This design comes from an exercise in tuning for small area and a short achievable clock period on the open sky130 flow, not from production work.
RTL that was checked went through simulation tests only; none was proved equivalent to the original.
The series may have gaps, and a smaller design here may also do less where the tests do not look.
Function not checked in runs 4 to 10: the RTL went through the layout flow alone.
Power is estimated from default activity; no workload was simulated.

### flow/config.mk
export PLATFORM = sky130hd
export DESIGN_NAME = processor
export DESIGN_NICKNAME = processor
export VERILOG_FILES = /design/flow/design.v
export SDC_FILE = /design/flow/constraint.sdc
export NUM_CORES = 4
export LEC_CHECK = 0
export CAP_MARGIN = 20
export CORE_MARGIN = 2
export CORE_UTILIZATION = 40
export SETUP_SLACK_MARGIN = 0.1
export SLEW_MARGIN = 20
### flow/constraint.sdc
create_clock -name core_clock -period 7.5 [get_ports {clk}]
set_input_delay 1.5000 -clock core_clock [delete_from_list [all_inputs] [get_ports {clk}]]
set_output_delay 1.5000 -clock core_clock [all_outputs]
set_load 0.01 [all_outputs]
### flow/design.v
module MUX_2to1(inp1,inp2,sel,out);
input [31:0]inp1;
input [31:0]inp2;
input sel;
output wire [31:0]out;
assign out = (sel == 0)?(inp1):(inp2);
endmodule
module PipeReg(q, d, clk);
parameter n = 70;
output reg [n-1:0]q;
input [n-1:0]d;
input clk;
always@(posedge clk)
begin
	q <= d;
end
endmodule
module PipeReg1(q, d, clk);
parameter n = 103;
output reg [n-1:0]q;
input [n-1:0]d;
input clk;
always@(posedge clk)
begin
	q <= d;
end
endmodule
module PipeRegD(q, d, clk);
parameter n = 109;
output reg [n-1:0]q;
input [n-1:0]d;
input clk;
always@(posedge clk)
begin
	q <= d;
end
endmodule
module PipeRegI(q, d, clk);
parameter n = 32;
output reg [n-1:0]q;
input [n-1:0]d;
input clk;
always@(posedge clk)
begin
	q <= d;
end
endmodule
module alu_ADD(A,B,Y,cpsr);
input [31:0] A,B;
output wire [3:0] cpsr;
output wire [31:0] Y;
assign {cpsr[3], Y} = A + B;
assign cpsr[2] = ~|Y;
assign cpsr[1] = Y[31];
assign cpsr[0] = A[31]^B[31]^Y[31]^cpsr[3];
endmodule
module alu_AND(A,B,Y);
input [31:0] A,B;
output wire [31:0] Y;
assign Y = A&B;
endmodule
module alu_EXOR(A,B,Y);
input [31:0] A,B;
output wire [31:0] Y;
assign Y = A^B;
endmodule
module alu_NOT(A,B,Y);
input [31:0] A,B;
output wire [31:0] Y;
assign Y = ~A;
endmodule
module alu_OR(A,B,Y);
input [31:0] A,B;
output wire [31:0] Y;
assign Y = A|B;
     endmodule
module alu_SUB(A,B,Y,cpsr);
input [31:0] A,B;
output wire [3:0] cpsr;
output wire [31:0] Y;
assign {cpsr[3], Y} = A + ~B + 1;
assign cpsr[2] = ~|Y;
assign cpsr[1] = Y[31];
assign cpsr[0] = (A[31]^B[31]^Y[31]^cpsr[3]);
endmodule
module alu_compare(A,B,Y,cpsr);
input [31:0] A,B;
output wire [3:0] cpsr;
output wire [31:0] Y;
alu_SUB cmp_sub(A,B,Y,cpsr);
endmodule
module alu_mov(A, B, Y);
input [31:0] A, B;
output [31:0] Y;
assign Y = B;
endmodule
module alu(
		input clk,
		input rst,
		input valid,
		input [5:0] opcode,
		input [31:0] A,
		input [31:0] B,
		input s,
		input [23:0] pc_br,
		output reg [31:0] result,
		output reg [3:0] cpsr,
		output reg Br
		);
reg[3:0] mem;
reg upd;
wire [31:0] radd, rsub, r_and, ror, rnot, rxor, rcmp, rmov;
wire [3:0] cadd, csub, ccmp;
alu_ADD adder(A, B, radd, cadd);
alu_SUB sub(A, B, rsub, csub);
alu_AND andgate(A, B, r_and);
alu_OR orgate(A, B, ror);
alu_NOT notgate(A, B, rnot);
alu_EXOR exorgate(A, B, rxor);
alu_compare cmp(A, B, rcmp, ccmp);
alu_mov mov(A, B, rmov);
always@(*)
begin
 result = 32'd0;
 cpsr = 4'd0;
 upd = 1'b0;
 Br = 1'b0;
 case(opcode)
   6'b000110 :  begin
                result = radd;
                cpsr = cadd; upd = s;
   		end
   6'b001001 :  begin
                result = rsub;
                cpsr = csub; upd = s;
                end
   6'b001011 : 
                result = r_and;
   6'b001010 : 
                result = ror;
   6'b001100 :  
                result = rnot;
   6'b001110 : 
                result = rxor;
   6'b011101 :  begin
                result = rcmp;
	        cpsr = ccmp; upd = s;
		end
   6'b011100:	
   		result = rmov;
   6'b100100:   begin
		Br = valid & mem[2];
		result = {8'b00000000 , pc_br};
		end	
   default: ;
endcase
end
always @(posedge clk)
begin
 if (rst)
   mem <= 4'd0;
 else if (valid & upd)
   mem <= cpsr;
end
endmodule
module shifter(
			output [31:0] B,
			input [31:0] Rm,
			input shift,
			input shift_enable,
			input [4:0] shift_imm);
reg [31:0] temp;
always@(*)
begin
	if(shift_enable)
	begin
		if(shift)
		begin
			temp = Rm << shift_imm;
		end
		else
		begin
			temp = Rm >> shift_imm;
		end
	end
	else
	begin
		temp = Rm;
	end
end
assign B = temp;
endmodule
module sign_extend(in, out);
input [15:0] in;
output [31:0] out;
assign out = {{16{in[15]}}, in[15:0]};
endmodule
module control(instr, rn, rm, rd, imm, memEn, regW, regRn, regRm, ls, I, S, opcode, shift, shift_imm, shiftEn);
input [31:0] instr;
output reg [3:0] rn, rm, rd;
output reg memEn, regW, regRn, regRm, I, S, ls, shift, shiftEn;
output reg [4:0] shift_imm;
output reg [5:0] opcode;
output reg [15:0] imm;
reg temp;
always@(instr)
begin
	I = instr[31];
	S = instr[30];
	memEn = instr[29] & instr[28];
	ls = instr[27];
	temp = instr[29] | instr[28];
	if((memEn == 1'b1) && (instr[27] == 0))
		regW = 0;
	else 
		regW = 1;
	regRn = 1;
	regRm = ~I;
	rn = instr[23:20];
	rm = instr[3:0];
	if(temp == 1)
		rd = instr[23:20];
	else 
		rd = instr[19:16];
	opcode = instr[29:24];
	shiftEn = ~I;
	shift = instr[15];
	shift_imm = instr[14:10];
	imm = instr[15:0];
end
endmodule
module decoder(
		input [31:0]instr,
		output [3:0]rn,
		output [3:0]rm,
		output [31:0]imm_ext,
		output [5:0]opcode,
		output rn_en,
		output rm_en,
		output s, 
		output i,
		output m_en,
		output rw_en, 
		output w_en,
		output sh_en, 
		output sh,
		output [4:0]sh_imm,
		output [3:0]rd
		);
wire [15:0]imm;
control ctrl(instr, rn, rm, rd, imm, m_en, w_en, rn_en, rm_en, rw_en, i, s, opcode, sh, sh_imm, sh_en);
sign_extend s_ext(imm, imm_ext);
endmodule
module registerfile
  (input clk,
   input write,
   input [3:0] wrAddr,
   input [31:0] wrData,
   input [3:0] rdAddrm,
   output [31:0] rdDatam,
   input [3:0] rdAddrn,
   output [31:0] rdDatan);
   reg [31:0] 	 mem [0:15];
   assign rdDatam = mem[rdAddrm];
   assign rdDatan = mem[rdAddrn];
   always @(posedge clk)
   begin
      if (write) 
		begin
				mem[wrAddr] <= wrData;
		end
   end
endmodule
module fetch(
    input clk,
    input rst,
    input [31:0] br_pc,
    input Br,
    output [31:0] imem_addr,
    input [31:0] imem_rdata,
    output reg [31:0] instr
    );
    reg [31:0] pc;
    assign imem_addr = Br ? br_pc : pc;
    always @(posedge clk) begin
        instr <= imem_rdata;
        if (rst)
            pc <= 32'd0;
        else
            pc <= imem_addr + 32'd1;
    end
endmodule
module write_back(		
				output [31:0] result,
				output reg [3:0] Rd,
				output reg write,
				input [31:0] data_in,
				input [31:0] alu_in,
				input [3:0] Rd_in,
				input w_en,
				input mem_enable);
MUX_2to1 wb(alu_in, data_in, mem_enable, result);
always@(*)
begin
Rd = Rd_in;
write = w_en;
end
endmodule
module processor(
    input clk,
    input rst,
    output [31:0] imem_addr,
    input [31:0] imem_rdata,
    output dmem_en,
    output dmem_we,
    output [31:0] dmem_addr,
    output [31:0] dmem_wdata,
    input [31:0] dmem_rdata,
    output wb_en,
    output [3:0] wb_addr,
    output [31:0] wb_data
    );
wire [31:0] instr;  
wire [31:0]IF_out;  
wire [3:0]rn, rm, rd;
wire [31:0] imm_ext;
wire [5:0]opcode;
wire rn_en, rm_en, s, i, m_en, rw_en, w_en, sh_en, sh;
wire [4:0]sh_imm;
wire write;
wire [3:0]wAddr;
wire [31:0]wData;
wire [108:0]de_out;
wire [31:0] Rn_v, Rm_v;
wire [31:0]B, alu_result;
wire [31:0]B_v;
wire [3:0] cpsr;
wire Br;
wire brm_en, brw_en;
wire [102:0]em_out;
wire [31:0]d_out;
wire [69:0]mw_out;
reg if_valid, id_valid, ex_valid, mem_valid, wb_valid;
always @(posedge clk) begin
	if (rst) begin
		if_valid <= 1'b0;
		id_valid <= 1'b0;
		ex_valid <= 1'b0;
		mem_valid <= 1'b0;
		wb_valid <= 1'b0;
	end
	else begin
		if_valid <= 1'b1;
		id_valid <= if_valid & ~Br;
		ex_valid <= id_valid & ~Br;
		mem_valid <= ex_valid;
		wb_valid <= mem_valid;
	end
end
fetch Fetch_stage(clk, rst, alu_result, Br, imem_addr, imem_rdata, instr);
PipeRegI IF_ID(IF_out, instr, clk);
decoder Decstage(IF_out, rn, rm, imm_ext, opcode, rn_en, rm_en, s, i, m_en, rw_en, w_en, sh_en, sh, sh_imm, rd);
registerfile RegFile(clk, write, wAddr, wData, rm, Rm_v, rn, Rn_v);
MUX_2to1 imm_mux(Rm_v, imm_ext, i, B_v);
PipeRegD ID_EX(de_out, {IF_out[23:0], Rn_v, B_v, s, opcode, m_en, rw_en, w_en, rd, sh_en, sh, sh_imm}, clk);
assign brm_en = (de_out[13]&(~Br));
assign brw_en = (de_out[11]&(~Br));
shifter sft(B, de_out[52:21], de_out[5], de_out[6], de_out[4:0]);
alu exec(clk, rst, ex_valid, de_out[19:14], de_out[84:53], B, de_out[20], de_out[108:85], alu_result, cpsr, Br);
PipeReg1 EX_MEM(em_out, {alu_result, B, de_out[84:53], brm_en, de_out[12], brw_en, de_out[10:7]}, clk);
assign dmem_en = mem_valid & em_out[6];
assign dmem_we = dmem_en & ~em_out[5];
assign dmem_addr = em_out[70:39];
assign dmem_wdata = em_out[38:7];
assign d_out = dmem_rdata;
PipeReg MEM_WB(mw_out, {em_out[102:71], d_out, em_out[6], em_out[3:0], em_out[4]}, clk);
write_back Wb(wData, wAddr, write, mw_out[37:6], mw_out[69:38], mw_out[4:1], mw_out[0] & wb_valid, mw_out[5]);
assign wb_en = write;
assign wb_addr = wAddr;
assign wb_data = wData;
endmodule
### flow/run.sh
#!/bin/bash
# synth_recipe.tcl (not shown) runs the flow's synth.tcl, then flattens the netlist and writes it again
# the make line also repeats each setting of config.mk as NAME=value (left out here)
make -C /OpenROAD-flow-scripts/flow DESIGN_CONFIG=/design/flow/config.mk WORK_HOME=/design/flow/orfs CLKGATE_MAP_FILE= SYNTH_SCRIPT=/design/flow/synth_recipe.tcl finish
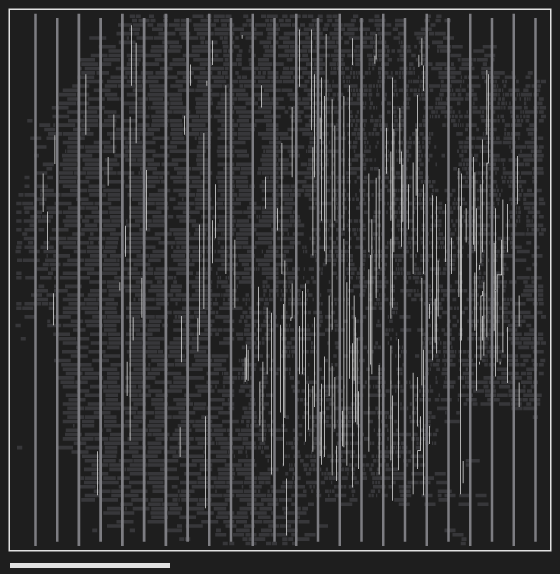
**Above:** run 1 (met4 routing).
Scale bar: 100 µm. Supply wires on this layer in gray. Cells faint in the background.
nets with wire on the layer: 116
longest straight run: 202 µm

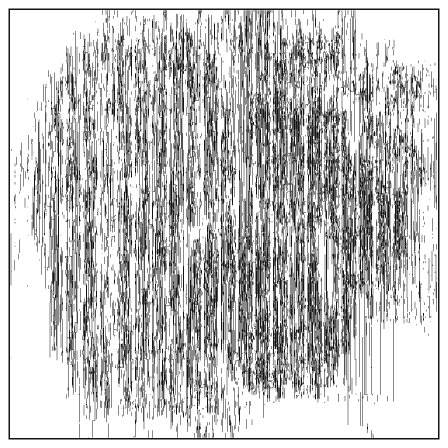
**Above:** run 1 (M2 wires).
longest straight run: 156 µm
share of all routed wire: 46%

==> impl_metrics.yaml, run 1 <==
synth:
  synth_edf_count: 512
  yosysMostFrequentCell: "edfxtp_1"
  syn_avg_cell_area_um2: 13.0
  synthFlopType: "edfxtp_1"
  yosysSeqAreaShare_pct: 51.7
  ys.warnings.count: 11
  synthTopCellsByArea: "edfxtp_1 (35%), dfxtp_1 (17%), mux4_2 (17%)"
  synth-seq-cells: 889
  netlist.top_cell.by_area: "edfxtp_1"
  synth_top_cells_by_count: "edfxtp_1 (512), dfxtp_1 (377), mux4_2 (328)"
  synthArstFlopShare_pct: 0
timing:
  rsz0062_at_grt: "yes"
  slew_violations: 0
  hold_ws_ps: 305
  skew_ps: 43.9
  worstMarginPinSlew_ps: 1220
  finalWorstSetupSlack_ps: 193
  max_clock_freq_mhz: 137
  fin_crit_ps: 7310
  finalHoldViolCount: 0
  finalSetupTns_ps: 0
power:
  top_power_group: "registers"
  comb-power_mw: 2.69
  switching_share_pct: 29.3
  peakVddDrop_uv: 162
  switching_power_mw: 3.81
  p_leak_nw: 19.3
  combPwrFrac_pct: 20.6
cells_and_area:
  drive_above_1_share_pct: 28.4
  mostFrequentLayoutCell: "edfxtp_1"
  postLayoutCoreUtil_pct: 48.4
  fin_cells: 5323
  fillerInstances: 9724
status:
  status: "complete, no violations"
critical_path:
  path_cells: "buf_4 > bufbuf_16 > mux2i_1 > buf_4 > a22oi_1 > nand4_1 > a31oi_1 > inv_1 > ha_1 > nor3b_1 > nor4_1 > buf_4 > o21bai_1 > buf_4 > o41ai_4 > buf_4 > o21ai_1 > xnor2_1 > a21oi_2 > a21oi_2 > clkdlybuf4s50_1"
  crit_family: "buffers and inverters"
  startpoint_type: "register"
  startpoint: "ID_EX.q[95]"
  crit_path_end: "imem_addr[23]"
  slowest_stage: "clkdlybuf4s50_1"
  crit_type: "register to primary output"
  r2r-start: "ID_EX.q[95]"
  slowest_delay_ps: 560
  path_max_fanout: 17
  r2r-end: "exec.mem[2]"
  crit_path_end_kind: "primary output"
  cp.arrival_ps: 5810
drt:
  drc: 0
  drtAntennaViolNets: 0
  wire_per_inst_um: 30.9
  vias: 32300
  drtIter0Drc: 4022
cts:
  numCtsBuffers: 93
  cts_hold_buf: 0
  cts_tree: "built"
  path_clk_slew_ps: 60
floorplan:
  die_h_um: 337
  rows: 122
  core_um2: 110000
place:
  io_buffers: 200
  placed_area_um2: 49400
  pre_cts_slack_ps: 171
  gp_congestion: 1.06
  dp.cells: 5116
  dpl.hpwl_um: 114000
global_routing:
  grt-ovfl-total: 0
  grt_pass1_wl_um: 232000
  track_usage_pct: 28.6
  grt_max_degree: 68
worst_hold_path:
  holdCritPathClass: "register to register"
flow_run:
  drv_cap: 0
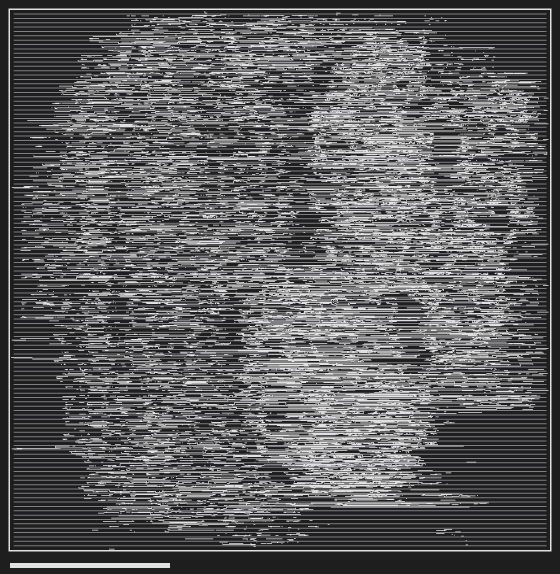
**Above:** run 1 (signal wires on met1).
Scale bar: 100 µm. Supply wires on this layer in gray.
main direction: horizontal
longest straight run: 157 µm
nets with wire on the layer: 3640

## run 1: cell families (layout without fill, tap and decap cells)
logic type	Yosys count	after routing	share of synthesized area, %
buffers and inverters	432	846	4.50
AO/OA/AOI/OAI	640	640	10.2
multiplexers	508	508	20.9
XOR/XNOR	63	63	1.24
adder cells (fa/ha/maj)	101	101	2.88
other	0	8	0
AND/OR/NAND/NOR	780	780	8.60
flip-flops	889	889	51.7
## run 1: routing by layer
layer,part of all wire [%],vias to the layer above,track usage [%]
met4,4.9,6,13.5
met3,8.9,333,5.74
met1,40,16400,37.9
met5,0.023,-,0
li1,-,13900,-
met2,46,1672,45.2
## run 1: final cells by class
cell class                 count  area, µm²  share of cell area [%]
sequential                   889      23000                    43.0
multi-input combinational   2092      20000                    37.5
timing repair buffer         551       4850                    9.09
clock buffer                 123       2680                    5.02
tap                         1488       1860                    3.49
clock inverter                52        532                   0.996
inverter                     120        454                   0.851
antenna                        8       20.0                  0.0375
## run 1: timing repair
item / in CTS / in global routing
resized for setup: 57 / 72
buffers inserted: 11 / 10
gates cloned: 3 / 0
pin swaps: 3 / 14
endpoints found under the setup margin: 14 / 15
**Run 1: finished layout with every layer on**

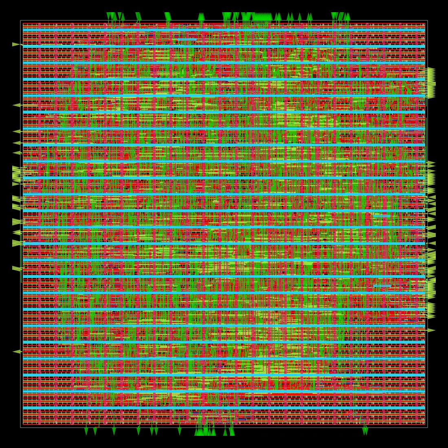

==> run 2: a larger rewrite; changed files in full <==
==> flow/design.v <==
module alu(
    input [2:0] op,
    input [31:0] A,
    input [31:0] B,
    output reg [31:0] result
    );
wire sub = (op == 3'd1);
wire [31:0] sum = A + (B ^ {32{sub}}) + {31'd0, sub};
always @(*) begin
    case (op)
    3'd0, 3'd1: result = sum;
    3'd2: result = A & B;
    3'd3: result = A | B;
    3'd4: result = ~A;
    3'd5: result = A ^ B;
    3'd6: result = B;
    default: result = 32'd0;
    endcase
end
endmodule
module registerfile
  (input clk,
   input write,
   input [3:0] wrAddr,
   input [31:0] wrData,
   input [3:0] rdAddrm,
   output [31:0] rdDatam,
   input [3:0] rdAddrn,
   output [31:0] rdDatan);
   reg [31:0] mem [0:15];
   assign rdDatam = mem[rdAddrm];
   assign rdDatan = mem[rdAddrn];
   always @(posedge clk)
      if (write)
         mem[wrAddr] <= wrData;
endmodule
module processor(
    input clk,
    input rst,
    output [31:0] imem_addr,
    input [31:0] imem_rdata,
    output dmem_en,
    output dmem_we,
    output [31:0] dmem_addr,
    output [31:0] dmem_wdata,
    input [31:0] dmem_rdata,
    output wb_en,
    output [3:0] wb_addr,
    output [31:0] wb_data
    );
reg [31:0] pc;
reg [31:0] f_ir, d_ir;
reg f_v, d_v;
reg [31:0] e_A, e_B;
reg [4:0] e_shamt;
reg e_sh;
reg [2:0] e_op;
reg e_zupd, e_beq, e_wen, e_men, e_we;
reg [3:0] e_rd;
reg br;      
reg z;       
reg [31:0] m_A, m_B;
reg [2:0] m_op;
reg m_wen, m_en, m_we;
reg [3:0] m_rd;
reg [31:0] w_data;
reg [3:0] w_rd;
reg w_en;
assign imem_addr = br ? {8'd0, e_B[23:0]} : pc;
always @(posedge clk) begin
    f_ir <= imem_rdata;
    d_ir <= f_ir;
    f_v <= ~rst;
    d_v <= ~rst & f_v & ~br;
    if (rst)
        pc <= 32'd0;
    else
        pc <= imem_addr + 32'd1;
end
wire       d_I   = d_ir[31];
wire       d_S   = d_ir[30];
wire [5:0] d_opc = d_ir[29:24];
wire [3:0] d_rn  = d_ir[23:20];
wire [3:0] d_rm  = d_ir[3:0];
wire d_mem = d_opc[5] & d_opc[4];
wire d_ls  = d_ir[27];
wire d_regw = ~(d_mem & ~d_ls);
wire [3:0] d_rd = (d_opc[5] | d_opc[4]) ? d_rn : d_ir[19:16];
wire d_beq = (d_opc == 6'b100100);
wire d_flag = (d_opc == 6'b000110) | (d_opc == 6'b001001) | (d_opc == 6'b011101);
reg [2:0] d_op;
always @(*) begin
    case (d_opc)
    6'b000110: d_op = 3'd0;
    6'b001001: d_op = 3'd1;
    6'b011101: d_op = 3'd1;
    6'b001011: d_op = 3'd2;
    6'b001010: d_op = 3'd3;
    6'b001100: d_op = 3'd4;
    6'b001110: d_op = 3'd5;
    6'b011100: d_op = 3'd6;
    6'b100100: d_op = 3'd6;
    default:   d_op = 3'd7;
    endcase
end
wire [31:0] rf_n, rf_m;
wire [3:0] rf_waddr;
wire [31:0] rf_wdata;
wire rf_we;
registerfile RegFile(clk, rf_we, rf_waddr, rf_wdata, d_rm, rf_m, d_rn, rf_n);
wire d_useimm = d_I | d_beq;
wire [31:0] d_imm = {d_beq ? 8'd0 : {8{d_ir[15]}},
                     d_beq ? d_ir[23:16] : {8{d_ir[15]}},
                     d_ir[15:0]};
wire d_go = ~rst & d_v & ~br;
always @(posedge clk) begin
    e_A <= rf_n;
    e_B <= d_useimm ? d_imm : rf_m;
    e_shamt <= d_useimm ? 5'd0 : d_ir[14:10];
    e_sh <= d_ir[15];
    e_op <= d_op;
    e_rd <= d_rd;
    e_zupd <= d_go & d_S & d_flag;
    e_beq <= d_go & d_beq;
    e_wen <= d_go & d_regw;
    e_men <= d_go & d_mem;
    e_we <= d_go & d_mem & ~d_ls;
end
wire [31:0] e_Bs = e_sh ? (e_B << e_shamt) : (e_B >> e_shamt);
wire e_sub = e_op[0];
wire [31:0] e_y = e_Bs ^ {32{e_sub}};
wire [31:0] e_cin = {e_A[30:0] | e_y[30:0], e_sub};
wire e_zero = ((e_A ^ e_y) == e_cin);
wire e_znext = e_zupd ? e_zero : z;
always @(posedge clk) begin
    if (rst) z <= 1'b0;
    else     z <= e_znext;
    br <= d_go & d_beq & e_znext;
end
always @(posedge clk) begin
    m_A <= e_A;
    m_B <= e_Bs;
    m_op <= e_op;
    m_rd <= e_rd;
    m_wen <= ~rst & e_wen & ~br;
    m_en <= ~rst & e_men;
    m_we <= ~rst & e_we;
end
assign dmem_en = m_en;
assign dmem_we = m_we;
assign dmem_addr = m_B;
assign dmem_wdata = m_A;
wire [31:0] m_res;
alu exec(m_op, m_A, m_B, m_res);
always @(posedge clk) begin
    w_data <= m_en ? dmem_rdata : m_res;
    w_rd <= m_rd;
    w_en <= ~rst & m_wen;
end
assign rf_we = w_en;
assign rf_waddr = w_rd;
assign rf_wdata = w_data;
assign wb_en = w_en;
assign wb_addr = w_rd;
assign wb_data = w_data;
endmodule
==> flow/config.mk <==
export PLATFORM = sky130hd
export DESIGN_NAME = processor
export DESIGN_NICKNAME = processor
export VERILOG_FILES = /design/flow/design.v
export SDC_FILE = /design/flow/constraint.sdc
export NUM_CORES = 4
export LEC_CHECK = 0
export CAP_MARGIN = 20
export CORE_MARGIN = 2
export CORE_UTILIZATION = 55
export SETUP_SLACK_MARGIN = 0.1
export SLEW_MARGIN = 20
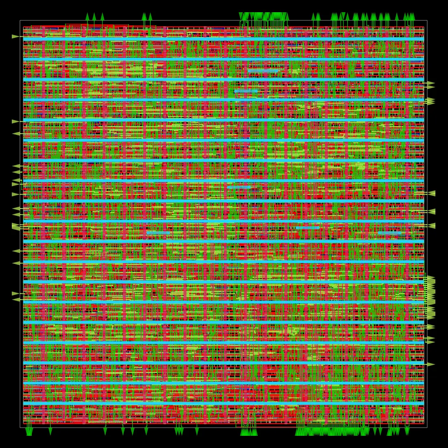
**Above:** run 2 (finished layout with every layer on).
die footprint: 74900 µm²
Post-Route WL: 123000 µm
row cnt: 98
Chip Height: 274 µm
final instance area: 45800 µm²

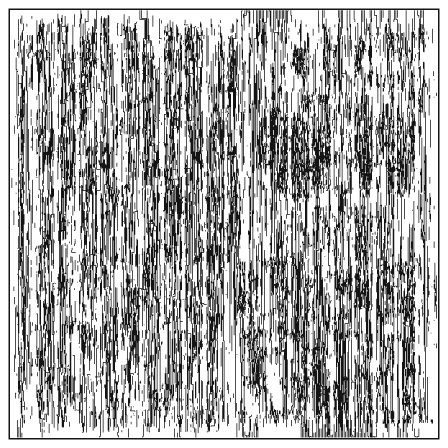
**Above:** run 2 (M2 wires).
nets with wire on the layer: 2741
longest straight run: 117 µm
wire length on this layer: 58.5 mm
main direction: vertical

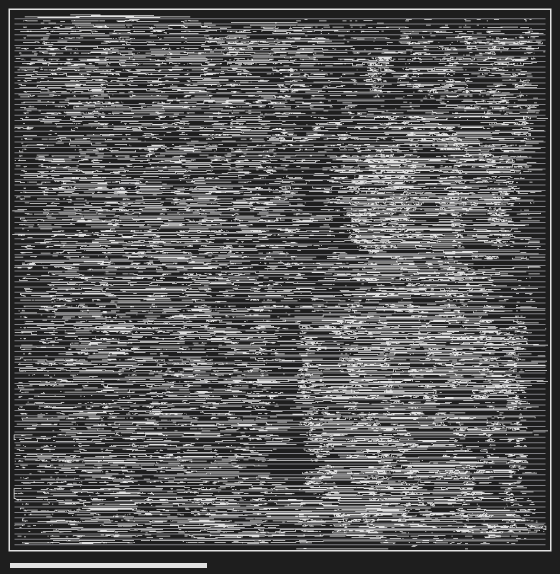
**Above:** run 2 (signal wires on met1).
Scale bar: 100 µm. Supply wires on this layer in gray.
share of all routed wire: 39%
longest straight run: 116 µm
main direction: horizontal
wire length on this layer: 48.0 mm

==> run 2 against run 1 <==
- sequential share of layout area rose by 3.4 points
- maximum frequency up 52%
- total power fell by 16%
- register-to-register slack better by 1500 ps
- setup slack gained 2500 ps
- critical path depth decreased by 7
- design area decreased by 14%
- utilization up 15 points
- critical path type is now register to register
- critical endpoint is now w_data[28]
- largest power group unchanged
- highest routed layer unchanged
==> impl_metrics.yaml, run 2 <==
global_routing:
  grt_pass1_wl_um: 177000
  grt_pass1_vias: 25800
  grt_most_used_layer: "met2"
  grt-ovfl-total: 0
  gr-usage-met1_pct: 45.7
  track_usage_pct: 32.9
  grt_use_met3_pct: 5.79
  grt_max_degree: 98
  met2_usage_pct: 52.4
worst_hold_path:
  holdCritPathClass: "register to register"
timing:
  finalWorstSetupSlack_ps: 2680
  finalSetupTns_ps: 0
  max_clock_freq_mhz: 208
  worstMarginPinSlew_ps: 1100
  hold_ws_ps: 319
  rsz0062_at_grt: "no"
  slew_violations: 0
  finalHoldViolCount: 0
  skew_ps: 46.9
  fin_crit_ps: 4820
cells_and_area:
  mostFrequentLayoutCell: "edfxtp_1"
  fin_cells: 3948
  drive_above_1_share_pct: 22.2
  postLayoutCoreUtil_pct: 63.9
drt:
  wl_met1_um: 48000
  wl_met2_um: 58500
  drc: 0
  vias: 26000
  routed.top_layer: "met5"
  drtIter0Drc: 3251
  wire_per_inst_um: 31.0
  drtAntennaViolNets: 0
  wl_met3_um: 11300
synth:
  synth_fa_ha_area_share_pct: 4.21
  yosysMostFrequentCell: "edfxtp_1"
  synth-seq-cells: 804
  yosysSeqAreaShare_pct: 53.1
  syn_avg_cell_area_um2: 14.4
  netlist.top_cell.by_area: "edfxtp_1"
  synth_edf_count: 512
  synth_top_family_by_area: "multiplexers"
  muxShareOfSynthArea_pct: 24.0
  synth-compound-area-share_pct: 6.46
  ys.warnings.count: 3
  synthFlopType: "edfxtp_1"
  synthTopCellsByArea: "edfxtp_1 (38%), mux4_2 (20%), dfxtp_1 (15%)"
  synth_top_cells_by_count: "edfxtp_1 (512), mux4_2 (362), dfxtp_1 (292)"
  synthArstFlopShare_pct: 0
  yosys.area_share.xor_xnor_pct: 3.24
power:
  peakVddDrop_uv: 208
  p_leak_nw: 16.3
cts:
  cts_tree: "built"
  path_clk_slew_ps: 60
  clkSinkCount: 804
  numCtsBuffers: 83
  post_cts_buffers: 0
  post_cts_resized: 0
  cts_hold_buf: 0
critical_path:
  startpoint_type: "register"
  crit_family: "compound AO/OA/AOI/OAI gates"
  slowest_stage: "o31ai_2"
  crit_type: "register to register"
  slowest_delay_ps: 630
  path_max_fanout: 58
  crit_path_end_kind: "register"
  path_cells: "buf_4 > nor3b_4 > buf_4 > xnor2_1 > inv_1 > fa_1 > o21ai_1 > a41oi_1 > o31ai_2 > a211oi_2 > o21a_1 > o221ai_1 > nand4b_1 > o211ai_1"
  cp.arrival_ps: 5370
status:
  status: "complete, no violations"
place:
  io_buffers: 200
  dp.cells: 3789
  dpl.hpwl_um: 80600
  placed_area_um2: 42900
  gp_congestion: 0.943
  pre_cts_slack_ps: 2830
flow_run:
  drv_cap: 0
floorplan:
  core_um2: 71700
## run 2: changes by cell type in the layout (fill, tap and decap cells not counted), sizes merged, moves of 30 or more
| cell | delta |
|---|---|
| a21oi | -37 |
| buf | -302 |
| dfxtp | -85 |
| ha | +34 |
| mux2 | -30 |
| mux4 | +34 |
| nand2 | -94 |
| nand3 | -32 |
| nor2 | -38 |
| xnor2 | +48 |
| xor2 | +37 |
## run 2: layout make-up
cell class	instances	area (µm²)
clock inverter	44	509
sequential	804	21300
timing repair buffer	247	2390
tap	950	1190
inverter	139	522
fill	5261	25900
multi-input combinational	1651	17600
antenna	1	2.50
clock buffer	112	2330
## run 2: final timing paths
kind | endpoint | cells after the start | start | slack, ps
max reg2reg | w_data[28] | 14 | m_op[2] | 2680
min reg2reg | d_ir[15] | 0 | f_ir[15] | 320
max | w_data[28] | 14 | m_op[2] | 2680
min | d_ir[15] | 0 | f_ir[15] | 320
## run 2: power breakdown
part,leakage (nW),switching (mW),internal (mW)
combinational,7.94,0.887,0.798
sequential,6.99,0.306,4.82
clock,1.36,1.80,2.39
total,16.3,2.99,8.02
**Run 2: signal wires on met3**

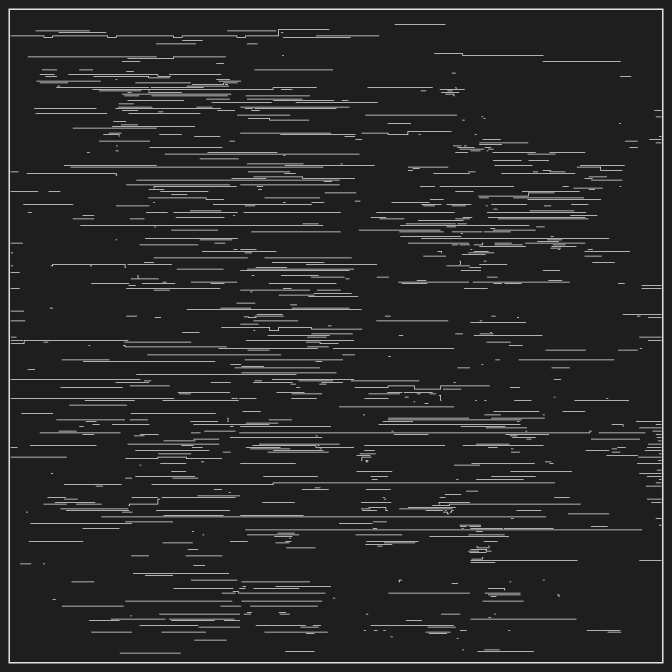

## Run 3: what changed since run 2
--- a/flow/config.mk
+++ b/flow/config.mk
@@ -5,8 +5,9 @@
 export SDC_FILE = /design/flow/constraint.sdc
 export NUM_CORES = 4
 export LEC_CHECK = 0
+export ABC_CLOCK_PERIOD_IN_PS = 3000
 export CAP_MARGIN = 20
 export CORE_MARGIN = 2
 export CORE_UTILIZATION = 55
-export SETUP_SLACK_MARGIN = 0.1
+export SETUP_SLACK_MARGIN = 4.4
 export SLEW_MARGIN = 20
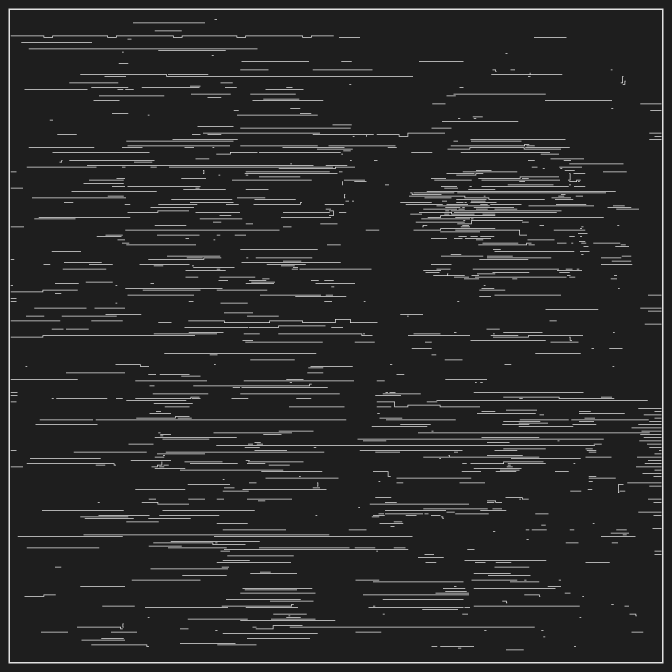
**Above:** run 3 (signal wires on met3).
main direction: horizontal
share of all routed wire: 9.0%
wire length on this layer: 11500 µm
longest straight run: 159 µm

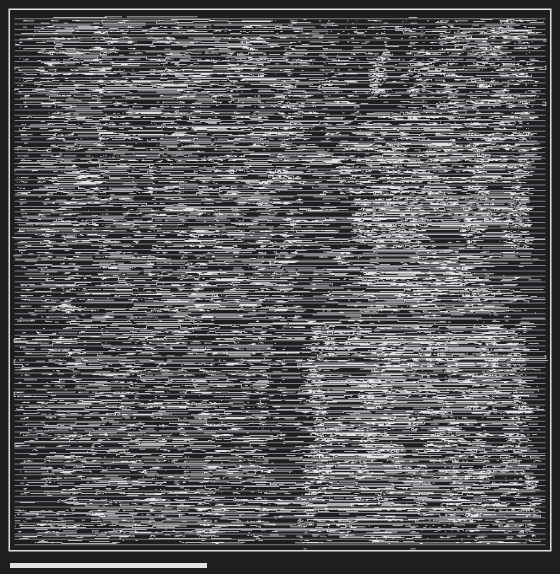
**Above:** run 3 (signal wires on met1).
Scale bar: 100 µm. Supply wires on this layer in gray.
nets with wire on the layer: 3128
share of all routed wire: 39%
longest straight run: 132 µm
main direction: horizontal
wire length on this layer: 49.7 mm

==> run 3 against run 2 <==
- flip-flop and latch count did not move
- sequential power barely moved
- largest cell class unchanged
- maximum frequency up 29%
- final cell count is 4.9% higher
==> impl_metrics.yaml, run 3 <==
status:
  status: "complete, no violations"
worst_hold_path:
  min_from: "f_ir[10]"
  whs_endpoint: "d_ir[10]"
  holdCritPathClass: "register to register"
  hold_depth: 0
synth:
  synth_edf_count: 512
  yosysMostFrequentCell: "edfxtp_1"
  synth_top_cells_by_count: "edfxtp_1 (512), mux4_2 (362), dfxtp_1 (292)"
  netlist.top_cell.by_area: "edfxtp_1"
  ys.warnings.count: 3
  synth-seq-cells: 804
  synthArstFlopShare_pct: 0
  synthFlopType: "edfxtp_1"
critical_path:
  startpoint_type: "register"
  r2r_setup_slack_ps: 3770
  r2r-end: "br"
  path_max_fanout: 8
  slowest_stage: "mux4_2"
  crit_path_end_kind: "register"
global_routing:
  grt_most_used_layer: "met2"
  grt_pass1_vias: 26700
  grt-ovfl-total: 0
  track_usage_pct: 33.9
  grt_use_met3_pct: 5.94
timing:
  worstMarginPinSlew_ps: 1060
  fin_crit_ps: 3730
  rsz0062_at_grt: "yes"
  skew_ps: 48.3
cts:
  cts_tree: "built"
  path_clk_slew_ps: 60
  numCtsBuffers: 83
  cts_hold_buf: 0
cells_and_area:
  fillerInstances: 4894
  drive_above_1_share_pct: 36.4
  mostFrequentLayoutCell: "edfxtp_1"
place:
  io_buffers: 200
  gp_congestion: 0.933
  placed_area_um2: 43000
  dpl.hpwl_um: 79100
power:
  clk-power_mw: 4.22
  switching_share_pct: 27.8
  power.share.clock_pct: 37.0
  top_power_group: "registers"
  seqPwrFrac_pct: 44.8
  p_leak_nw: 18.3
  combPwrFrac_pct: 18.2
drt:
  drtAntennaViolNets: 0
  routed.top_layer: "met5"
  drc: 0
  vias: 27200
  wl_met1_um: 49700
  wl_met3_um: 11500
  wl_met2_um: 61300
floorplan:
  fp.dieArea_um2: 74900
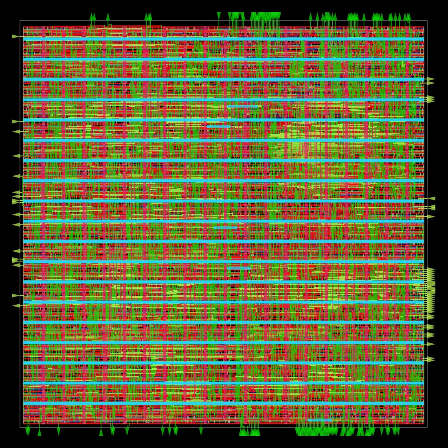
**Above:** run 3 (finished layout with every layer on).
Final Instance Count excl. Fillers: 4142
final instance area: 49400 µm²
Post-Route WL: 129000 µm
IO Count: 201

==> run 3: metrics by stage <==
stage	total power, mW	worst slack (ps)	util [%]	std cells
2_1_floorplan	6.21	4300	-	2773
3_3_place_gp	6.87	3120	59.9	3785
5_1_grt	11.8	3630	68.9	4137
4_1_cts	11.3	3830	67.0	4070
3_5_place_dp	6.88	3000	59.9	3785
6_report	11.4	3770	68.9	4142
==> run 3: area by class of cell <==
cell class | instances | area [µm²] | share of cell area (%)
sequential | 804 | 21500 | 43.6
multi-input combinational | 1651 | 18900 | 38.2
timing repair buffer | 438 | 4420 | 8.94
clock buffer | 116 | 2440 | 4.95
tap | 950 | 1190 | 2.40
inverter | 139 | 534 | 1.08
clock inverter | 38 | 417 | 0.843
antenna | 6 | 15.0 | 0.0304
==> run 3: logic make-up after synthesis <==
group           count (synthesis)  share of synthesized area (%)
fa+ha+maj                     134                           4.21
flops                         804                           53.1
simple gates                  482                           5.79
mux                           500                           24.0
buf+inv                       318                           3.24
xor+xnor                      148                           3.24
compound gates                387                           6.46
==> run 3: timing repair <==
action | 4_1_cts | 5_1_grt
pin swaps | 58 | 78
buffers inserted | 124 | 64
resized for setup | 586 | 172
setup endpoints to repair | 203 | 78
gates cloned | 7 | 2
**Run 3: met4 routing**

Scale bar: 100 µm. Supply wires on this layer in gray. Cells faint in the background.
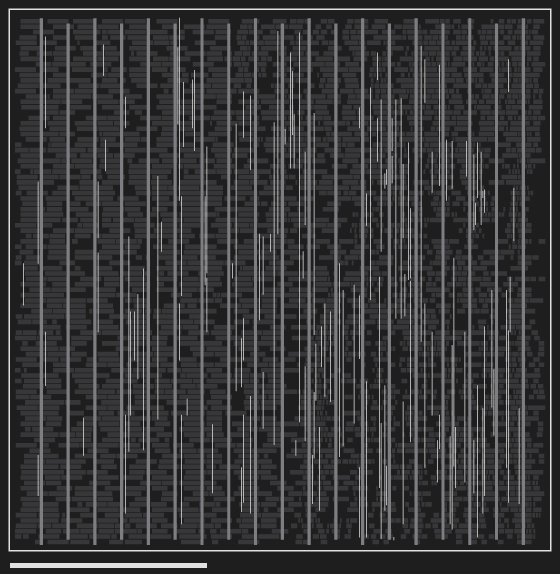

==> run 4: a larger rewrite; changed files in full <==
==> flow/design.v <==
module alu(
    input [2:0] op,
    input [31:0] A,
    input [31:0] B,
    output reg [31:0] result
    );
wire sub = (op == 3'd1);
wire [31:0] sum = A + (B ^ {32{sub}}) + {31'd0, sub};
always @(*) begin
    case (op)
    3'd0, 3'd1: result = sum;
    3'd2: result = A & B;
    3'd3: result = A | B;
    3'd4: result = ~A;
    3'd5: result = A ^ B;
    3'd6: result = B;
    default: result = 32'd0;
    endcase
end
endmodule
module shifter(
    input [31:0] in,
    input [4:0] l,
    input [4:0] r,
    output [31:0] out
    );
reg [31:0] s;
integer k;
always @(*) begin
    s = in;
    for (k = 0; k < 5; k = k + 1)
        s = (s & {32{~(l[k] | r[k])}}) | ((s << (1 << k)) & {32{l[k]}}) | ((s >> (1 << k)) & {32{r[k]}});
end
assign out = s;
endmodule
module registerfile
  (input clk,
   input write,
   input [3:0] wrAddr,
   input [31:0] wrData,
   input [15:0] selm,
   output [31:0] rdDatam,
   input [15:0] seln,
   output [31:0] rdDatan);
   reg [511:0] rf;
   genvar r;
   generate
      for (r = 0; r < 16; r = r + 1) begin : g_reg
         wire we = write & (wrAddr == r);
         always @(posedge clk)
            rf[32*r +: 32] <= (rf[32*r +: 32] & {32{~we}}) | (wrData & {32{we}});
      end
   endgenerate
   reg [31:0] m, n;
   integer k;
   always @(*) begin
      m = 32'd0;
      n = 32'd0;
      for (k = 0; k < 16; k = k + 1) begin
         m = m | (rf[32*k +: 32] & {32{selm[k]}});
         n = n | (rf[32*k +: 32] & {32{seln[k]}});
      end
   end
   assign rdDatam = m;
   assign rdDatan = n;
endmodule
module processor(
    input clk,
    input rst,
    output [31:0] imem_addr,
    input [31:0] imem_rdata,
    output dmem_en,
    output dmem_we,
    output [31:0] dmem_addr,
    output [31:0] dmem_wdata,
    input [31:0] dmem_rdata,
    output wb_en,
    output [3:0] wb_addr,
    output [31:0] wb_data
    );
reg [31:0] ia;       
reg [31:0] f_ir, d_ir;
reg f_v, d_v;
reg [15:0] d_seln, d_selm;   
reg d_useimm;                
reg [31:0] e_A, e_B;
reg [2:0] e_op;
reg e_zupd, e_wen, e_men, e_we;
reg [3:0] e_rd;
reg br;      
reg z;       
reg [31:0] m_A, m_B;
reg [2:0] m_op;
reg m_wen, m_en, m_we;
reg [3:0] m_rd;
reg [31:0] w_data;
reg [3:0] w_rd;
reg w_en;
assign imem_addr = ia;
wire [5:0] f_opc = f_ir[29:24];
wire f_useimm = f_ir[31] | (f_opc == 6'b100100);
always @(posedge clk) begin
    f_ir <= imem_rdata;
    d_ir <= f_ir;
    f_v <= ~rst;
    d_v <= ~rst & f_v & ~br;
    d_useimm <= f_useimm;
    d_seln <= 16'd1 << f_ir[23:20];
    d_selm <= f_useimm ? 16'd0 : (16'd1 << f_ir[3:0]);
end
wire       d_S   = d_ir[30];
wire [5:0] d_opc = d_ir[29:24];
wire [3:0] d_rn  = d_ir[23:20];
wire d_mem = d_opc[5] & d_opc[4];
wire d_ls  = d_ir[27];
wire d_regw = ~(d_mem & ~d_ls);
wire [3:0] d_rd = (d_opc[5] | d_opc[4]) ? d_rn : d_ir[19:16];
wire d_beq = (d_opc == 6'b100100);
wire d_flag = (d_opc == 6'b000110) | (d_opc == 6'b001001) | (d_opc == 6'b011101);
reg [2:0] d_op;
always @(*) begin
    case (d_opc)
    6'b000110: d_op = 3'd0;
    6'b001001: d_op = 3'd1;
    6'b011101: d_op = 3'd1;
    6'b001011: d_op = 3'd2;
    6'b001010: d_op = 3'd3;
    6'b001100: d_op = 3'd4;
    6'b001110: d_op = 3'd5;
    6'b011100: d_op = 3'd6;
    6'b100100: d_op = 3'd6;
    default:   d_op = 3'd7;
    endcase
end
wire [31:0] rf_n, rf_m;
registerfile RegFile(clk, w_en, w_rd, w_data, d_selm, rf_m, d_seln, rf_n);
wire [31:0] d_imm = {d_beq ? 8'd0 : {8{d_ir[15]}},
                     d_beq ? d_ir[23:16] : {8{d_ir[15]}},
                     d_ir[15:0]};
wire [4:0] d_shl = d_ir[14:10] & {5{~d_useimm &  d_ir[15]}};
wire [4:0] d_shr = d_ir[14:10] & {5{~d_useimm & ~d_ir[15]}};
wire [31:0] d_Bs;
shifter sft(rf_m, d_shl, d_shr, d_Bs);
wire d_go = ~rst & d_v & ~br;
always @(posedge clk) begin
    e_A <= rf_n;
    e_B <= d_Bs | (d_imm & {32{d_useimm}});
    e_op <= d_op;
    e_rd <= d_rd;
    e_zupd <= d_go & d_S & d_flag;
    e_wen <= d_go & d_regw;
    e_men <= d_go & d_mem;
    e_we <= d_go & d_mem & ~d_ls;
end
wire e_sub = e_op[0];
wire [31:0] e_y = e_B ^ {32{e_sub}};
wire [31:0] e_cin = {e_A[30:0] | e_y[30:0], e_sub};
wire e_zero = ((e_A ^ e_y) == e_cin);
wire e_znext = e_zupd ? e_zero : z;
wire br_next = d_go & d_beq & e_znext;
always @(posedge clk) begin
    if (rst) z <= 1'b0;
    else     z <= e_znext;
    br <= br_next;
    if (br_next)
        ia <= {8'd0, d_ir[23:0]};
    else if (rst)
        ia <= 32'd0;
    else
        ia <= ia + 32'd1;
end
always @(posedge clk) begin
    m_A <= e_A;
    m_B <= e_B;
    m_op <= e_op;
    m_rd <= e_rd;
    m_wen <= ~rst & e_wen & ~br;
    m_en <= ~rst & e_men;
    m_we <= ~rst & e_we;
end
assign dmem_en = m_en;
assign dmem_we = m_we;
assign dmem_addr = m_B;
assign dmem_wdata = m_A;
wire [31:0] m_res;
alu exec(m_op, m_A, m_B, m_res);
always @(posedge clk) begin
    w_data <= m_en ? dmem_rdata : m_res;
    w_rd <= m_rd;
    w_en <= ~rst & m_wen;
end
assign wb_en = w_en;
assign wb_addr = w_rd;
assign wb_data = w_data;
endmodule
==> flow/config.mk <==
export PLATFORM = sky130hd
export DESIGN_NAME = processor
export DESIGN_NICKNAME = processor
export VERILOG_FILES = /design/flow/design.v
export SDC_FILE = /design/flow/constraint.sdc
export NUM_CORES = 4
export LEC_CHECK = 0
export ABC_CLOCK_PERIOD_IN_PS = 2900
export CAP_MARGIN = 20
export CORE_MARGIN = 2
export CORE_UTILIZATION = 55
export SETUP_SLACK_MARGIN = 4.6
export SLEW_MARGIN = 20
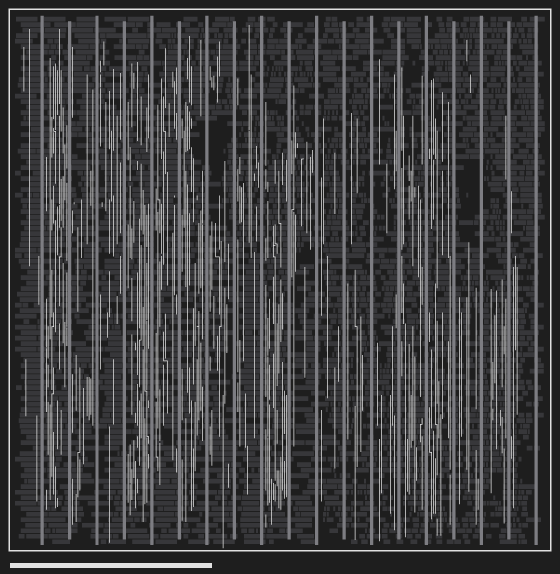
**Above:** run 4 (met4 routing).
Scale bar: 100 µm. Supply wires on this layer in gray. Cells faint in the background.
wire length on this layer: 13300 µm
share of all routed wire: 8.3%
longest straight run: 166 µm
nets with wire on the layer: 191
main direction: vertical

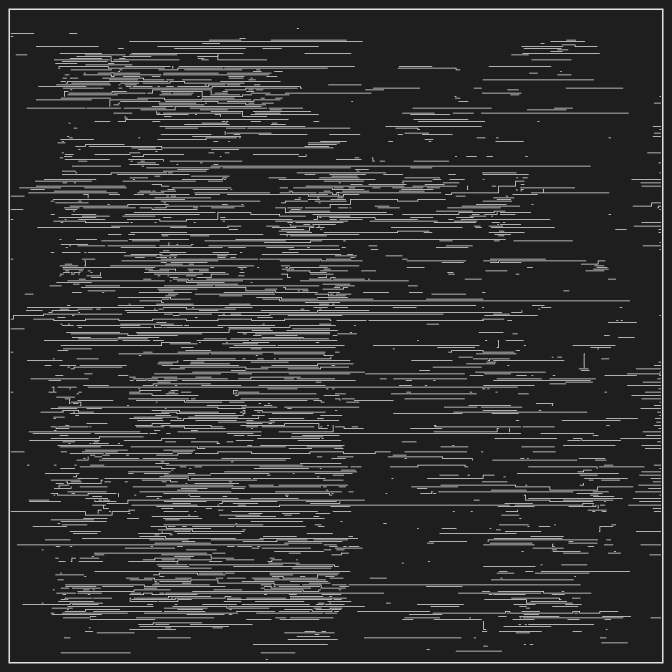
**Above:** run 4 (signal wires on met3).
share of all routed wire: 14%
main direction: horizontal
nets with wire on the layer: 700
wire length on this layer: 22.6 mm

==> run 4 against run 3 <==
- combinational power is 7% higher
- critical path depth is 5 higher
- final cell count is 11% higher
- clock skew is 12 ps higher
- wire length is 25% higher
- global-route usage is 9.7 points higher
- total power is 5.0% higher
- flip-flop and latch count is 26 higher
- utilization is 2.8 points higher
- non-clock buffer count is 97 higher
- die area is 4.8% lower
==> impl_metrics.yaml, run 4 <==
synth:
  synthArstFlopShare_pct: 0
  synthTopCellsByArea: "edfxtp_1 (40%), dfxtp_1 (17%), a22o_1 (5.9%)"
  netlist.top_cell.by_area: "edfxtp_1"
  yosysSeqAreaShare_pct: 57.2
  synth-seq-cells: 830
  synth_top_cells_by_count: "edfxtp_1 (512), dfxtp_1 (318), a22o_1 (257)"
  syn_avg_cell_area_um2: 11.7
  ys.warnings.count: 4
  synthFlopType: "edfxtp_1"
place:
  dpl.hpwl_um: 92000
  pre_cts_slack_ps: 3040
  dp.cells: 4186
  io_buffers: 200
  placed_area_um2: 40900
cts:
  clkSinkCount: 830
  numCtsBuffers: 84
  worst_skew_pair.late_latency_ps: 680
  cts_hold_buf: 0
  cts_tree: "built"
drt:
  wl_met2_um: 68100
  routed.top_layer: "met5"
  drc: 0
  drtIter0Drc: 4728
  drtAntennaViolNets: 0
  wl_met3_um: 22600
  drt_wl_total_um: 160000
power:
  top_power_group: "registers"
  power.share.clock_pct: 37.7
  switching_share_pct: 28.2
  switching_power_mw: 3.38
  power.total_mw: 12.0
  powerDensity_nw_per_um2: 244
  combPwrFrac_pct: 18.5
  peakVddDrop_uv: 227
  seqPwrFrac_pct: 43.8
  clk-power_mw: 4.51
  comb-power_mw: 2.22
  p_int_mw: 8.60
global_routing:
  track_usage_pct: 43.6
  grt_max_degree: 73
  grt_pass1_wl_um: 223000
  grt-ovfl-total: 0
  met2_usage_pct: 64.1
  grt_most_used_layer: "met2"
  gr-usage-met1_pct: 55.1
  grt_pass1_vias: 32200
worst_hold_path:
  whs_endpoint: "d_ir[4]"
  holdCritPathClass: "register to register"
  hold_depth: 0
critical_path:
  r2r_setup_slack_ps: 3720
  path_max_fanout: 8
  r2r-start: "m_op[1]"
  path_cells: "buf_12 > nor3b_4 > buf_6 > buf_12 > xnor2_4 > buf_6 > ha_4 > and3_4 > a311o_1 > a311oi_4 > o2111ai_4 > buf_6 > buf_6 > nand2_4 > a21o_1 > o21ai_2 > xnor2_1 > o211ai_1 > a22o_1"
  reg2regPathDepth: 19
  r2r-end: "w_data[23]"
  startpoint_type: "register"
  crit_type: "register to register"
  crit_path_end: "w_data[23]"
  cp_num_cells: 19
  slowest_stage: "a311o_1"
  slowest_delay_ps: 400
  startpoint: "m_op[1]"
  cp.arrival_ps: 4300
cells_and_area:
  dominant-cell-class: "registers"
  postLayoutCoreUtil_pct: 71.8
  clk_share_pct: 6.09
  seq_area_um2: 22000
  antenna_cells: 2
  multi_input_area_um2: 17200
  num-nonclk-inverters: 125
  drive_above_1_share_pct: 26.7
  sh_seq_area_pct: 44.8
  design.seq.count: 830
  buffers: 535
  fin_cells: 4604
  clock_buffers: 106
  buffer_area_share_pct: 10.9
  fin_area_um2: 49100
  fillerInstances: 4716
timing:
  worstMarginPinSlew_ps: 1110
  max_clock_freq_mhz: 264
  finalHoldViolCount: 0
  fin_crit_ps: 3780
  finalWorstSetupSlack_ps: 3720
  hold_ws_ps: 326
  finalSetupTns_ps: 0
  skew_ps: 60.2
  slew_violations: 0
floorplan:
  die_h_um: 267
  core_um2: 68500
  fp.dieArea_um2: 71300
  die_w_um: 267
  io_pins: 201
  tap_cells: 882
status:
  status: "complete, no violations"
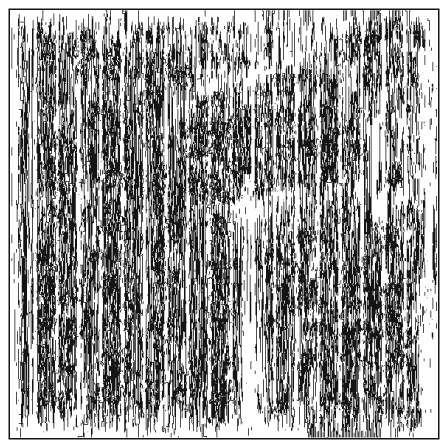
**Above:** run 4 (M2 wires).
main direction: vertical
share of all routed wire: 43%
nets with wire on the layer: 3411

run 4: cell count changes in the layout (fill, tap and decap cells not counted), moves of 33 or more:
cell      change
mux4_2      -362
mux2i_1      -44
o22ai_1      +33
a221oi_1    +210
nand2_1      +79
a221oi_2     +33
a22o_1      +250
buf_4        +72
dfxtp_1      +41
run 4: repair_timing:
action	4_1_cts	5_1_grt
gates resized for setup	690	220
buffers inserted	179	60
endpoints found under the setup margin	232	110
pin swaps	167	148
cloned	12	8
run 4: logic make-up (layout without fill, tap and decap cells):
logic type                 Yosys count  in the layout  share of synthesized area (%)
DFF                                830            830                           57.2
xor gates and xnor gates           150            150                           3.45
adders and majority gates          127            127                           4.20
AOI/OAI and AO/OA                 1052           1052                           21.1
and+or+nand+nor                    703            704                           8.91
other                                0              2                              0
muxes                               40             40                           1.09
buffers and inverters              347            817                           4.11
run 4: worst register-to-register path, delay by kind of cell, from the launching register on:
family | cells | cell delay (ps)
xor+xnor | 2 | 330
fa+ha+maj | 1 | 190
buf+inv | 6 | 830
flops | 1 | 350
compound gates | 7 | 1540
simple gates | 3 | 450
**Run 4: finished layout with every layer on**

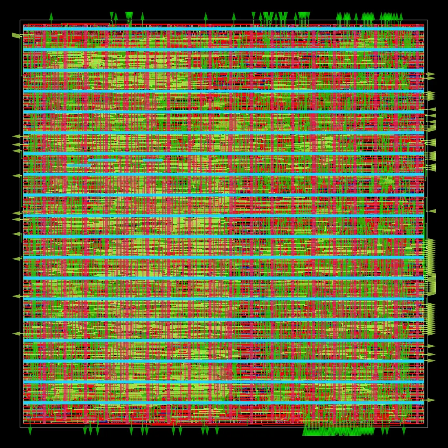

## Run 5: what changed since run 4
--- a/flow/config.mk
+++ b/flow/config.mk
@@ -9,5 +9,7 @@
 export CAP_MARGIN = 20
 export CORE_MARGIN = 2
 export CORE_UTILIZATION = 55
+export CTS_BUF_LIST = sky130_fd_sc_hd__clkbuf_4 sky130_fd_sc_hd__clkbuf_8
+export CTS_CLUSTER_SIZE = 30
 export SETUP_SLACK_MARGIN = 4.6
 export SLEW_MARGIN = 20
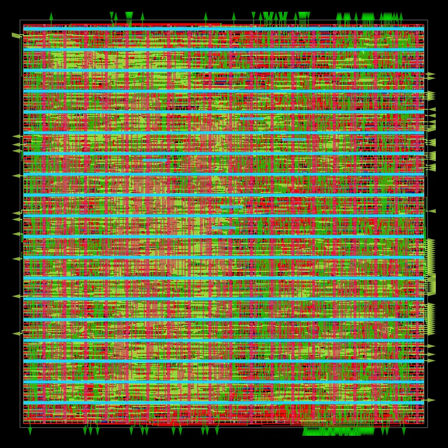
**Above:** run 5 (finished layout with every layer on).
final instance area: 50000 µm²
die width: 267 µm
Post-Route WL: 164000 µm
final core utilization: 73.0%

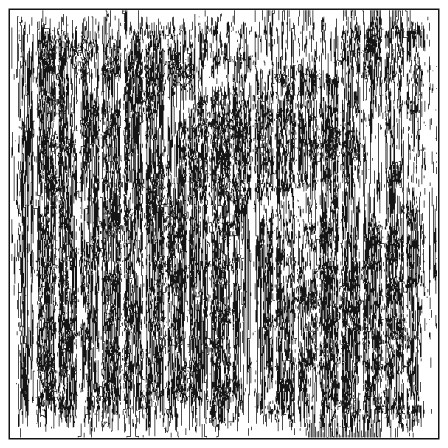
**Above:** run 5 (M2 wires).
wire length on this layer: 69.8 mm
longest straight run: 121 µm

==> run 5 against run 4 <==
- flip-flop and latch count unchanged
- synthesized area unchanged
- wire length increased by 2.7%
- hold slack got worse by 12 ps
- largest cell class unchanged
- register-to-register slack improved by 90 ps
- sequential power about the same
- via count increased by 3.5%
- global-route usage increased by 1.1 points
- critical path type unchanged
- clock skew decreased by 7.3 ps
- die area unchanged
- first-iteration DRC count increased by 16%
==> impl_metrics.yaml, run 5 <==
status:
  status: "complete, no violations"
cells_and_area:
  seq_area_um2: 22200
  buffers: 625
  mostFrequentLayoutCell: "edfxtp_1"
  multi_input_area_um2: 17500
  sh_seq_area_pct: 44.4
  buffer_area_share_pct: 11.7
  finalNetCount: 3984
  clk_share_pct: 5.70
  fillerInstances: 4626
  antenna_cells: 2
  fin_cells: 4782
  dominant-cell-class: "registers"
  drive_above_1_share_pct: 35.6
  design.seq.count: 830
  num-multi-input-gates: 2074
  multi_input_area_share_pct: 35.1
  num-nonclk-inverters: 125
  clock_buffers: 186
power:
  p_int_mw: 8.23
  seqPwrFrac_pct: 44.7
  combPwrFrac_pct: 20.0
  power.total_mw: 11.7
  p_leak_nw: 18.8
  powerDensity_nw_per_um2: 234
  switching_power_mw: 3.48
  peakVddDrop_uv: 237
  power.share.clock_pct: 35.4
  switching_share_pct: 29.7
cts:
  clockRootBuffer: "clkbuf_8"
  cts_hold_buf: 0
  worst_skew_pair.late_latency_ps: 830
  path_clk_slew_ps: 60
  numCtsBuffers: 135
  post_cts_resized: 1221
  clkSinkCount: 830
  post_cts_buffers: 253
  cts_tree: "built"
global_routing:
  grt_use_met3_pct: 14.6
  grt-ovfl-total: 0
  met2_usage_pct: 66.5
  grt_max_degree: 73
  grt_most_used_layer: "met2"
  track_usage_pct: 44.7
  gr-usage-met1_pct: 55.8
  grt_pass1_vias: 33000
  grt_pass1_wl_um: 228000
critical_path:
  path_cells: "buf_12 > nor3b_4 > buf_12 > xnor2_4 > inv_2 > fa_2 > nand2b_4 > a2111oi_4 > o41ai_4 > and3_4 > nor4b_4 > o2111ai_2 > a21boi_2 > o41ai_2 > mux2_2 > o21ai_1"
  crit_type: "register to register"
  crit_family: "compound AO/OA/AOI/OAI gates"
  slowest_delay_ps: 450
  startpoint_type: "register"
  crit_path_end_kind: "register"
  cp.arrival_ps: 4410
  slowest_stage: "a2111oi_4"
  path_max_fanout: 8
floorplan:
  tap_cells: 882
  io_pins: 201
  core_um2: 68500
  rows: 96
  fp.dieArea_um2: 71300
drt:
  drtAntennaViolNets: 0
  drt-pass1-iter-count: 7
  vias: 34500
  wire_per_inst_um: 34.4
  drc: 0
  drtIter0Drc: 5471
timing:
  finalWorstSetupSlack_ps: 3800
  hold_ws_ps: 314
  finalSetupTns_ps: 0
  worstMarginPinSlew_ps: 1090
  finalHoldViolCount: 0
  rsz0062_at_grt: "yes"
  slew_violations: 0
  skew_ps: 52.9
  max_clock_freq_mhz: 271
  fin_crit_ps: 3700
place:
  io_buffers: 200
  dpl.hpwl_um: 92000
  placed_area_um2: 40900
  pre_cts_slack_ps: 3040
  gp_congestion: 1.00
  dp.cells: 4186
synth:
  synthTopCellsByArea: "edfxtp_1 (40%), dfxtp_1 (17%), a22o_1 (5.9%)"
  synth_top_cells_by_count: "edfxtp_1 (512), dfxtp_1 (318), a22o_1 (257)"
  yosysSeqAreaShare_pct: 57.2
  syn_avg_cell_area_um2: 11.7
  synth_edf_count: 512
  synth-seq-cells: 830
  synthFlopType: "edfxtp_1"
  synthArstFlopShare_pct: 0
  yosysMostFrequentCell: "edfxtp_1"
  ys.warnings.count: 4
  netlist.top_cell.by_area: "edfxtp_1"
  syn_nets: 3442
worst_hold_path:
  holdCritPathClass: "register to register"
flow_run:
  drv_cap: 0
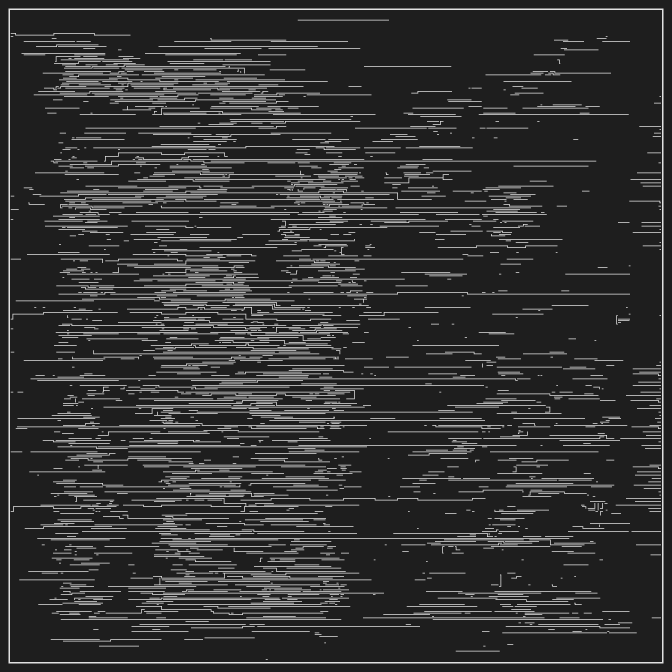
**Above:** run 5 (signal wires on met3).
wire length on this layer: 22.9 mm
share of all routed wire: 14%
nets with wire on the layer: 739
main direction: horizontal
longest straight run: 199 µm

==> run 5: cell counts after synthesis <==
Identical to the previous run, type by type.
==> run 5: path summary, 6_finish.rpt <==
path	start	end	slack, ps	cells after the start
worst min register to register	f_ir[14]	d_ir[14]	310	0
worst min-delay path	f_ir[14]	d_ir[14]	310	0
worst max-delay path	m_op[2]	w_data[30]	3800	16
worst max register to register	m_op[2]	w_data[30]	3800	16
==> run 5: logic make-up after synthesis <==
| family | count (synthesis) | synth area share (%) |
|---|---|---|
| compound gates | 1052 | 21.1 |
| flops | 830 | 57.2 |
| simple gates | 703 | 8.91 |
| buf+inv | 347 | 4.11 |
| xor+xnor | 150 | 3.45 |
| fa+ha+maj | 127 | 4.20 |
| mux | 40 | 1.09 |
==> run 5: metal layers <==
layer	vias up	share of wire [%]	wire [µm]
met5	-	0.041	68
met4	10	8.6	14100
met3	977	14	22900
met2	3101	42	69800
met1	16600	35	57600
li1	13800	-	-
==> run 5: power groups by stage <==
stage	Combinational (mW)	Sequential [mW]	Clock (mW)
after global routing	2.45	5.23	4.35
after floorplan	1.03	5.22	0
after detailed placement	1.59	5.35	0
after global placement	1.58	5.35	0
final	2.34	5.23	4.14
after CTS	1.98	5.21	4.14
**Run 5: met4 routing**

Scale bar: 100 µm. Supply wires on this layer in gray. Cells faint in the background.
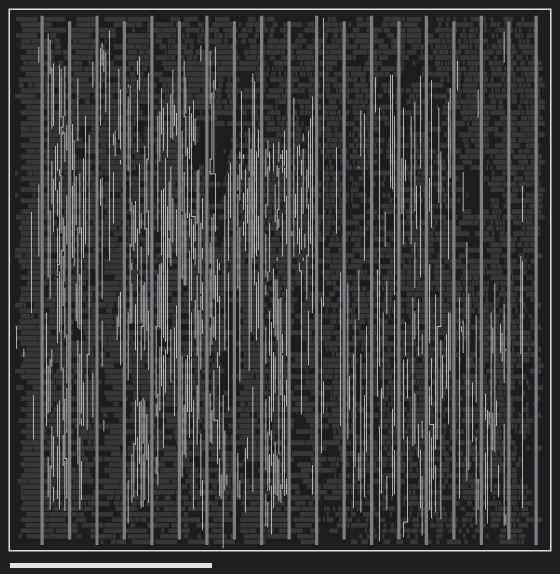

## Run 6: files that changed since run 5, shown whole
==> flow/design.v <==
module alu(
    input add, input f_and, input f_or, input f_not, input f_xor, input pass,
    input cin,
    input [31:0] A,
    input [31:0] B,
    output [31:0] result
    );
wire [31:0] p = A ^ B;
wire [31:0] g0 = A & B;
reg [31:0] G, P;
integer l, i, j;
always @(*) begin
    G = g0;
    P = p;
    G[0] = g0[0] | (p[0] & cin);
    for (l = 0; l < 5; l = l + 1)
        for (i = 0; i < 32; i = i + 1)
            if (i[l]) begin
                j = ((i >> l) << l) - 1;
                G[i] = G[i] | (P[i] & G[j]);
                P[i] = P[i] & P[j];
            end
end
wire [31:0] c = {G[30:0], cin};
wire [31:0] sum = p ^ c;
assign result = ({32{add}} & sum)
              | ({32{f_and}} & g0)
              | ({32{f_or}} & (A | B))
              | ({32{f_not}} & ~A)
              | ({32{f_xor}} & p)
              | ({32{pass}} & B);
endmodule
module shifter(
    input [31:0] in,
    input [4:0] l,
    input [4:0] r,
    input [4:0] n,
    output [31:0] out
    );
reg [31:0] s;
integer k;
always @(*) begin
    s = in;
    for (k = 0; k < 5; k = k + 1)
        s = (s & {32{n[k]}}) | ((s << (1 << k)) & {32{l[k]}}) | ((s >> (1 << k)) & {32{r[k]}});
end
assign out = s;
endmodule
module registerfile
  (input clk,
   input write,
   input [3:0] wrAddr,
   input [31:0] wrData,
   input [15:0] selm,
   output [31:0] rdDatam,
   input [15:0] seln,
   output [31:0] rdDatan);
   reg [511:0] rf;
   genvar r;
   generate
      for (r = 0; r < 16; r = r + 1) begin : g_reg
         wire we = write & (wrAddr == r);
         always @(posedge clk)
            rf[32*r +: 32] <= (rf[32*r +: 32] & {32{~we}}) | (wrData & {32{we}});
      end
   endgenerate
   reg [31:0] m, n;
   integer k;
   always @(*) begin
      m = 32'd0;
      n = 32'd0;
      for (k = 0; k < 16; k = k + 1) begin
         m = m | (rf[32*k +: 32] & {32{selm[k]}});
         n = n | (rf[32*k +: 32] & {32{seln[k]}});
      end
   end
   assign rdDatam = m;
   assign rdDatan = n;
endmodule
module processor(
    input clk,
    input rst,
    output [31:0] imem_addr,
    input [31:0] imem_rdata,
    output dmem_en,
    output dmem_we,
    output [31:0] dmem_addr,
    output [31:0] dmem_wdata,
    input [31:0] dmem_rdata,
    output wb_en,
    output [3:0] wb_addr,
    output [31:0] wb_data
    );
reg [31:0] ia;       
reg [31:0] f_ir, d_ir;
reg f_v, d_v;
reg [15:0] d_seln, d_selm;   
reg d_useimm;                
reg [4:0] d_shl, d_shr, d_shn;   
reg [31:0] e_A, e_B;
reg [2:0] e_op;
reg e_zupd, e_wen, e_men, e_we;
reg [3:0] e_rd;
reg br;      
reg z;       
reg [31:0] m_A, m_B;
reg m_add, m_and, m_or, m_not, m_xor, m_pass, m_cin;
reg m_wen, m_en, m_we;
reg [3:0] m_rd;
reg [31:0] w_data;
reg [3:0] w_rd;
reg w_en;
assign imem_addr = ia;
wire [5:0] f_opc = f_ir[29:24];
wire f_useimm = f_ir[31] | (f_opc == 6'b100100);
always @(posedge clk) begin
    f_ir <= imem_rdata;
    d_ir <= f_ir;
    f_v <= ~rst;
    d_v <= ~rst & f_v & ~br;
    d_useimm <= f_useimm;
    d_seln <= 16'd1 << f_ir[23:20];
    d_selm <= f_useimm ? 16'd0 : (16'd1 << f_ir[3:0]);
    d_shl <= f_ir[14:10] & {5{~f_useimm &  f_ir[15]}};
    d_shr <= f_ir[14:10] & {5{~f_useimm & ~f_ir[15]}};
    d_shn <= ~f_ir[14:10] | {5{f_useimm}};
end
wire       d_S   = d_ir[30];
wire [5:0] d_opc = d_ir[29:24];
wire [3:0] d_rn  = d_ir[23:20];
wire d_mem = d_opc[5] & d_opc[4];
wire d_ls  = d_ir[27];
wire d_regw = ~(d_mem & ~d_ls);
wire [3:0] d_rd = (d_opc[5] | d_opc[4]) ? d_rn : d_ir[19:16];
wire d_beq = (d_opc == 6'b100100);
wire d_flag = (d_opc == 6'b000110) | (d_opc == 6'b001001) | (d_opc == 6'b011101);
reg [2:0] d_op;
always @(*) begin
    case (d_opc)
    6'b000110: d_op = 3'd0;
    6'b001001: d_op = 3'd1;
    6'b011101: d_op = 3'd1;
    6'b001011: d_op = 3'd2;
    6'b001010: d_op = 3'd3;
    6'b001100: d_op = 3'd4;
    6'b001110: d_op = 3'd5;
    6'b011100: d_op = 3'd6;
    6'b100100: d_op = 3'd6;
    default:   d_op = 3'd7;
    endcase
end
wire [31:0] rf_n, rf_m;
registerfile RegFile(clk, w_en, w_rd, w_data, d_selm, rf_m, d_seln, rf_n);
wire [31:0] d_imm = {d_beq ? 8'd0 : {8{d_ir[15]}},
                     d_beq ? d_ir[23:16] : {8{d_ir[15]}},
                     d_ir[15:0]};
wire [31:0] d_Bs;
shifter sft(rf_m, d_shl, d_shr, d_shn, d_Bs);
wire d_go = ~rst & d_v & ~br;
always @(posedge clk) begin
    e_A <= rf_n;
    e_B <= d_Bs | (d_imm & {32{d_useimm}});
    e_op <= d_op;
    e_rd <= d_rd;
    e_zupd <= d_go & d_S & d_flag;
    e_wen <= d_go & d_regw;
    e_men <= d_go & d_mem;
    e_we <= d_go & d_mem & ~d_ls;
end
wire e_sub = (e_op == 3'd1);
wire [31:0] e_y = e_B ^ {32{e_sub}};
wire [31:0] e_cin = {e_A[30:0] | e_y[30:0], e_sub};
wire e_zero = ((e_A ^ e_y) == e_cin);
wire e_znext = e_zupd ? e_zero : z;
wire br_next = d_go & d_beq & e_znext;
always @(posedge clk) begin
    if (rst) z <= 1'b0;
    else     z <= e_znext;
    br <= br_next;
    if (br_next)
        ia <= {8'd0, d_ir[23:0]};
    else if (rst)
        ia <= 32'd0;
    else
        ia <= ia + 32'd1;
end
always @(posedge clk) begin
    m_A <= e_A;
    m_B <= e_y;
    m_add <= (e_op == 3'd0) | (e_op == 3'd1);
    m_and <= (e_op == 3'd2);
    m_or <= (e_op == 3'd3);
    m_not <= (e_op == 3'd4);
    m_xor <= (e_op == 3'd5);
    m_pass <= (e_op == 3'd6);
    m_cin <= e_sub;
    m_rd <= e_rd;
    m_wen <= ~rst & e_wen & ~br;
    m_en <= ~rst & e_men;
    m_we <= ~rst & e_we;
end
assign dmem_en = m_en;
assign dmem_we = m_we;
assign dmem_addr = m_B;
assign dmem_wdata = m_A;
wire [31:0] m_res;
alu exec(m_add, m_and, m_or, m_not, m_xor, m_pass, m_cin, m_A, m_B, m_res);
always @(posedge clk) begin
    w_data <= m_res | (dmem_rdata & {32{m_en}});
    w_rd <= m_rd;
    w_en <= ~rst & m_wen;
end
assign wb_en = w_en;
assign wb_addr = w_rd;
assign wb_data = w_data;
endmodule
==> flow/config.mk <==
export PLATFORM = sky130hd
export DESIGN_NAME = processor
export DESIGN_NICKNAME = processor
export VERILOG_FILES = /design/flow/design.v
export SDC_FILE = /design/flow/constraint.sdc
export NUM_CORES = 4
export LEC_CHECK = 0
export ABC_CLOCK_PERIOD_IN_PS = 2800
export CAP_MARGIN = 20
export CORE_MARGIN = 2
export CORE_UTILIZATION = 55
export SETUP_SLACK_MARGIN = 4.7
export SLEW_MARGIN = 20
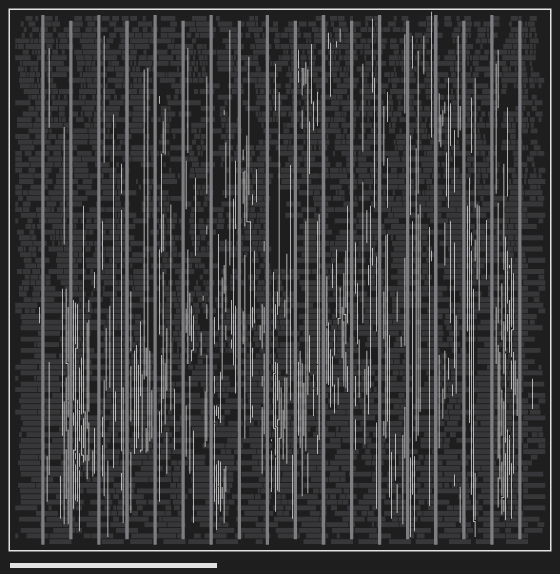
**Above:** run 6 (met4 routing).
Scale bar: 100 µm. Supply wires on this layer in gray. Cells faint in the background.
main direction: vertical
nets with wire on the layer: 187

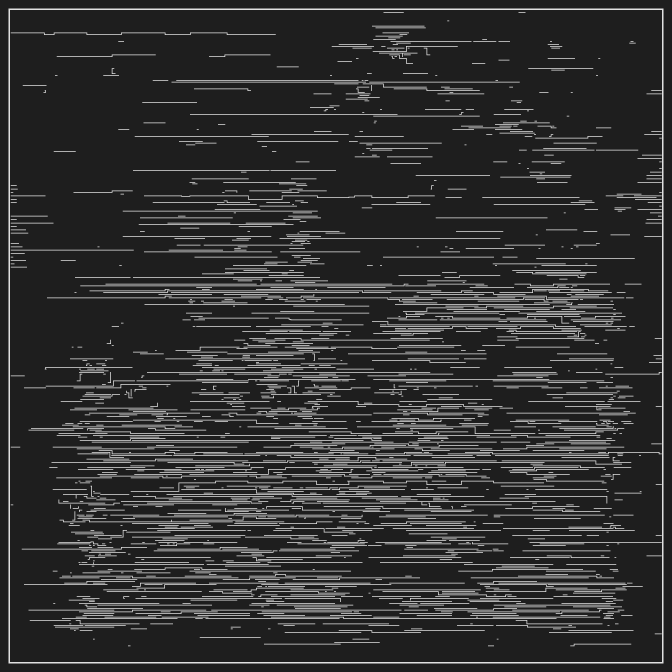
**Above:** run 6 (signal wires on met3).
nets with wire on the layer: 581
wire length on this layer: 22.1 mm
main direction: horizontal

==> run 6 against run 5 <==
- still clean on timing, DRC and antenna
- synthesized cell count is 13% lower
- final cell count is 13% lower
- via count is 11% lower
- critical endpoint is now e_B[0]
==> impl_metrics.yaml, run 6 <==
cells_and_area:
  multi_input_area_um2: 14500
  postLayoutCoreUtil_pct: 70.7
  num-nonclk-inverters: 152
  multi_input_area_share_pct: 31.2
  fin_area_um2: 46400
  finalNetCount: 3397
  fillerInstances: 4490
  mostFrequentLayoutCell: "edfxtp_1"
  sh_seq_area_pct: 48.4
  buffer_area_share_pct: 10.1
  fin_cells: 4171
  drive_above_1_share_pct: 27.7
  num-multi-input-gates: 1658
synth:
  synthArstFlopShare_pct: 0
  synthTopCellsByArea: "edfxtp_1 (42%), dfxtp_1 (19%), a221oi_1 (6.7%)"
  muxShareOfSynthArea_pct: 0.651
  syn_avg_cell_area_um2: 12.8
  yosys.area_share.xor_xnor_pct: 2.84
  ys.warnings.count: 4
  syn_nets: 3007
  synth_fa_ha_area_share_pct: 3.60
  synthSimpleGateAreaFrac_pct: 6.16
  synth_top_cells_by_count: "edfxtp_1 (512), dfxtp_1 (337), a221oi_1 (280)"
  synth_edf_count: 512
  synth-compound-area-share_pct: 22.2
  yosysMostFrequentCell: "edfxtp_1"
  synth-seq-cells: 849
place:
  placed_area_um2: 39600
  gp_congestion: 0.990
  dp.cells: 3783
  dpl.hpwl_um: 82000
drt:
  vias: 30900
  wl_met3_um: 22100
  drc: 0
  wire_per_inst_um: 35.9
  drtAntennaViolNets: 0
  routed.top_layer: "met5"
  drt-pass1-iter-count: 13
  drtIter0Drc: 5627
critical_path:
  startpoint_type: "register"
  slowest_delay_ps: 410
  cp_num_cells: 12
  path_cells: "buf_12 > a22o_1 > a221oi_1 > nand4_1 > buf_6 > a222oi_1 > buf_4 > o211ai_1 > buf_4 > a22o_1 > a221o_1 > a221o_1"
  path_max_fanout: 14
  crit_type: "register to register"
cts:
  clockRootBuffer: "clkbuf_16"
  numCtsBuffers: 87
  post_cts_buffers: 176
  clkSinkCount: 849
  cts_hold_buf: 0
  cts_tree: "built"
timing:
  worstMarginPinSlew_ps: 1140
  finalSetupTns_ps: 0
  fin_crit_ps: 3410
  skew_ps: 37.4
  finalHoldViolCount: 0
  max_clock_freq_mhz: 294
  finalWorstSetupSlack_ps: 4090
global_routing:
  grt_pass1_vias: 29800
  grt_max_degree: 37
  grt_pass1_wl_um: 209000
  grt-ovfl-total: 0
floorplan:
  die_w_um: 261
  fp.dieArea_um2: 68200
  core_um2: 65600
  die_h_um: 261
worst_hold_path:
  holdCritPathClass: "register to register"
power:
  p_leak_nw: 17.2
  power.total_mw: 11.9
status:
  status: "complete, no violations"
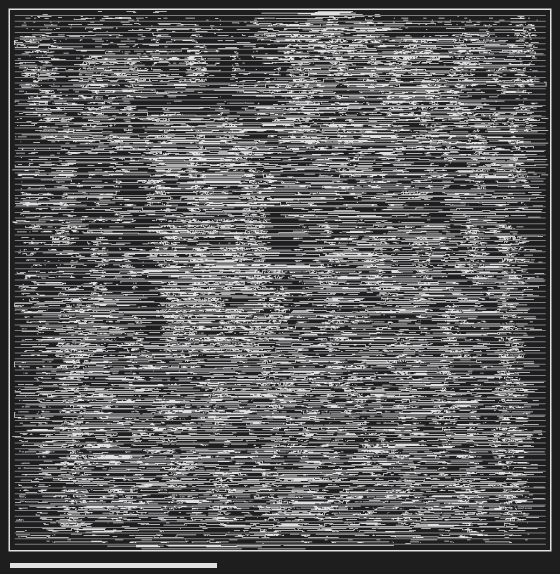
**Above:** run 6 (signal wires on met1).
Scale bar: 100 µm. Supply wires on this layer in gray.
wire length on this layer: 53.0 mm
share of all routed wire: 35%
longest straight run: 115 µm
nets with wire on the layer: 3194

[run 6: cell types whose count changed in the layout (fill, tap and decap cells not counted), sizes merged, moves of 44 or more]
cell	before	now
clkbuf	192	139
o21ai	123	59
clkdlybuf4s15	10	88
a21oi	112	39
nor2	183	98
xnor2	111	35
buf	535	290
xor2	39	83
nand2	246	127
[run 6: path summary, 6_finish.rpt]
check	from	end	slack [ps]
worst max-delay path	d_selm[1]	e_B[0]	4090
worst min-delay path	f_ir[5]	d_ir[5]	320
worst max register to register	d_selm[1]	e_B[0]	4090
worst min register to register	f_ir[5]	d_ir[5]	320
[run 6: power breakdown]
| group | total [mW] | internal (mW) | leakage, nW | switching, mW |
|---|---|---|---|---|
| combinational | 1.78 | 0.751 | 8.00 | 1.03 |
| clock | 4.68 | 2.77 | 1.51 | 1.90 |
| sequential | 5.41 | 5.17 | 7.64 | 0.233 |
[run 6: routing by layer]
metal / track usage [%] / vias to the layer above
li1: - / 12300
met1: 56.7 / 15000
met2: 62.4 / 2858
met3: 13.6 / 731
met4: 25.2 / 10
met5: 0 / -
**Run 6: M2 wires**

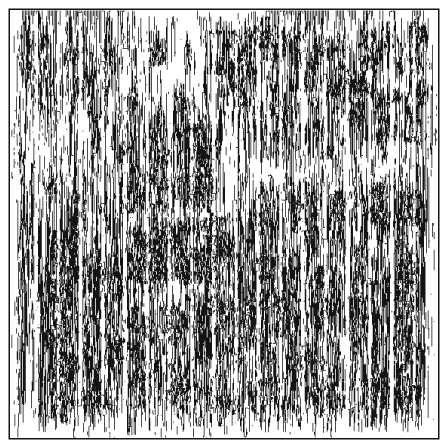

## Run 7: what changed since run 6
--- a/flow/design.v
+++ b/flow/design.v
@@ -30,18 +30,18 @@
               | ({32{f_xor}} & p)
               | ({32{pass}} & B);
 endmodule
-module shifter(
+module shifter #(parameter LEVELS = 5) (
     input [31:0] in,
-    input [4:0] l,
-    input [4:0] r,
-    input [4:0] n,
+    input [LEVELS-1:0] l,
+    input [LEVELS-1:0] r,
+    input [LEVELS-1:0] n,
     output [31:0] out
     );
 reg [31:0] s;
 integer k;
 always @(*) begin
     s = in;
-    for (k = 0; k < 5; k = k + 1)
+    for (k = 0; k < LEVELS; k = k + 1)
         s = (s & {32{n[k]}}) | ((s << (1 << k)) & {32{l[k]}}) | ((s >> (1 << k)) & {32{r[k]}});
 end
 assign out = s;
@@ -99,7 +99,8 @@
 reg [4:0] d_shl, d_shr, d_shn;   
 reg [31:0] e_A, e_B;
 reg [2:0] e_op;
-reg e_zupd, e_wen, e_men, e_we;
+reg e_zupd, e_wen, e_men, e_we, e_sub;
+reg e_l4, e_r4, e_n4;    
 reg [3:0] e_rd;
 reg br;      
 reg z;       
@@ -155,20 +156,24 @@
                      d_beq ? d_ir[23:16] : {8{d_ir[15]}},
                      d_ir[15:0]};
 wire [31:0] d_Bs;
-shifter sft(rf_m, d_shl, d_shr, d_shn, d_Bs);
+shifter #(4) sft(rf_m, d_shl[3:0], d_shr[3:0], d_shn[3:0], d_Bs);
 wire d_go = ~rst & d_v & ~br;
 always @(posedge clk) begin
     e_A <= rf_n;
     e_B <= d_Bs | (d_imm & {32{d_useimm}});
     e_op <= d_op;
+    e_sub <= (d_op == 3'd1);
+    e_l4 <= d_shl[4];
+    e_r4 <= d_shr[4];
+    e_n4 <= d_shn[4];
     e_rd <= d_rd;
     e_zupd <= d_go & d_S & d_flag;
     e_wen <= d_go & d_regw;
     e_men <= d_go & d_mem;
     e_we <= d_go & d_mem & ~d_ls;
 end
-wire e_sub = (e_op == 3'd1);
-wire [31:0] e_y = e_B ^ {32{e_sub}};
+wire [31:0] e_Bs = (e_B & {32{e_n4}}) | ((e_B << 16) & {32{e_l4}}) | ((e_B >> 16) & {32{e_r4}});
+wire [31:0] e_y = e_Bs ^ {32{e_sub}};
 wire [31:0] e_cin = {e_A[30:0] | e_y[30:0], e_sub};
 wire e_zero = ((e_A ^ e_y) == e_cin);
 wire e_znext = e_zupd ? e_zero : z;
--- a/flow/config.mk
+++ b/flow/config.mk
@@ -8,6 +8,8 @@
 export ABC_CLOCK_PERIOD_IN_PS = 2800
 export CAP_MARGIN = 20
 export CORE_MARGIN = 2
-export CORE_UTILIZATION = 55
+export CORE_UTILIZATION = 50
+export CTS_CLUSTER_DIAMETER = 100
+export CTS_CLUSTER_SIZE = 24
 export SETUP_SLACK_MARGIN = 4.7
 export SLEW_MARGIN = 20
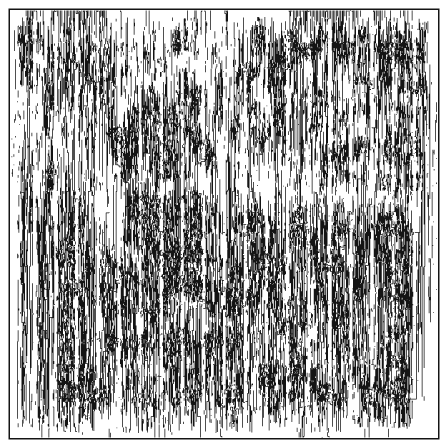
**Above:** run 7 (M2 wires).
main direction: vertical
nets with wire on the layer: 3119
wire length on this layer: 65.4 mm

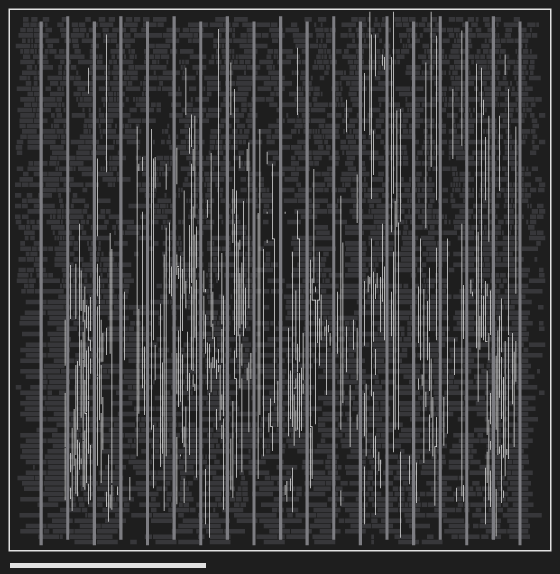
**Above:** run 7 (met4 routing).
Scale bar: 100 µm. Supply wires on this layer in gray. Cells faint in the background.
wire length on this layer: 11300 µm
nets with wire on the layer: 185
main direction: vertical
longest straight run: 168 µm

==> run 7 against run 6 <==
- final cell count rose by 3.8%
- count of clock-buffer cells in the layout fell by 43
- setup slack improved by 87 ps
- register-to-register slack improved by 90 ps
- critical path depth rose by 1
- clock skew rose by 6.6 ps
- total power fell by 15%
- largest cell class unchanged
- largest power group unchanged
- highest routed layer unchanged
==> impl_metrics.yaml, run 7 <==
status:
  status: "complete, no violations"
worst_hold_path:
  holdCritPathClass: "register to register"
  hold_depth: 0
  whs_endpoint: "e_n4"
  min_from: "d_shn[4]"
global_routing:
  track_usage_pct: 39.8
  grt_pass1_vias: 29800
  grt_use_met3_pct: 12.0
  grt_most_used_layer: "met2"
  grt-ovfl-total: 0
  grt_max_degree: 38
  gr-usage-met1_pct: 53.3
  met2_usage_pct: 58.4
  grt_pass1_wl_um: 215000
critical_path:
  slowest_stage: "or4_4"
  path_max_fanout: 8
  slowest_delay_ps: 520
  r2r-start: "e_n4"
  crit_required_ps: 8040
  r2r-end: "ia[23]"
  cp.arrival_ps: 3860
  crit_path_end_kind: "register"
  crit_type: "register to register"
  startpoint_type: "register"
  r2r_setup_slack_ps: 4180
  crit_family: "simple AND/OR/NAND/NOR gates"
  reg2regPathDepth: 13
  path_cells: "buf_12 > a22oi_2 > xnor2_1 > inv_1 > ha_4 > xor2_2 > nand4_1 > nor4_2 > a32oi_2 > or4_4 > buf_12 > buf_6 > o22ai_2"
cts:
  worst_skew_pair.late_latency_ps: 650
  clockRootBuffer: "clkbuf_16"
  numCtsBuffers: 43
  clkSinkCount: 853
  cts_hold_buf: 0
  cts_tree: "built"
  path_clk_slew_ps: 100
drt:
  wl_met3_um: 22100
  drc: 0
  drt_wl_total_um: 156000
  vias: 31300
  routed.top_layer: "met5"
  drtAntennaViolNets: 0
  drtIter0Drc: 5258
  drt-pass1-iter-count: 11
  wire_per_inst_um: 36.0
  wl_met1_um: 56800
  wl_met2_um: 65400
synth:
  ys.warnings.count: 4
  yosys.area_share.xor_xnor_pct: 2.62
  syn_avg_cell_area_um2: 12.3
  synthSimpleGateAreaFrac_pct: 7.47
  synth_fa_ha_area_share_pct: 3.59
  synth_edf_count: 512
  synthFlopType: "edfxtp_1"
  syn_nets: 3152
  synth_top_cells_by_count: "edfxtp_1 (512), dfxtp_1 (341), a221oi_1 (253)"
  netlist.top_cell.by_area: "edfxtp_1"
  synthArstFlopShare_pct: 0
  synth_top_family_by_area: "compound AO/OA/AOI/OAI gates"
  yosysMostFrequentCell: "edfxtp_1"
  yosysSeqAreaShare_pct: 60.3
  synth-seq-cells: 853
  synthTopCellsByArea: "edfxtp_1 (42%), dfxtp_1 (19%), a221oi_1 (6.0%)"
  muxShareOfSynthArea_pct: 0.146
  synth-compound-area-share_pct: 22.2
flow_run:
  drv_cap: 0
timing:
  finalSetupTns_ps: 0
  slew_violations: 0
  hold_ws_ps: 330
  finalHoldViolCount: 0
  max_clock_freq_mhz: 301
  worstMarginPinSlew_ps: 1040
  finalWorstSetupSlack_ps: 4180
  fin_crit_ps: 3320
  skew_ps: 44.0
  rsz0062_at_grt: "yes"
power:
  p_int_mw: 7.14
  powerDensity_nw_per_um2: 219
  peakVddDrop_uv: 248
  comb-power_mw: 1.99
  seqPwrFrac_pct: 53.9
  power.share.clock_pct: 26.2
  clk-power_mw: 2.64
  power.total_mw: 10.1
  switching_power_mw: 2.91
  seq_power_mw: 5.42
  combPwrFrac_pct: 19.8
  switching_share_pct: 29.0
  top_power_group: "registers"
  p_leak_nw: 16.6
place:
  placed_area_um2: 40000
  gp_congestion: 1.02
  dp.cells: 4028
  io_buffers: 200
  dpl.hpwl_um: 89400
  pre_cts_slack_ps: 3170
floorplan:
  die_h_um: 275
  fp.dieArea_um2: 75900
  die_w_um: 275
  io_pins: 201
  core_um2: 73000
cells_and_area:
  fin_cells: 4331
  drive_above_1_share_pct: 25.8
  finalNetCount: 3512
  synthToLayoutAreaGrowth_pct: 24.5
  postLayoutCoreUtil_pct: 62.9
  fillerInstances: 5663
  seq_area_um2: 22500
  mostFrequentLayoutCell: "edfxtp_1"
  multi_input_area_um2: 15300
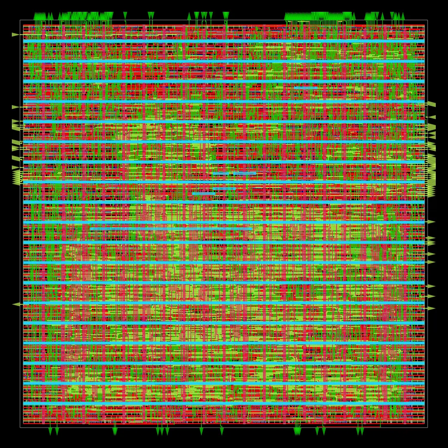
**Above:** run 7 (finished layout with every layer on).
final instance area: 45900 µm²
row cnt: 99

[run 7: cell types whose count changed in the layout (fill, tap and decap cells not counted), sizes merged, moves of 18 or more]
cell,before,now
mux2,21,3
a22o,274,221
o31ai,0,22
nand2,127,193
a222oi,51,33
a22oi,73,176
a221oi,293,255
xnor2,35,57
xor2,83,53
clkinv,36,13
clkbuf,139,85
[run 7: worst max path at each step]
stage,endpoint,slack [ps],start,cells past startpoint
after floorplan,w_data[16],4600,m_A[0],12
after global placement,e_B[0],3110,d_selm[13],9
after detailed placement,e_B[0],3170,d_selm[13],9
after CTS,ia[23],4170,e_n4,13
after global routing,ia[23],4120,e_n4,13
final,ia[23],4180,e_n4,13
[run 7: cell type report]
| type | count | share of cell area (%) |
|---|---|---|
| flip-flops and latches | 853 | 49.1 |
| multi-input cells | 1786 | 33.4 |
| repair buffers | 496 | 10.6 |
| well taps | 959 | 2.62 |
| clock buffers | 64 | 2.52 |
| inverters | 159 | 1.34 |
| clock inverters | 7 | 0.232 |
| repair inverters | 5 | 0.145 |
| diodes | 2 | 0.0109 |
[run 7: what timing repair did]
item	in CTS	in global routing
gates resized for setup	753	230
cloned	12	6
pin swaps	146	136
setup endpoints to repair	223	156
setup buffers	171	41
**Run 7: signal wires on met3**

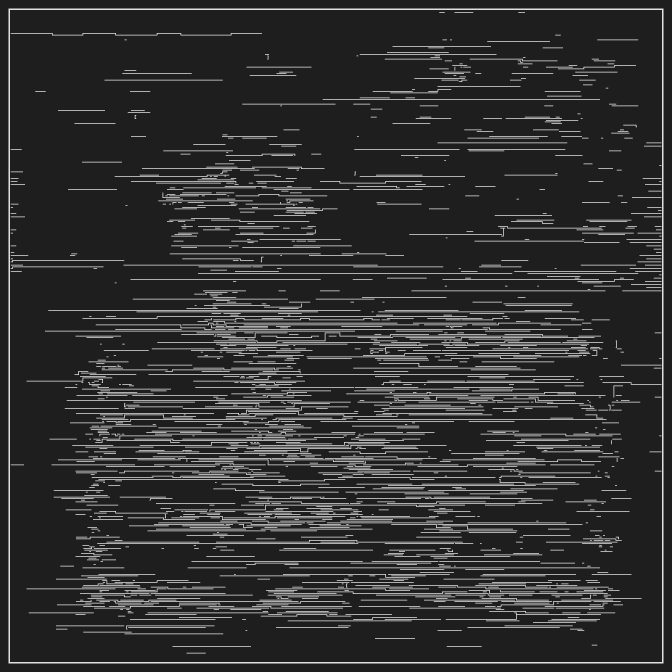

## Run 8: what changed since run 7
--- a/flow/config.mk
+++ b/flow/config.mk
@@ -11,5 +11,5 @@
 export CORE_UTILIZATION = 50
 export CTS_CLUSTER_DIAMETER = 100
 export CTS_CLUSTER_SIZE = 24
-export SETUP_SLACK_MARGIN = 4.7
+export SETUP_SLACK_MARGIN = 4.0
 export SLEW_MARGIN = 20
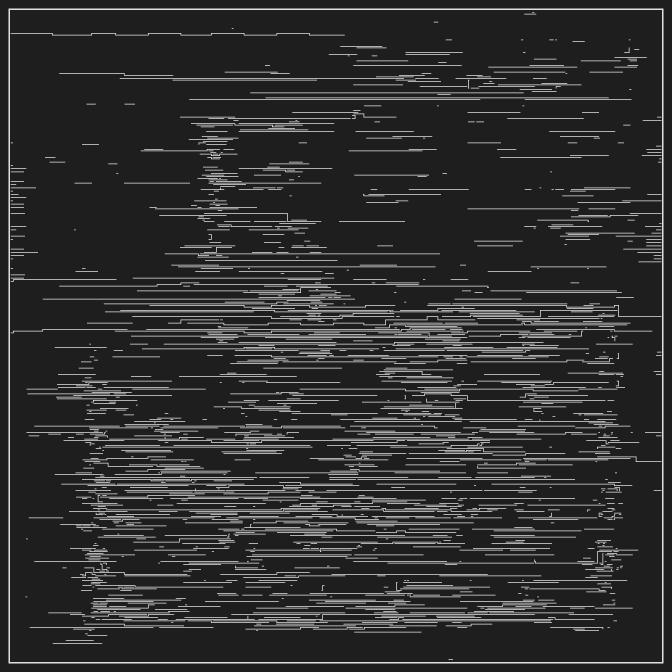
**Above:** run 8 (signal wires on met3).
nets with wire on the layer: 501
longest straight run: 145 µm
wire length on this layer: 20.9 mm
main direction: horizontal
share of all routed wire: 14%

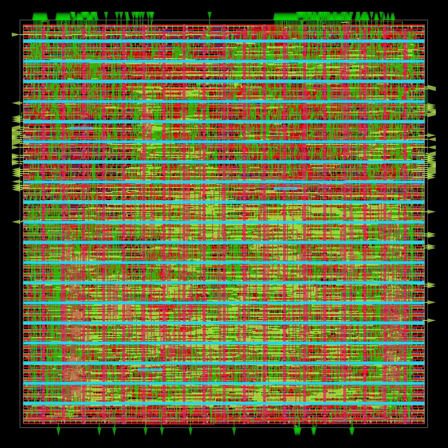
**Above:** run 8 (finished layout with every layer on).
Chip Height: 275 µm
final instance area: 42100 µm²
final core utilization: 57.7%

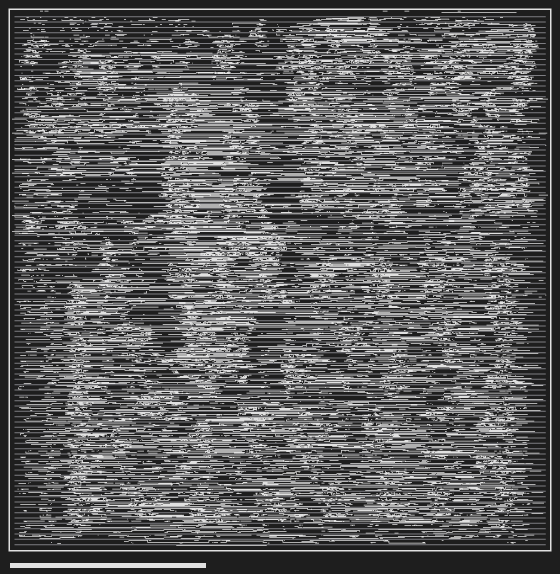
**Above:** run 8 (signal wires on met1).
Scale bar: 100 µm. Supply wires on this layer in gray.
main direction: horizontal
share of all routed wire: 36%
nets with wire on the layer: 3133
longest straight run: 138 µm

==> run 8 against run 7 <==
- maximum frequency is 5.8% lower
- critical path depth decreased by 5
- still clean
- wire length shrank 3.9%
- critical endpoint is now e_B[20]
- via count fell by 3.9%
- global-route usage is 1.3 points lower
- design area decreased by 8.3%
- flip-flop and latch count unchanged
- count of clock-buffer cells in the layout is 2 higher
==> impl_metrics.yaml, run 8 <==
synth:
  synth_fa_ha_area_share_pct: 3.59
  muxShareOfSynthArea_pct: 0.146
  synth_top_cells_by_count: "edfxtp_1 (512), dfxtp_1 (341), a221oi_1 (253)"
  syn_nets: 3152
  synth_top_family_by_area: "compound AO/OA/AOI/OAI gates"
  yosys.area_share.xor_xnor_pct: 2.62
  netlist.top_cell.by_area: "edfxtp_1"
  synthTopCellsByArea: "edfxtp_1 (42%), dfxtp_1 (19%), a221oi_1 (6.0%)"
  synthArstFlopShare_pct: 0
  yosysMostFrequentCell: "edfxtp_1"
  yosysSeqAreaShare_pct: 60.3
  synthFlopType: "edfxtp_1"
  ys.warnings.count: 4
  synthSimpleGateAreaFrac_pct: 7.47
cells_and_area:
  multi_input_area_um2: 13700
  fillerInstances: 6004
  buffers: 321
  dominant-cell-class: "registers"
  multi_input_area_share_pct: 32.6
  buffer_area_share_pct: 7.13
  drive_above_1_share_pct: 9.62
  num-multi-input-gates: 1785
  clock_buffers: 66
  clk_share_pct: 3.01
  synthToLayoutAreaGrowth_pct: 14.2
  mostFrequentLayoutCell: "edfxtp_1"
  sh_seq_area_pct: 52.9
critical_path:
  crit_type: "register to register"
  crit_required_ps: 7910
  crit_path_end_kind: "register"
  startpoint_type: "register"
  slowest_delay_ps: 750
  path_max_fanout: 32
  cp.arrival_ps: 3930
status:
  status: "complete, no violations"
drt:
  drtIter0Drc: 5079
  drt-pass1-iter-count: 10
  drtAntennaViolNets: 0
  wl_met1_um: 54300
  vias: 30100
  wl_met3_um: 20900
  wl_met2_um: 65000
  drc: 0
  wire_per_inst_um: 36.1
power:
  power.share.clock_pct: 27.1
  combPwrFrac_pct: 16.2
  switching_power_mw: 2.72
  comb-power_mw: 1.57
  clk-power_mw: 2.62
  top_power_group: "registers"
  powerDensity_nw_per_um2: 230
  seqPwrFrac_pct: 56.7
  peakVddDrop_uv: 265
  switching_share_pct: 28.0
  seq_power_mw: 5.49
global_routing:
  grt_use_met3_pct: 10.1
  grt_most_used_layer: "met2"
  track_usage_pct: 38.5
  grt-ovfl-total: 0
  grt_max_degree: 38
  met2_usage_pct: 58.6
  grt_pass1_vias: 28600
  gr-usage-met1_pct: 51.3
place:
  gp_congestion: 0.963
  io_buffers: 200
  placed_area_um2: 39900
  dpl.hpwl_um: 89700
floorplan:
  fp.dieArea_um2: 75900
  die_w_um: 275
  tap_cells: 959
  io_pins: 201
timing:
  finalHoldViolCount: 0
  finalSetupTns_ps: 0
  slew_violations: 0
  skew_ps: 37.6
  fin_crit_ps: 3520
  max_clock_freq_mhz: 284
cts:
  clockRootBuffer: "clkbuf_16"
  numCtsBuffers: 42
  worst_skew_pair.late_latency_ps: 630
  path_clk_slew_ps: 100
  clkSinkCount: 853
flow_run:
  drv_cap: 0
## run 8: changes by cell type in the layout (fill, tap and decap cells not counted), moves of 22 or more
cell	change
a22oi_1	+48
dlygate4sd2_1	-22
buf_12	-22
buf_4	-95
buf_6	-41
dfxtp_4	-54
a22oi_2	-48
dfxtp_1	+97
a221oi_2	-33
dfxtp_2	-43
clkdlybuf4s15_1	-65
a221oi_1	+36
clkdlybuf4s50_1	+132
## run 8: timing repair
| action | CTS | global route |
|---|---|---|
| pin swaps | 18 | 16 |
| gates resized for setup | 70 | 57 |
| endpoints found under the setup margin | 94 | 75 |
| hold endpoints to repair | 0 | 0 |
| cloned | 1 | 0 |
| buffers inserted | 33 | 16 |
## run 8: path summary, 6_finish.rpt
kind / startpoint / to / slack [ps] / cells after the start
worst min-delay path: f_ir[5] / d_ir[5] / 320 / 0
worst min register to register: f_ir[5] / d_ir[5] / 320 / 0
worst max-delay path: d_selm[10] / e_B[20] / 3980 / 8
worst max register to register: d_selm[10] / e_B[20] / 3980 / 8
## run 8: per-stage QoR
stage               power [mW]  setup slack [ps]
detailed placement        7.03              3170
CTS                       9.63              4000
floorplan                 6.28              4180
global route              10.0              3950
global placement          7.01              2940
finish                    9.69              3980
**Run 8: met4 routing**

Scale bar: 100 µm. Supply wires on this layer in gray. Cells faint in the background.
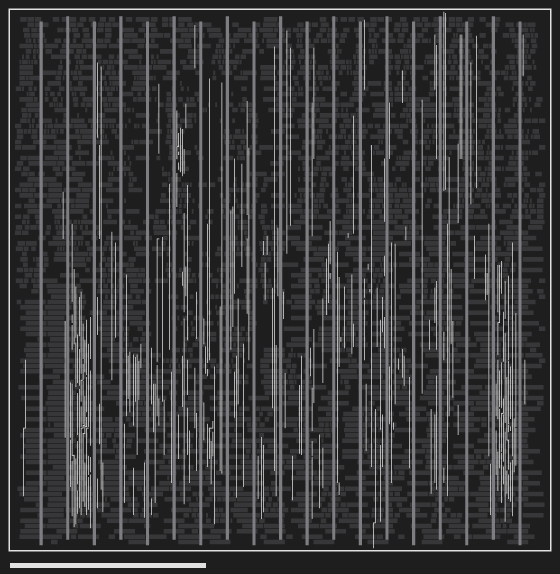

## Run 9: what changed since run 8
--- a/flow/config.mk
+++ b/flow/config.mk
@@ -5,7 +5,7 @@
 export SDC_FILE = /design/flow/constraint.sdc
 export NUM_CORES = 4
 export LEC_CHECK = 0
-export ABC_CLOCK_PERIOD_IN_PS = 2800
+export ABC_AREA = 1
 export CAP_MARGIN = 20
 export CORE_MARGIN = 2
 export CORE_UTILIZATION = 50
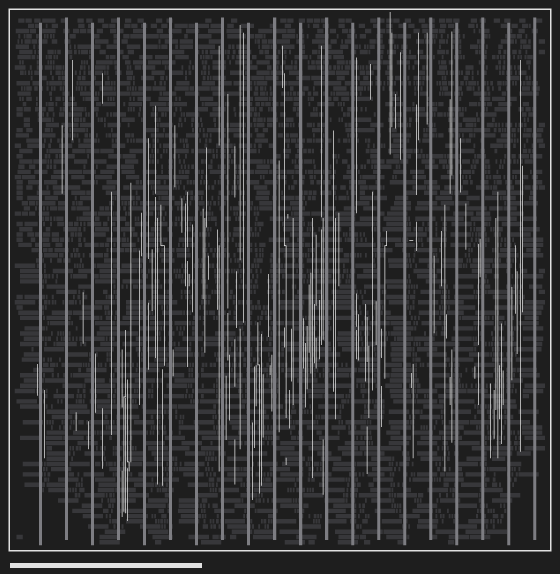
**Above:** run 9 (met4 routing).
Scale bar: 100 µm. Supply wires on this layer in gray. Cells faint in the background.
share of all routed wire: 4.9%
longest straight run: 204 µm
main direction: vertical

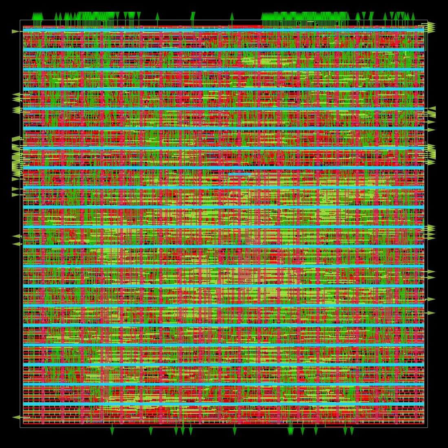
**Above:** run 9 (finished layout with every layer on).
Chip Height: 282 µm
row cnt: 101

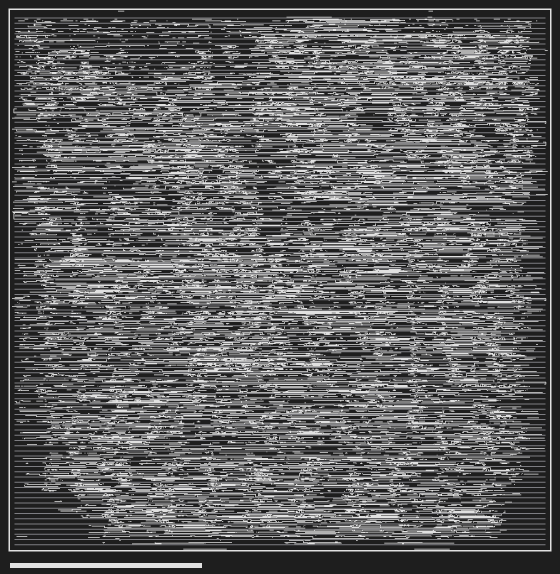
**Above:** run 9 (signal wires on met1).
Scale bar: 100 µm. Supply wires on this layer in gray.
longest straight run: 142 µm
share of all routed wire: 40%

==> run 9 against run 8 <==
- sequential share of layout area shrank 0.99 points
- total power fell by 0.79%
- wire length fell by 5.4%
- final cell count increased by 30%
- die area increased by 4.6%
- register-to-register slack improved by 240 ps
- non-clock buffer count down 54
- first-iteration DRC count is 24% lower
- critical endpoint is now wb_data[24]
- largest power group unchanged
- highest routed layer unchanged
==> impl_metrics.yaml, run 9 <==
status:
  status: "complete, no violations"
cells_and_area:
  drive_above_1_share_pct: 6.00
  design.seq.count: 853
  buffer_area_share_pct: 5.87
  clk_share_pct: 2.88
  synthToLayoutAreaGrowth_pct: 11.3
  multi_input_area_share_pct: 33.9
  clock_buffers: 65
  postLayoutCoreUtil_pct: 56.4
  buffers: 267
  seq_area_um2: 22300
  num-multi-input-gates: 2918
  multi_input_area_um2: 14500
  mostFrequentLayoutCell: "nand2_1"
  fin_cells: 5411
synth:
  synthTopCellsByArea: "edfxtp_1 (40%), dfxtp_1 (18%), nand2_1 (16%)"
  synth_top_cells_by_count: "nand2_1 (1668), edfxtp_1 (512), dfxtp_1 (341)"
  yosysSeqAreaShare_pct: 57.6
  synth_top_family_by_area: "simple AND/OR/NAND/NOR gates"
  synthSimpleGateAreaFrac_pct: 24.7
  netlist.top_cell.by_area: "edfxtp_1"
  yosys.area_share.xor_xnor_pct: 1.63
  synthFlopType: "edfxtp_1"
  yosysMostFrequentCell: "nand2_1"
  ys.warnings.count: 4
  synth-seq-cells: 853
  synth-compound-area-share_pct: 7.63
critical_path:
  startpoint_type: "register"
  crit_type: "register to primary output"
  r2r_setup_slack_ps: 4220
  path_max_fanout: 17
  crit_family: "buffers and inverters"
  slowest_stage: "clkdlybuf4s50_1"
  path_cells: "clkdlybuf4s50_1"
  slowest_delay_ps: 710
  cp.arrival_ps: 1930
  crit_path_end: "wb_data[24]"
  crit_required_ps: 6000
timing:
  max_clock_freq_mhz: 291
  rsz0062_at_grt: "no"
  skew_ps: 30.5
  slew_violations: 0
  hold_ws_ps: 334
  finalWorstSetupSlack_ps: 4070
  fin_crit_ps: 3430
  finalHoldViolCount: 0
place:
  io_buffers: 200
  placed_area_um2: 41500
  gp_congestion: 0.921
drt:
  wl_met2_um: 61300
  wl_met3_um: 16300
  drt_wl_total_um: 142000
  wire_per_inst_um: 26.2
  drtIter0Drc: 3840
  vias: 31600
  drc: 0
  wl_met1_um: 57200
  drt-pass1-iter-count: 6
global_routing:
  grt_pass1_wl_um: 200000
  grt_pass1_vias: 29200
  grt_max_degree: 35
  met2_usage_pct: 53.2
  grt_use_met3_pct: 7.84
floorplan:
  fp.dieArea_um2: 79300
  tap_cells: 1030
  die_w_um: 282
cts:
  post_cts_resized: 27
  path_clk_slew_ps: 100
  clkSinkCount: 853
  clockRootBuffer: "clkbuf_16"
  worst_skew_pair.late_latency_ps: 630
flow_run:
  drv_cap: 0
worst_hold_path:
  holdCritPathClass: "register to register"
power:
  p_leak_nw: 17.6
  peakVddDrop_uv: 229
==> run 9: cell types whose count changed after synthesis, moves of 24 or more <==
| cell | change |
|---|---|
| nand2_1 | +1476 |
| nand3_1 | +184 |
| a22o_1 | -181 |
| a22oi_1 | -173 |
| nor2_1 | +163 |
| a221oi_1 | -152 |
| inv_1 | +113 |
| clkbuf_1 | -46 |
| xnor2_1 | -37 |
| a222oi_1 | -33 |
| o21ai_0 | +31 |
| nand3_2 | +28 |
| buf_6 | +24 |
==> run 9: power by group <==
part / switching [mW] / leakage (nW) / internal, mW
Clock: 1.50 / 0.590 / 1.12
Sequential: 0.313 / 7.60 / 5.22
Combinational: 0.908 / 9.36 / 0.538
==> run 9: worst min-delay path by stage <==
stage | start | end | slack [ps] | cells past startpoint
2_1_floorplan | f_ir[16] | d_ir[16] | 310 | 0
3_3_place_gp | f_ir[17] | d_ir[17] | 310 | 0
3_5_place_dp | f_ir[17] | d_ir[17] | 310 | 0
4_1_cts | m_rd[0] | w_rd[0] | 330 | 0
5_1_grt | e_rd[3] | m_rd[3] | 340 | 0
6_report | f_ir[16] | d_ir[16] | 330 | 0
**Run 9: signal wires on met3**

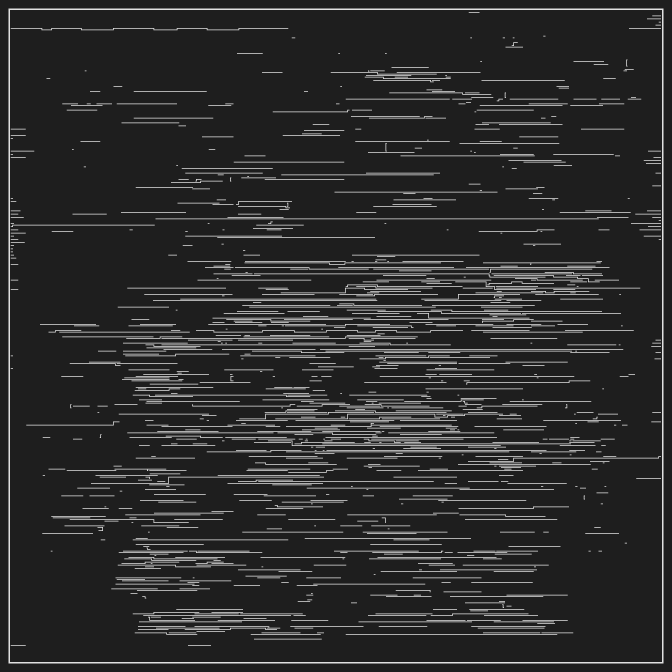

## Run 10: what changed since run 9
==> flow/flow/run.sh (new file) <==
#!/bin/bash
# The standard layout, with the port buffers made of buf_2 cells
# (ORFS's buffer_ports takes -buffer_cell from BUFFER_PORTS_ARGS)
set -euo pipefail
export BUFFER_PORTS_ARGS="-buffer_cell sky130_fd_sc_hd__buf_2"
bash standard.sh > standard.log 2>&1
==> flow/standard.sh (new file) <==
#!/bin/bash
# synth_recipe.tcl (not shown) runs the flow's synth.tcl, then flattens the netlist and writes it again
# the make line also repeats each setting of config.mk as NAME=value (left out here)
make -C /OpenROAD-flow-scripts/flow DESIGN_CONFIG=/design/flow/config.mk WORK_HOME=/design/flow/orfs CLKGATE_MAP_FILE= SYNTH_SCRIPT=/design/flow/synth_recipe.tcl "${@:-finish}"
--- a/flow/config.mk
+++ b/flow/config.mk
@@ -5,11 +5,11 @@
 export SDC_FILE = /design/flow/constraint.sdc
 export NUM_CORES = 4
 export LEC_CHECK = 0
-export ABC_AREA = 1
+export ABC_CLOCK_PERIOD_IN_PS = 2800
 export CAP_MARGIN = 20
 export CORE_MARGIN = 2
 export CORE_UTILIZATION = 50
 export CTS_CLUSTER_DIAMETER = 100
 export CTS_CLUSTER_SIZE = 24
-export SETUP_SLACK_MARGIN = 4.0
+export SETUP_SLACK_MARGIN = 4.7
 export SLEW_MARGIN = 20
removed: flow/run.sh
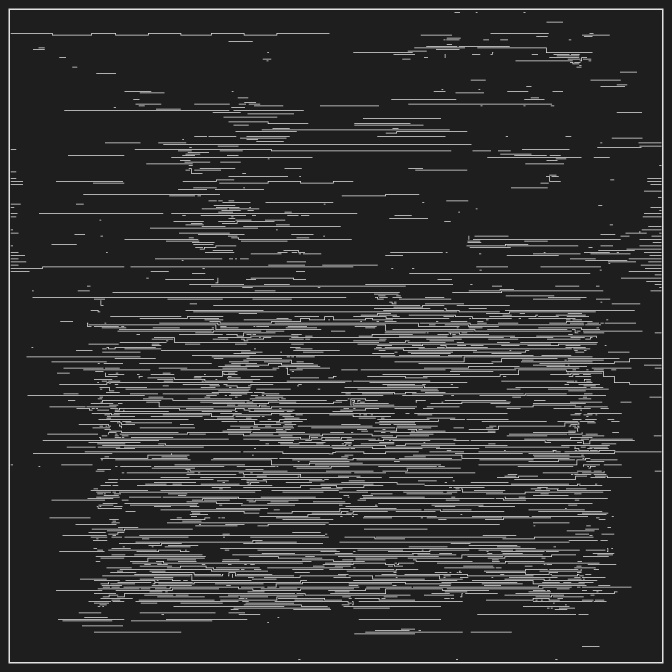
**Above:** run 10 (signal wires on met3).
longest straight run: 133 µm
main direction: horizontal

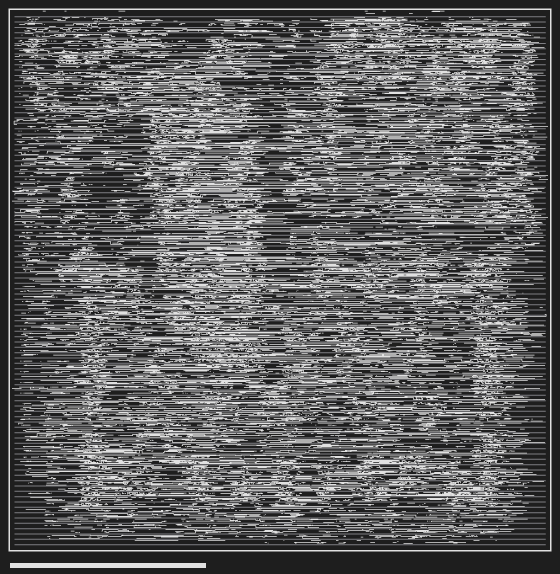
**Above:** run 10 (signal wires on met1).
Scale bar: 100 µm. Supply wires on this layer in gray.
share of all routed wire: 36%
longest straight run: 150 µm

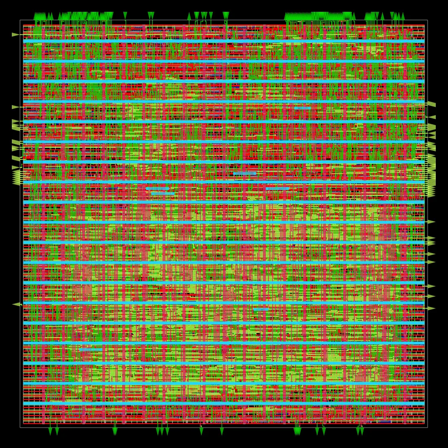
**Above:** run 10 (finished layout with every layer on).
final core utilization: 63.3%
final instance area: 46200 µm²
Final Instance Count excl. Fillers: 4400

==> run 10 against run 9 <==
- count of clock-buffer cells in the layout is 2 higher
- via count grew 0.57%
- register-to-register slack got worse by 90 ps
- sequential share of layout area is 3.4 points lower
- synthesized cell count fell by 29%
- critical path type is now register to register
- flip-flop and latch count did not move
- largest power group unchanged
==> impl_metrics.yaml, run 10 <==
power:
  clk-power_mw: 2.60
  switching_power_mw: 2.88
  power.share.clock_pct: 26.0
  top_power_group: "registers"
  p_int_mw: 7.11
  powerDensity_nw_per_um2: 216
  seqPwrFrac_pct: 54.4
  combPwrFrac_pct: 19.6
  switching_share_pct: 28.9
  comb-power_mw: 1.96
  seq_power_mw: 5.44
cells_and_area:
  fillerInstances: 5520
  synthToLayoutAreaGrowth_pct: 25.5
  finalNetCount: 3576
  multi_input_area_um2: 15800
  mostFrequentLayoutCell: "edfxtp_1"
  drive_above_1_share_pct: 32.0
  seq_area_um2: 22400
synth:
  synthArstFlopShare_pct: 0
  synthFlopType: "edfxtp_1"
  yosysMostFrequentCell: "edfxtp_1"
  yosys.area_share.xor_xnor_pct: 2.62
  yosysSeqAreaShare_pct: 60.3
  netlist.top_cell.by_area: "edfxtp_1"
  synth-compound-area-share_pct: 22.2
  synth_fa_ha_area_share_pct: 3.59
  synth_top_family_by_area: "compound AO/OA/AOI/OAI gates"
  synthSimpleGateAreaFrac_pct: 7.47
  syn_nets: 3152
  synth_edf_count: 512
  ys.warnings.count: 4
  syn_avg_cell_area_um2: 12.3
  synth-seq-cells: 853
flow_run:
  drv_cap: 0
drt:
  wl_met2_um: 66100
  wl_met3_um: 23400
  drc: 0
  routed.top_layer: "met5"
  drt-pass1-iter-count: 11
  drtIter0Drc: 5529
  wire_per_inst_um: 36.1
  vias: 31800
  wl_met1_um: 57800
  drtAntennaViolNets: 0
worst_hold_path:
  hold_depth: 0
  min_from: "d_shr[4]"
  holdCritPathClass: "register to register"
cts:
  clkSinkCount: 853
  cts_hold_buf: 0
  post_cts_resized: 485
  path_clk_slew_ps: 90
  post_cts_buffers: 166
  worst_skew_pair.late_latency_ps: 660
  numCtsBuffers: 42
floorplan:
  fp.dieArea_um2: 75900
  die_h_um: 275
  io_pins: 201
  rows: 99
  die_w_um: 275
  core_um2: 73000
global_routing:
  grt_pass1_vias: 30100
  gr-usage-met1_pct: 53.6
  grt-ovfl-total: 0
  track_usage_pct: 40.4
  met2_usage_pct: 57.6
  grt_most_used_layer: "met2"
  grt_max_degree: 38
  grt_use_met3_pct: 13.6
  grt_pass1_wl_um: 218000
critical_path:
  path_cells: "buf_16 > a22oi_2 > xnor2_2 > inv_1 > ha_4 > xor2_2 > nand4_1 > nor4_2 > a32oi_2 > or4_4 > buf_12 > inv_16 > o31ai_2"
  r2r-start: "e_n4"
  crit_type: "register to register"
  cp.arrival_ps: 3860
  r2r_setup_slack_ps: 4130
  path_max_fanout: 8
  crit_path_end_kind: "register"
  startpoint_type: "register"
  r2r-end: "ia[17]"
  reg2regPathDepth: 13
  slowest_delay_ps: 570
  slowest_stage: "or4_4"
timing:
  finalHoldViolCount: 0
  slew_violations: 0
  worstMarginPinSlew_ps: 1150
  skew_ps: 60.9
  max_clock_freq_mhz: 296
  fin_crit_ps: 3370
  rsz0062_at_grt: "yes"
place:
  io_buffers: 200
  dpl.hpwl_um: 88800
status:
  status: "complete, no violations"
## run 10: per-stage QoR
step	hold WS (ps)	worst slack (ps)	power, mW	std cells	cell area [µm²]
CTS	331	4180	9.75	4290	44200
finish	329	4130	9.99	4400	46200
global placement	311	3440	6.92	4028	39000
global route	334	4060	10.3	4397	46200
detailed placement	312	3410	6.94	4029	39100
floorplan	310	4600	6.31	2984	37100
## run 10: final cells by class
cell class | count | share of cell area [%]
clock inverter | 6 | 0.157
timing repair buffer | 559 | 10.3
antenna | 4 | 0.0217
multi-input combinational | 1786 | 34.3
inverter | 159 | 1.33
clock buffer | 67 | 2.52
tap | 959 | 2.60
sequential | 853 | 48.5
timing repair inverter | 7 | 0.254
## run 10: critical path: cells and delay by family, from the launching register on
family	cells	cell delay (ps)
compound gates	3	610
xor+xnor	2	310
fa+ha+maj	1	280
buf+inv	4	560
flops	1	400
simple gates	3	1070
## run 10: how the worst max path moves through the flow
stage / startpoint / cells past startpoint / endpoint
CTS: e_n4 / 13 / ia[17]
global placement: d_selm[3] / 10 / e_B[0]
detailed placement: d_selm[3] / 10 / e_B[0]
finish: e_n4 / 13 / ia[17]
global route: e_n4 / 13 / ia[17]
floorplan: m_A[0] / 12 / w_data[16]
**Run 10: met4 routing**

Scale bar: 100 µm. Supply wires on this layer in gray. Cells faint in the background.
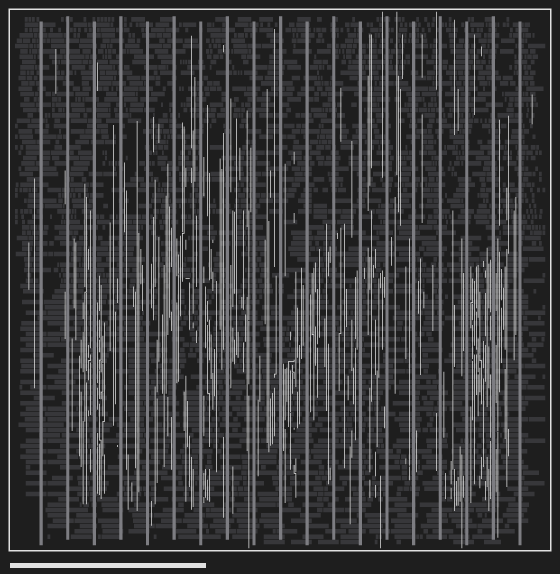

## Run 11: what changed since run 10
--- a/flow/design.v
+++ b/flow/design.v
@@ -34,7 +34,6 @@
     input [31:0] in,
     input [LEVELS-1:0] l,
     input [LEVELS-1:0] r,
-    input [LEVELS-1:0] n,
     output [31:0] out
     );
 reg [31:0] s;
@@ -42,7 +41,7 @@
 always @(*) begin
     s = in;
     for (k = 0; k < LEVELS; k = k + 1)
-        s = (s & {32{n[k]}}) | ((s << (1 << k)) & {32{l[k]}}) | ((s >> (1 << k)) & {32{r[k]}});
+        s = (s & {32{~(l[k] | r[k])}}) | ((s << (1 << k)) & {32{l[k]}}) | ((s >> (1 << k)) & {32{r[k]}});
 end
 assign out = s;
 endmodule
@@ -96,17 +95,17 @@
 reg f_v, d_v;
 reg [15:0] d_seln, d_selm;   
 reg d_useimm;                
-reg [4:0] d_shl, d_shr, d_shn;   
+reg [4:0] d_shl, d_shr;   
 reg [31:0] e_A, e_B;
 reg [2:0] e_op;
 reg e_zupd, e_wen, e_men, e_we, e_sub;
-reg e_l4, e_r4, e_n4;    
+reg e_l4, e_r4;    
 reg [3:0] e_rd;
 reg br;      
 reg z;       
 reg [31:0] m_A, m_B;
 reg m_add, m_and, m_or, m_not, m_xor, m_pass, m_cin;
-reg m_wen, m_en, m_we;
+reg m_wen, m_en, m_we, m_ld;
 reg [3:0] m_rd;
 reg [31:0] w_data;
 reg [3:0] w_rd;
@@ -124,7 +123,6 @@
     d_selm <= f_useimm ? 16'd0 : (16'd1 << f_ir[3:0]);
     d_shl <= f_ir[14:10] & {5{~f_useimm &  f_ir[15]}};
     d_shr <= f_ir[14:10] & {5{~f_useimm & ~f_ir[15]}};
-    d_shn <= ~f_ir[14:10] | {5{f_useimm}};
 end
 wire       d_S   = d_ir[30];
 wire [5:0] d_opc = d_ir[29:24];
@@ -156,7 +154,7 @@
                      d_beq ? d_ir[23:16] : {8{d_ir[15]}},
                      d_ir[15:0]};
 wire [31:0] d_Bs;
-shifter #(4) sft(rf_m, d_shl[3:0], d_shr[3:0], d_shn[3:0], d_Bs);
+shifter #(4) sft(rf_m, d_shl[3:0], d_shr[3:0], d_Bs);
 wire d_go = ~rst & d_v & ~br;
 always @(posedge clk) begin
     e_A <= rf_n;
@@ -165,14 +163,13 @@
     e_sub <= (d_op == 3'd1);
     e_l4 <= d_shl[4];
     e_r4 <= d_shr[4];
-    e_n4 <= d_shn[4];
     e_rd <= d_rd;
     e_zupd <= d_go & d_S & d_flag;
     e_wen <= d_go & d_regw;
     e_men <= d_go & d_mem;
     e_we <= d_go & d_mem & ~d_ls;
 end
-wire [31:0] e_Bs = (e_B & {32{e_n4}}) | ((e_B << 16) & {32{e_l4}}) | ((e_B >> 16) & {32{e_r4}});
+wire [31:0] e_Bs = (e_B & {32{~(e_l4 | e_r4)}}) | ((e_B << 16) & {32{e_l4}}) | ((e_B >> 16) & {32{e_r4}});
 wire [31:0] e_y = e_Bs ^ {32{e_sub}};
 wire [31:0] e_cin = {e_A[30:0] | e_y[30:0], e_sub};
 wire e_zero = ((e_A ^ e_y) == e_cin);
@@ -203,6 +200,7 @@
     m_wen <= ~rst & e_wen & ~br;
     m_en <= ~rst & e_men;
     m_we <= ~rst & e_we;
+    m_ld <= e_men & ~e_we;
 end
 assign dmem_en = m_en;
 assign dmem_we = m_we;
@@ -211,7 +209,7 @@
 wire [31:0] m_res;
 alu exec(m_add, m_and, m_or, m_not, m_xor, m_pass, m_cin, m_A, m_B, m_res);
 always @(posedge clk) begin
-    w_data <= m_res | (dmem_rdata & {32{m_en}});
+    w_data <= m_res | (dmem_rdata & {32{m_ld}});
     w_rd <= m_rd;
     w_en <= ~rst & m_wen;
 end
==> flow/run.sh (new file) <==
#!/bin/bash
# synth_recipe.tcl (not shown) runs the flow's synth.tcl, then flattens the netlist and writes it again
# the make line also repeats each setting of config.mk as NAME=value (left out here)
make -C /OpenROAD-flow-scripts/flow DESIGN_CONFIG=/design/flow/config.mk WORK_HOME=/design/flow/orfs CLKGATE_MAP_FILE= SYNTH_SCRIPT=/design/flow/synth_recipe.tcl finish
--- a/flow/config.mk
+++ b/flow/config.mk
@@ -11,5 +11,5 @@
 export CORE_UTILIZATION = 50
 export CTS_CLUSTER_DIAMETER = 100
 export CTS_CLUSTER_SIZE = 24
-export SETUP_SLACK_MARGIN = 4.7
+export SETUP_SLACK_MARGIN = 4.0
 export SLEW_MARGIN = 20
removed: flow/flow/run.sh
removed: flow/standard.sh
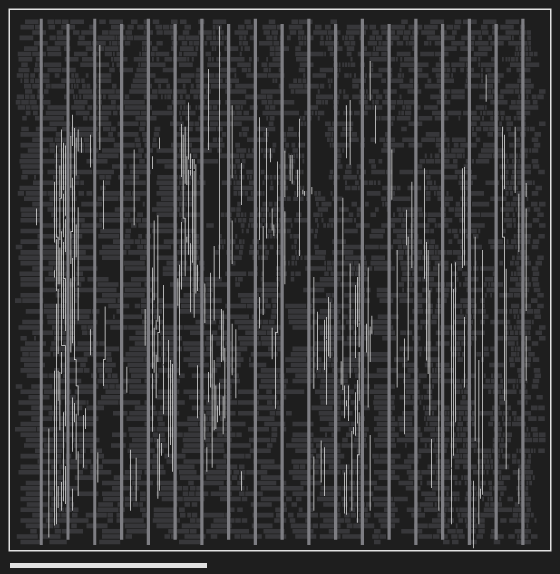
**Above:** run 11 (met4 routing).
Scale bar: 100 µm. Supply wires on this layer in gray. Cells faint in the background.
longest straight run: 128 µm
share of all routed wire: 5.0%
main direction: vertical
nets with wire on the layer: 95
wire length on this layer: 7080 µm

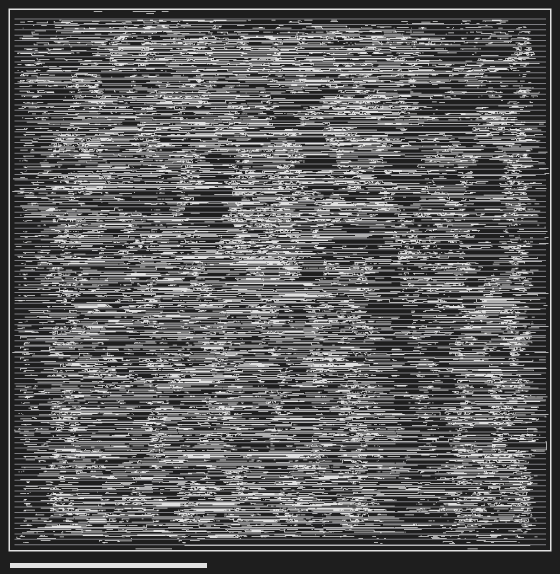
**Above:** run 11 (signal wires on met1).
Scale bar: 100 µm. Supply wires on this layer in gray.
share of all routed wire: 38%
wire length on this layer: 54.2 mm
nets with wire on the layer: 3034
longest straight run: 175 µm
main direction: horizontal

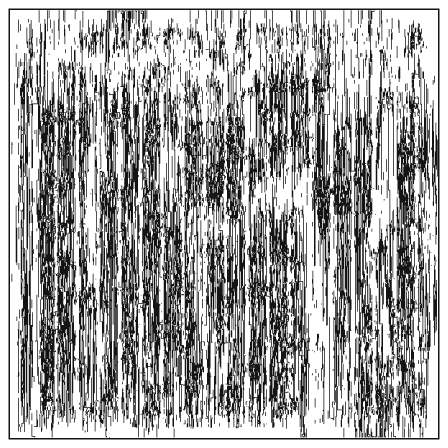
**Above:** run 11 (M2 wires).
nets with wire on the layer: 2748
share of all routed wire: 44%
main direction: vertical

==> run 11 against run 10 <==
- still clean on timing, DRC and antenna
- via count decreased by 9.9%
- design area down 11%
- flip-flop and latch count down 5
- utilization fell by 6.1 points
- clock skew decreased by 3.0 ps
- clock power barely moved
- first-iteration DRC count shrank 25%
- total power is 3.0% lower
- final cell count down 8.3%
- synthesized area shrank 1.1%
- largest power group unchanged
==> impl_metrics.yaml, run 11 <==
synth:
  ys.warnings.count: 4
  syn_nets: 3077
  netlist.top_cell.by_area: "edfxtp_1"
  synth_edf_count: 512
  yosysSeqAreaShare_pct: 60.7
  synthArstFlopShare_pct: 0
  synth-seq-cells: 848
  synthTopCellsByArea: "edfxtp_1 (42%), dfxtp_1 (18%), a221oi_1 (6.8%)"
  yosysMostFrequentCell: "edfxtp_1"
  synth_top_cells_by_count: "edfxtp_1 (512), dfxtp_1 (336), a221oi_1 (281)"
  synthFlopType: "edfxtp_1"
  syn_avg_cell_area_um2: 12.5
drt:
  wl_met3_um: 17400
  wire_per_inst_um: 34.9
  routed.top_layer: "met5"
  drt_wl_total_um: 141000
  drtAntennaViolNets: 0
  drc: 0
  wl_met1_um: 54200
  wl_met2_um: 62300
  drt-pass1-iter-count: 8
  drtIter0Drc: 4142
  vias: 28600
global_routing:
  grt_max_degree: 42
  grt_pass1_wl_um: 196000
  grt_pass1_vias: 27400
  track_usage_pct: 36.5
  grt_use_met3_pct: 9.69
  grt_most_used_layer: "met2"
  gr-usage-met1_pct: 49.1
  met2_usage_pct: 55.8
  grt-ovfl-total: 0
critical_path:
  crit_required_ps: 8010
  crit_path_end_kind: "register"
  r2r_setup_slack_ps: 3920
  path_max_fanout: 31
  cp.arrival_ps: 4080
  crit_path_end: "e_B[17]"
  crit_type: "register to register"
  r2r-start: "d_selm[1]"
  startpoint_type: "register"
floorplan:
  rows: 98
  die_h_um: 274
  fp.dieArea_um2: 75000
  die_w_um: 274
  core_um2: 71900
  io_pins: 201
place:
  io_buffers: 200
  gp_congestion: 0.970
  pre_cts_slack_ps: 2860
  dp.cells: 3925
  dpl.hpwl_um: 84000
  placed_area_um2: 39300
timing:
  slew_violations: 0
  hold_ws_ps: 333
  rsz0062_at_grt: "yes"
  fin_crit_ps: 3580
  max_clock_freq_mhz: 279
  skew_ps: 57.9
  finalWorstSetupSlack_ps: 3920
  worstMarginPinSlew_ps: 1140
  finalSetupTns_ps: 0
  finalHoldViolCount: 0
cells_and_area:
  postLayoutCoreUtil_pct: 57.3
  finalNetCount: 3219
  mostFrequentLayoutCell: "edfxtp_1"
  synthToLayoutAreaGrowth_pct: 13.0
  multi_input_area_um2: 13200
  fin_cells: 4035
  drive_above_1_share_pct: 9.51
  seq_area_um2: 22200
power:
  combPwrFrac_pct: 16.1
  switching_power_mw: 2.77
  power.total_mw: 9.69
  p_int_mw: 6.93
  clk-power_mw: 2.62
  power.share.clock_pct: 27.1
  powerDensity_nw_per_um2: 235
  seqPwrFrac_pct: 56.9
  top_power_group: "registers"
  comb-power_mw: 1.56
  seq_power_mw: 5.51
  peakVddDrop_uv: 249
  p_leak_nw: 14.3
cts:
  worst_skew_pair.late_latency_ps: 660
  numCtsBuffers: 42
  clockRootBuffer: "clkbuf_16"
  path_clk_slew_ps: 110
  cts_tree: "built"
  cts_hold_buf: 0
  clkSinkCount: 848
flow_run:
  drv_cap: 0
worst_hold_path:
  hold_depth: 0
  min_from: "f_ir[8]"
status:
  status: "complete, no violations"
[run 11: cell types whose count changed after synthesis, moves of 20 or more]
cell and delta:
a221oi_1 +28, a222oi_1 -29, a22o_1 +38, a22oi_1 -88, and4_1 +27, nand2_1 -23
nand4_1 -20, o22ai_1 +47
[run 11: cell type report]
cell class	count	area share [%]
inverters	148	1.38
repair inverters	2	0.0243
clock buffers	68	2.81
flip-flops and latches	848	53.9
clock inverters	7	0.264
multi-input cells	1717	32.1
diodes	3	0.0182
repair buffers	292	6.64
well taps	950	2.89
[run 11: critical path, stage by stage (launching register included)]
cell and delay [ps]:
dfxtp_1 340, buf_4 350, a22o_1 340, a221oi_1 300, and4_2 510, o22ai_1 130, o21ai_0 380, nand2_1 180
a221oi_2 380, inv_1 110, a221o_1 360
[run 11: cell families after synthesis]
group / synth area share [%]
and+or+nand+nor: 6.87
xor gates and xnor gates: 2.79
adders and majority gates: 3.63
DFF: 60.7
AOI/OAI and AO/OA: 21.7
muxes: 0.151
buffers and inverters: 4.14
[run 11: repair_timing]
item                                    in CTS  in global routing
gates resized for setup                     68                 65
setup buffers                                5                 22
endpoints found under the setup margin      96                 83
cloned                                       3                  2
hold endpoints to repair                     0                  0
pin swaps                                    5                  8

[static timing again, ports no longer ideal]
No port has a modelled driver above. Below, the same layouts with a new extraction and two added sets of constraints. Step 1 assumes that a clkbuf_16 drives the clock port and a buf_2 every other input. Step 2 adds t to the input delays and takes it off the output delays; t is the mean of the earliest and latest rising clock arrival at the registers after step 1. Input paths then give back, and output paths get back, about the clock's delay inside the block. a / b / c = ideal ports / drivers / drivers and shift; a / b = the first two.
| run | t (ns) | slack for setup (ns) | latest minus earliest clock arrival (ns) | worst register clock-pin slew, ns |
|---|---|---|---|---|
| run 1 | 0.758 | 0.193 / 0.118 / 0.877 | 0.044 / 0.045 | 0.07 / 0.07 |
| run 2 | 0.716 | 2.683 / 2.683 / 2.683 | 0.050 / 0.049 | 0.06 / 0.06 |
| run 3 | 0.716 | 3.775 / 3.775 / 3.775 | 0.050 / 0.050 | 0.07 / 0.07 |
| run 4 | 0.722 | 3.716 / 3.716 / 3.716 | 0.061 / 0.061 | 0.08 / 0.08 |
| run 5 | 0.867 | 3.805 / 3.805 / 3.805 | 0.059 / 0.059 | 0.07 / 0.07 |
| run 6 | 0.716 | 4.094 / 4.094 / 4.021 | 0.038 / 0.038 | 0.07 / 0.07 |
| run 7 | 0.694 | 4.181 / 4.181 / 3.842 | 0.047 / 0.046 | 0.10 / 0.10 |
| run 8 | 0.681 | 3.976 / 3.976 / 3.957 | 0.040 / 0.040 | 0.10 / 0.10 |
| run 9 | 0.677 | 4.069 / 4.002 / 3.618 | 0.031 / 0.031 | 0.10 / 0.10 |
| run 10 | 0.692 | 4.127 / 4.127 / 3.784 | 0.061 / 0.062 | 0.11 / 0.11 |
| run 11 | 0.701 | 3.922 / 3.922 / 3.922 | 0.059 / 0.058 | 0.11 / 0.11 |
After both steps setup and hold are still met in every run listed. The setup slack of run 9, which loses most, moves by -0.067 ns with the drivers and by -0.451 ns with both steps.
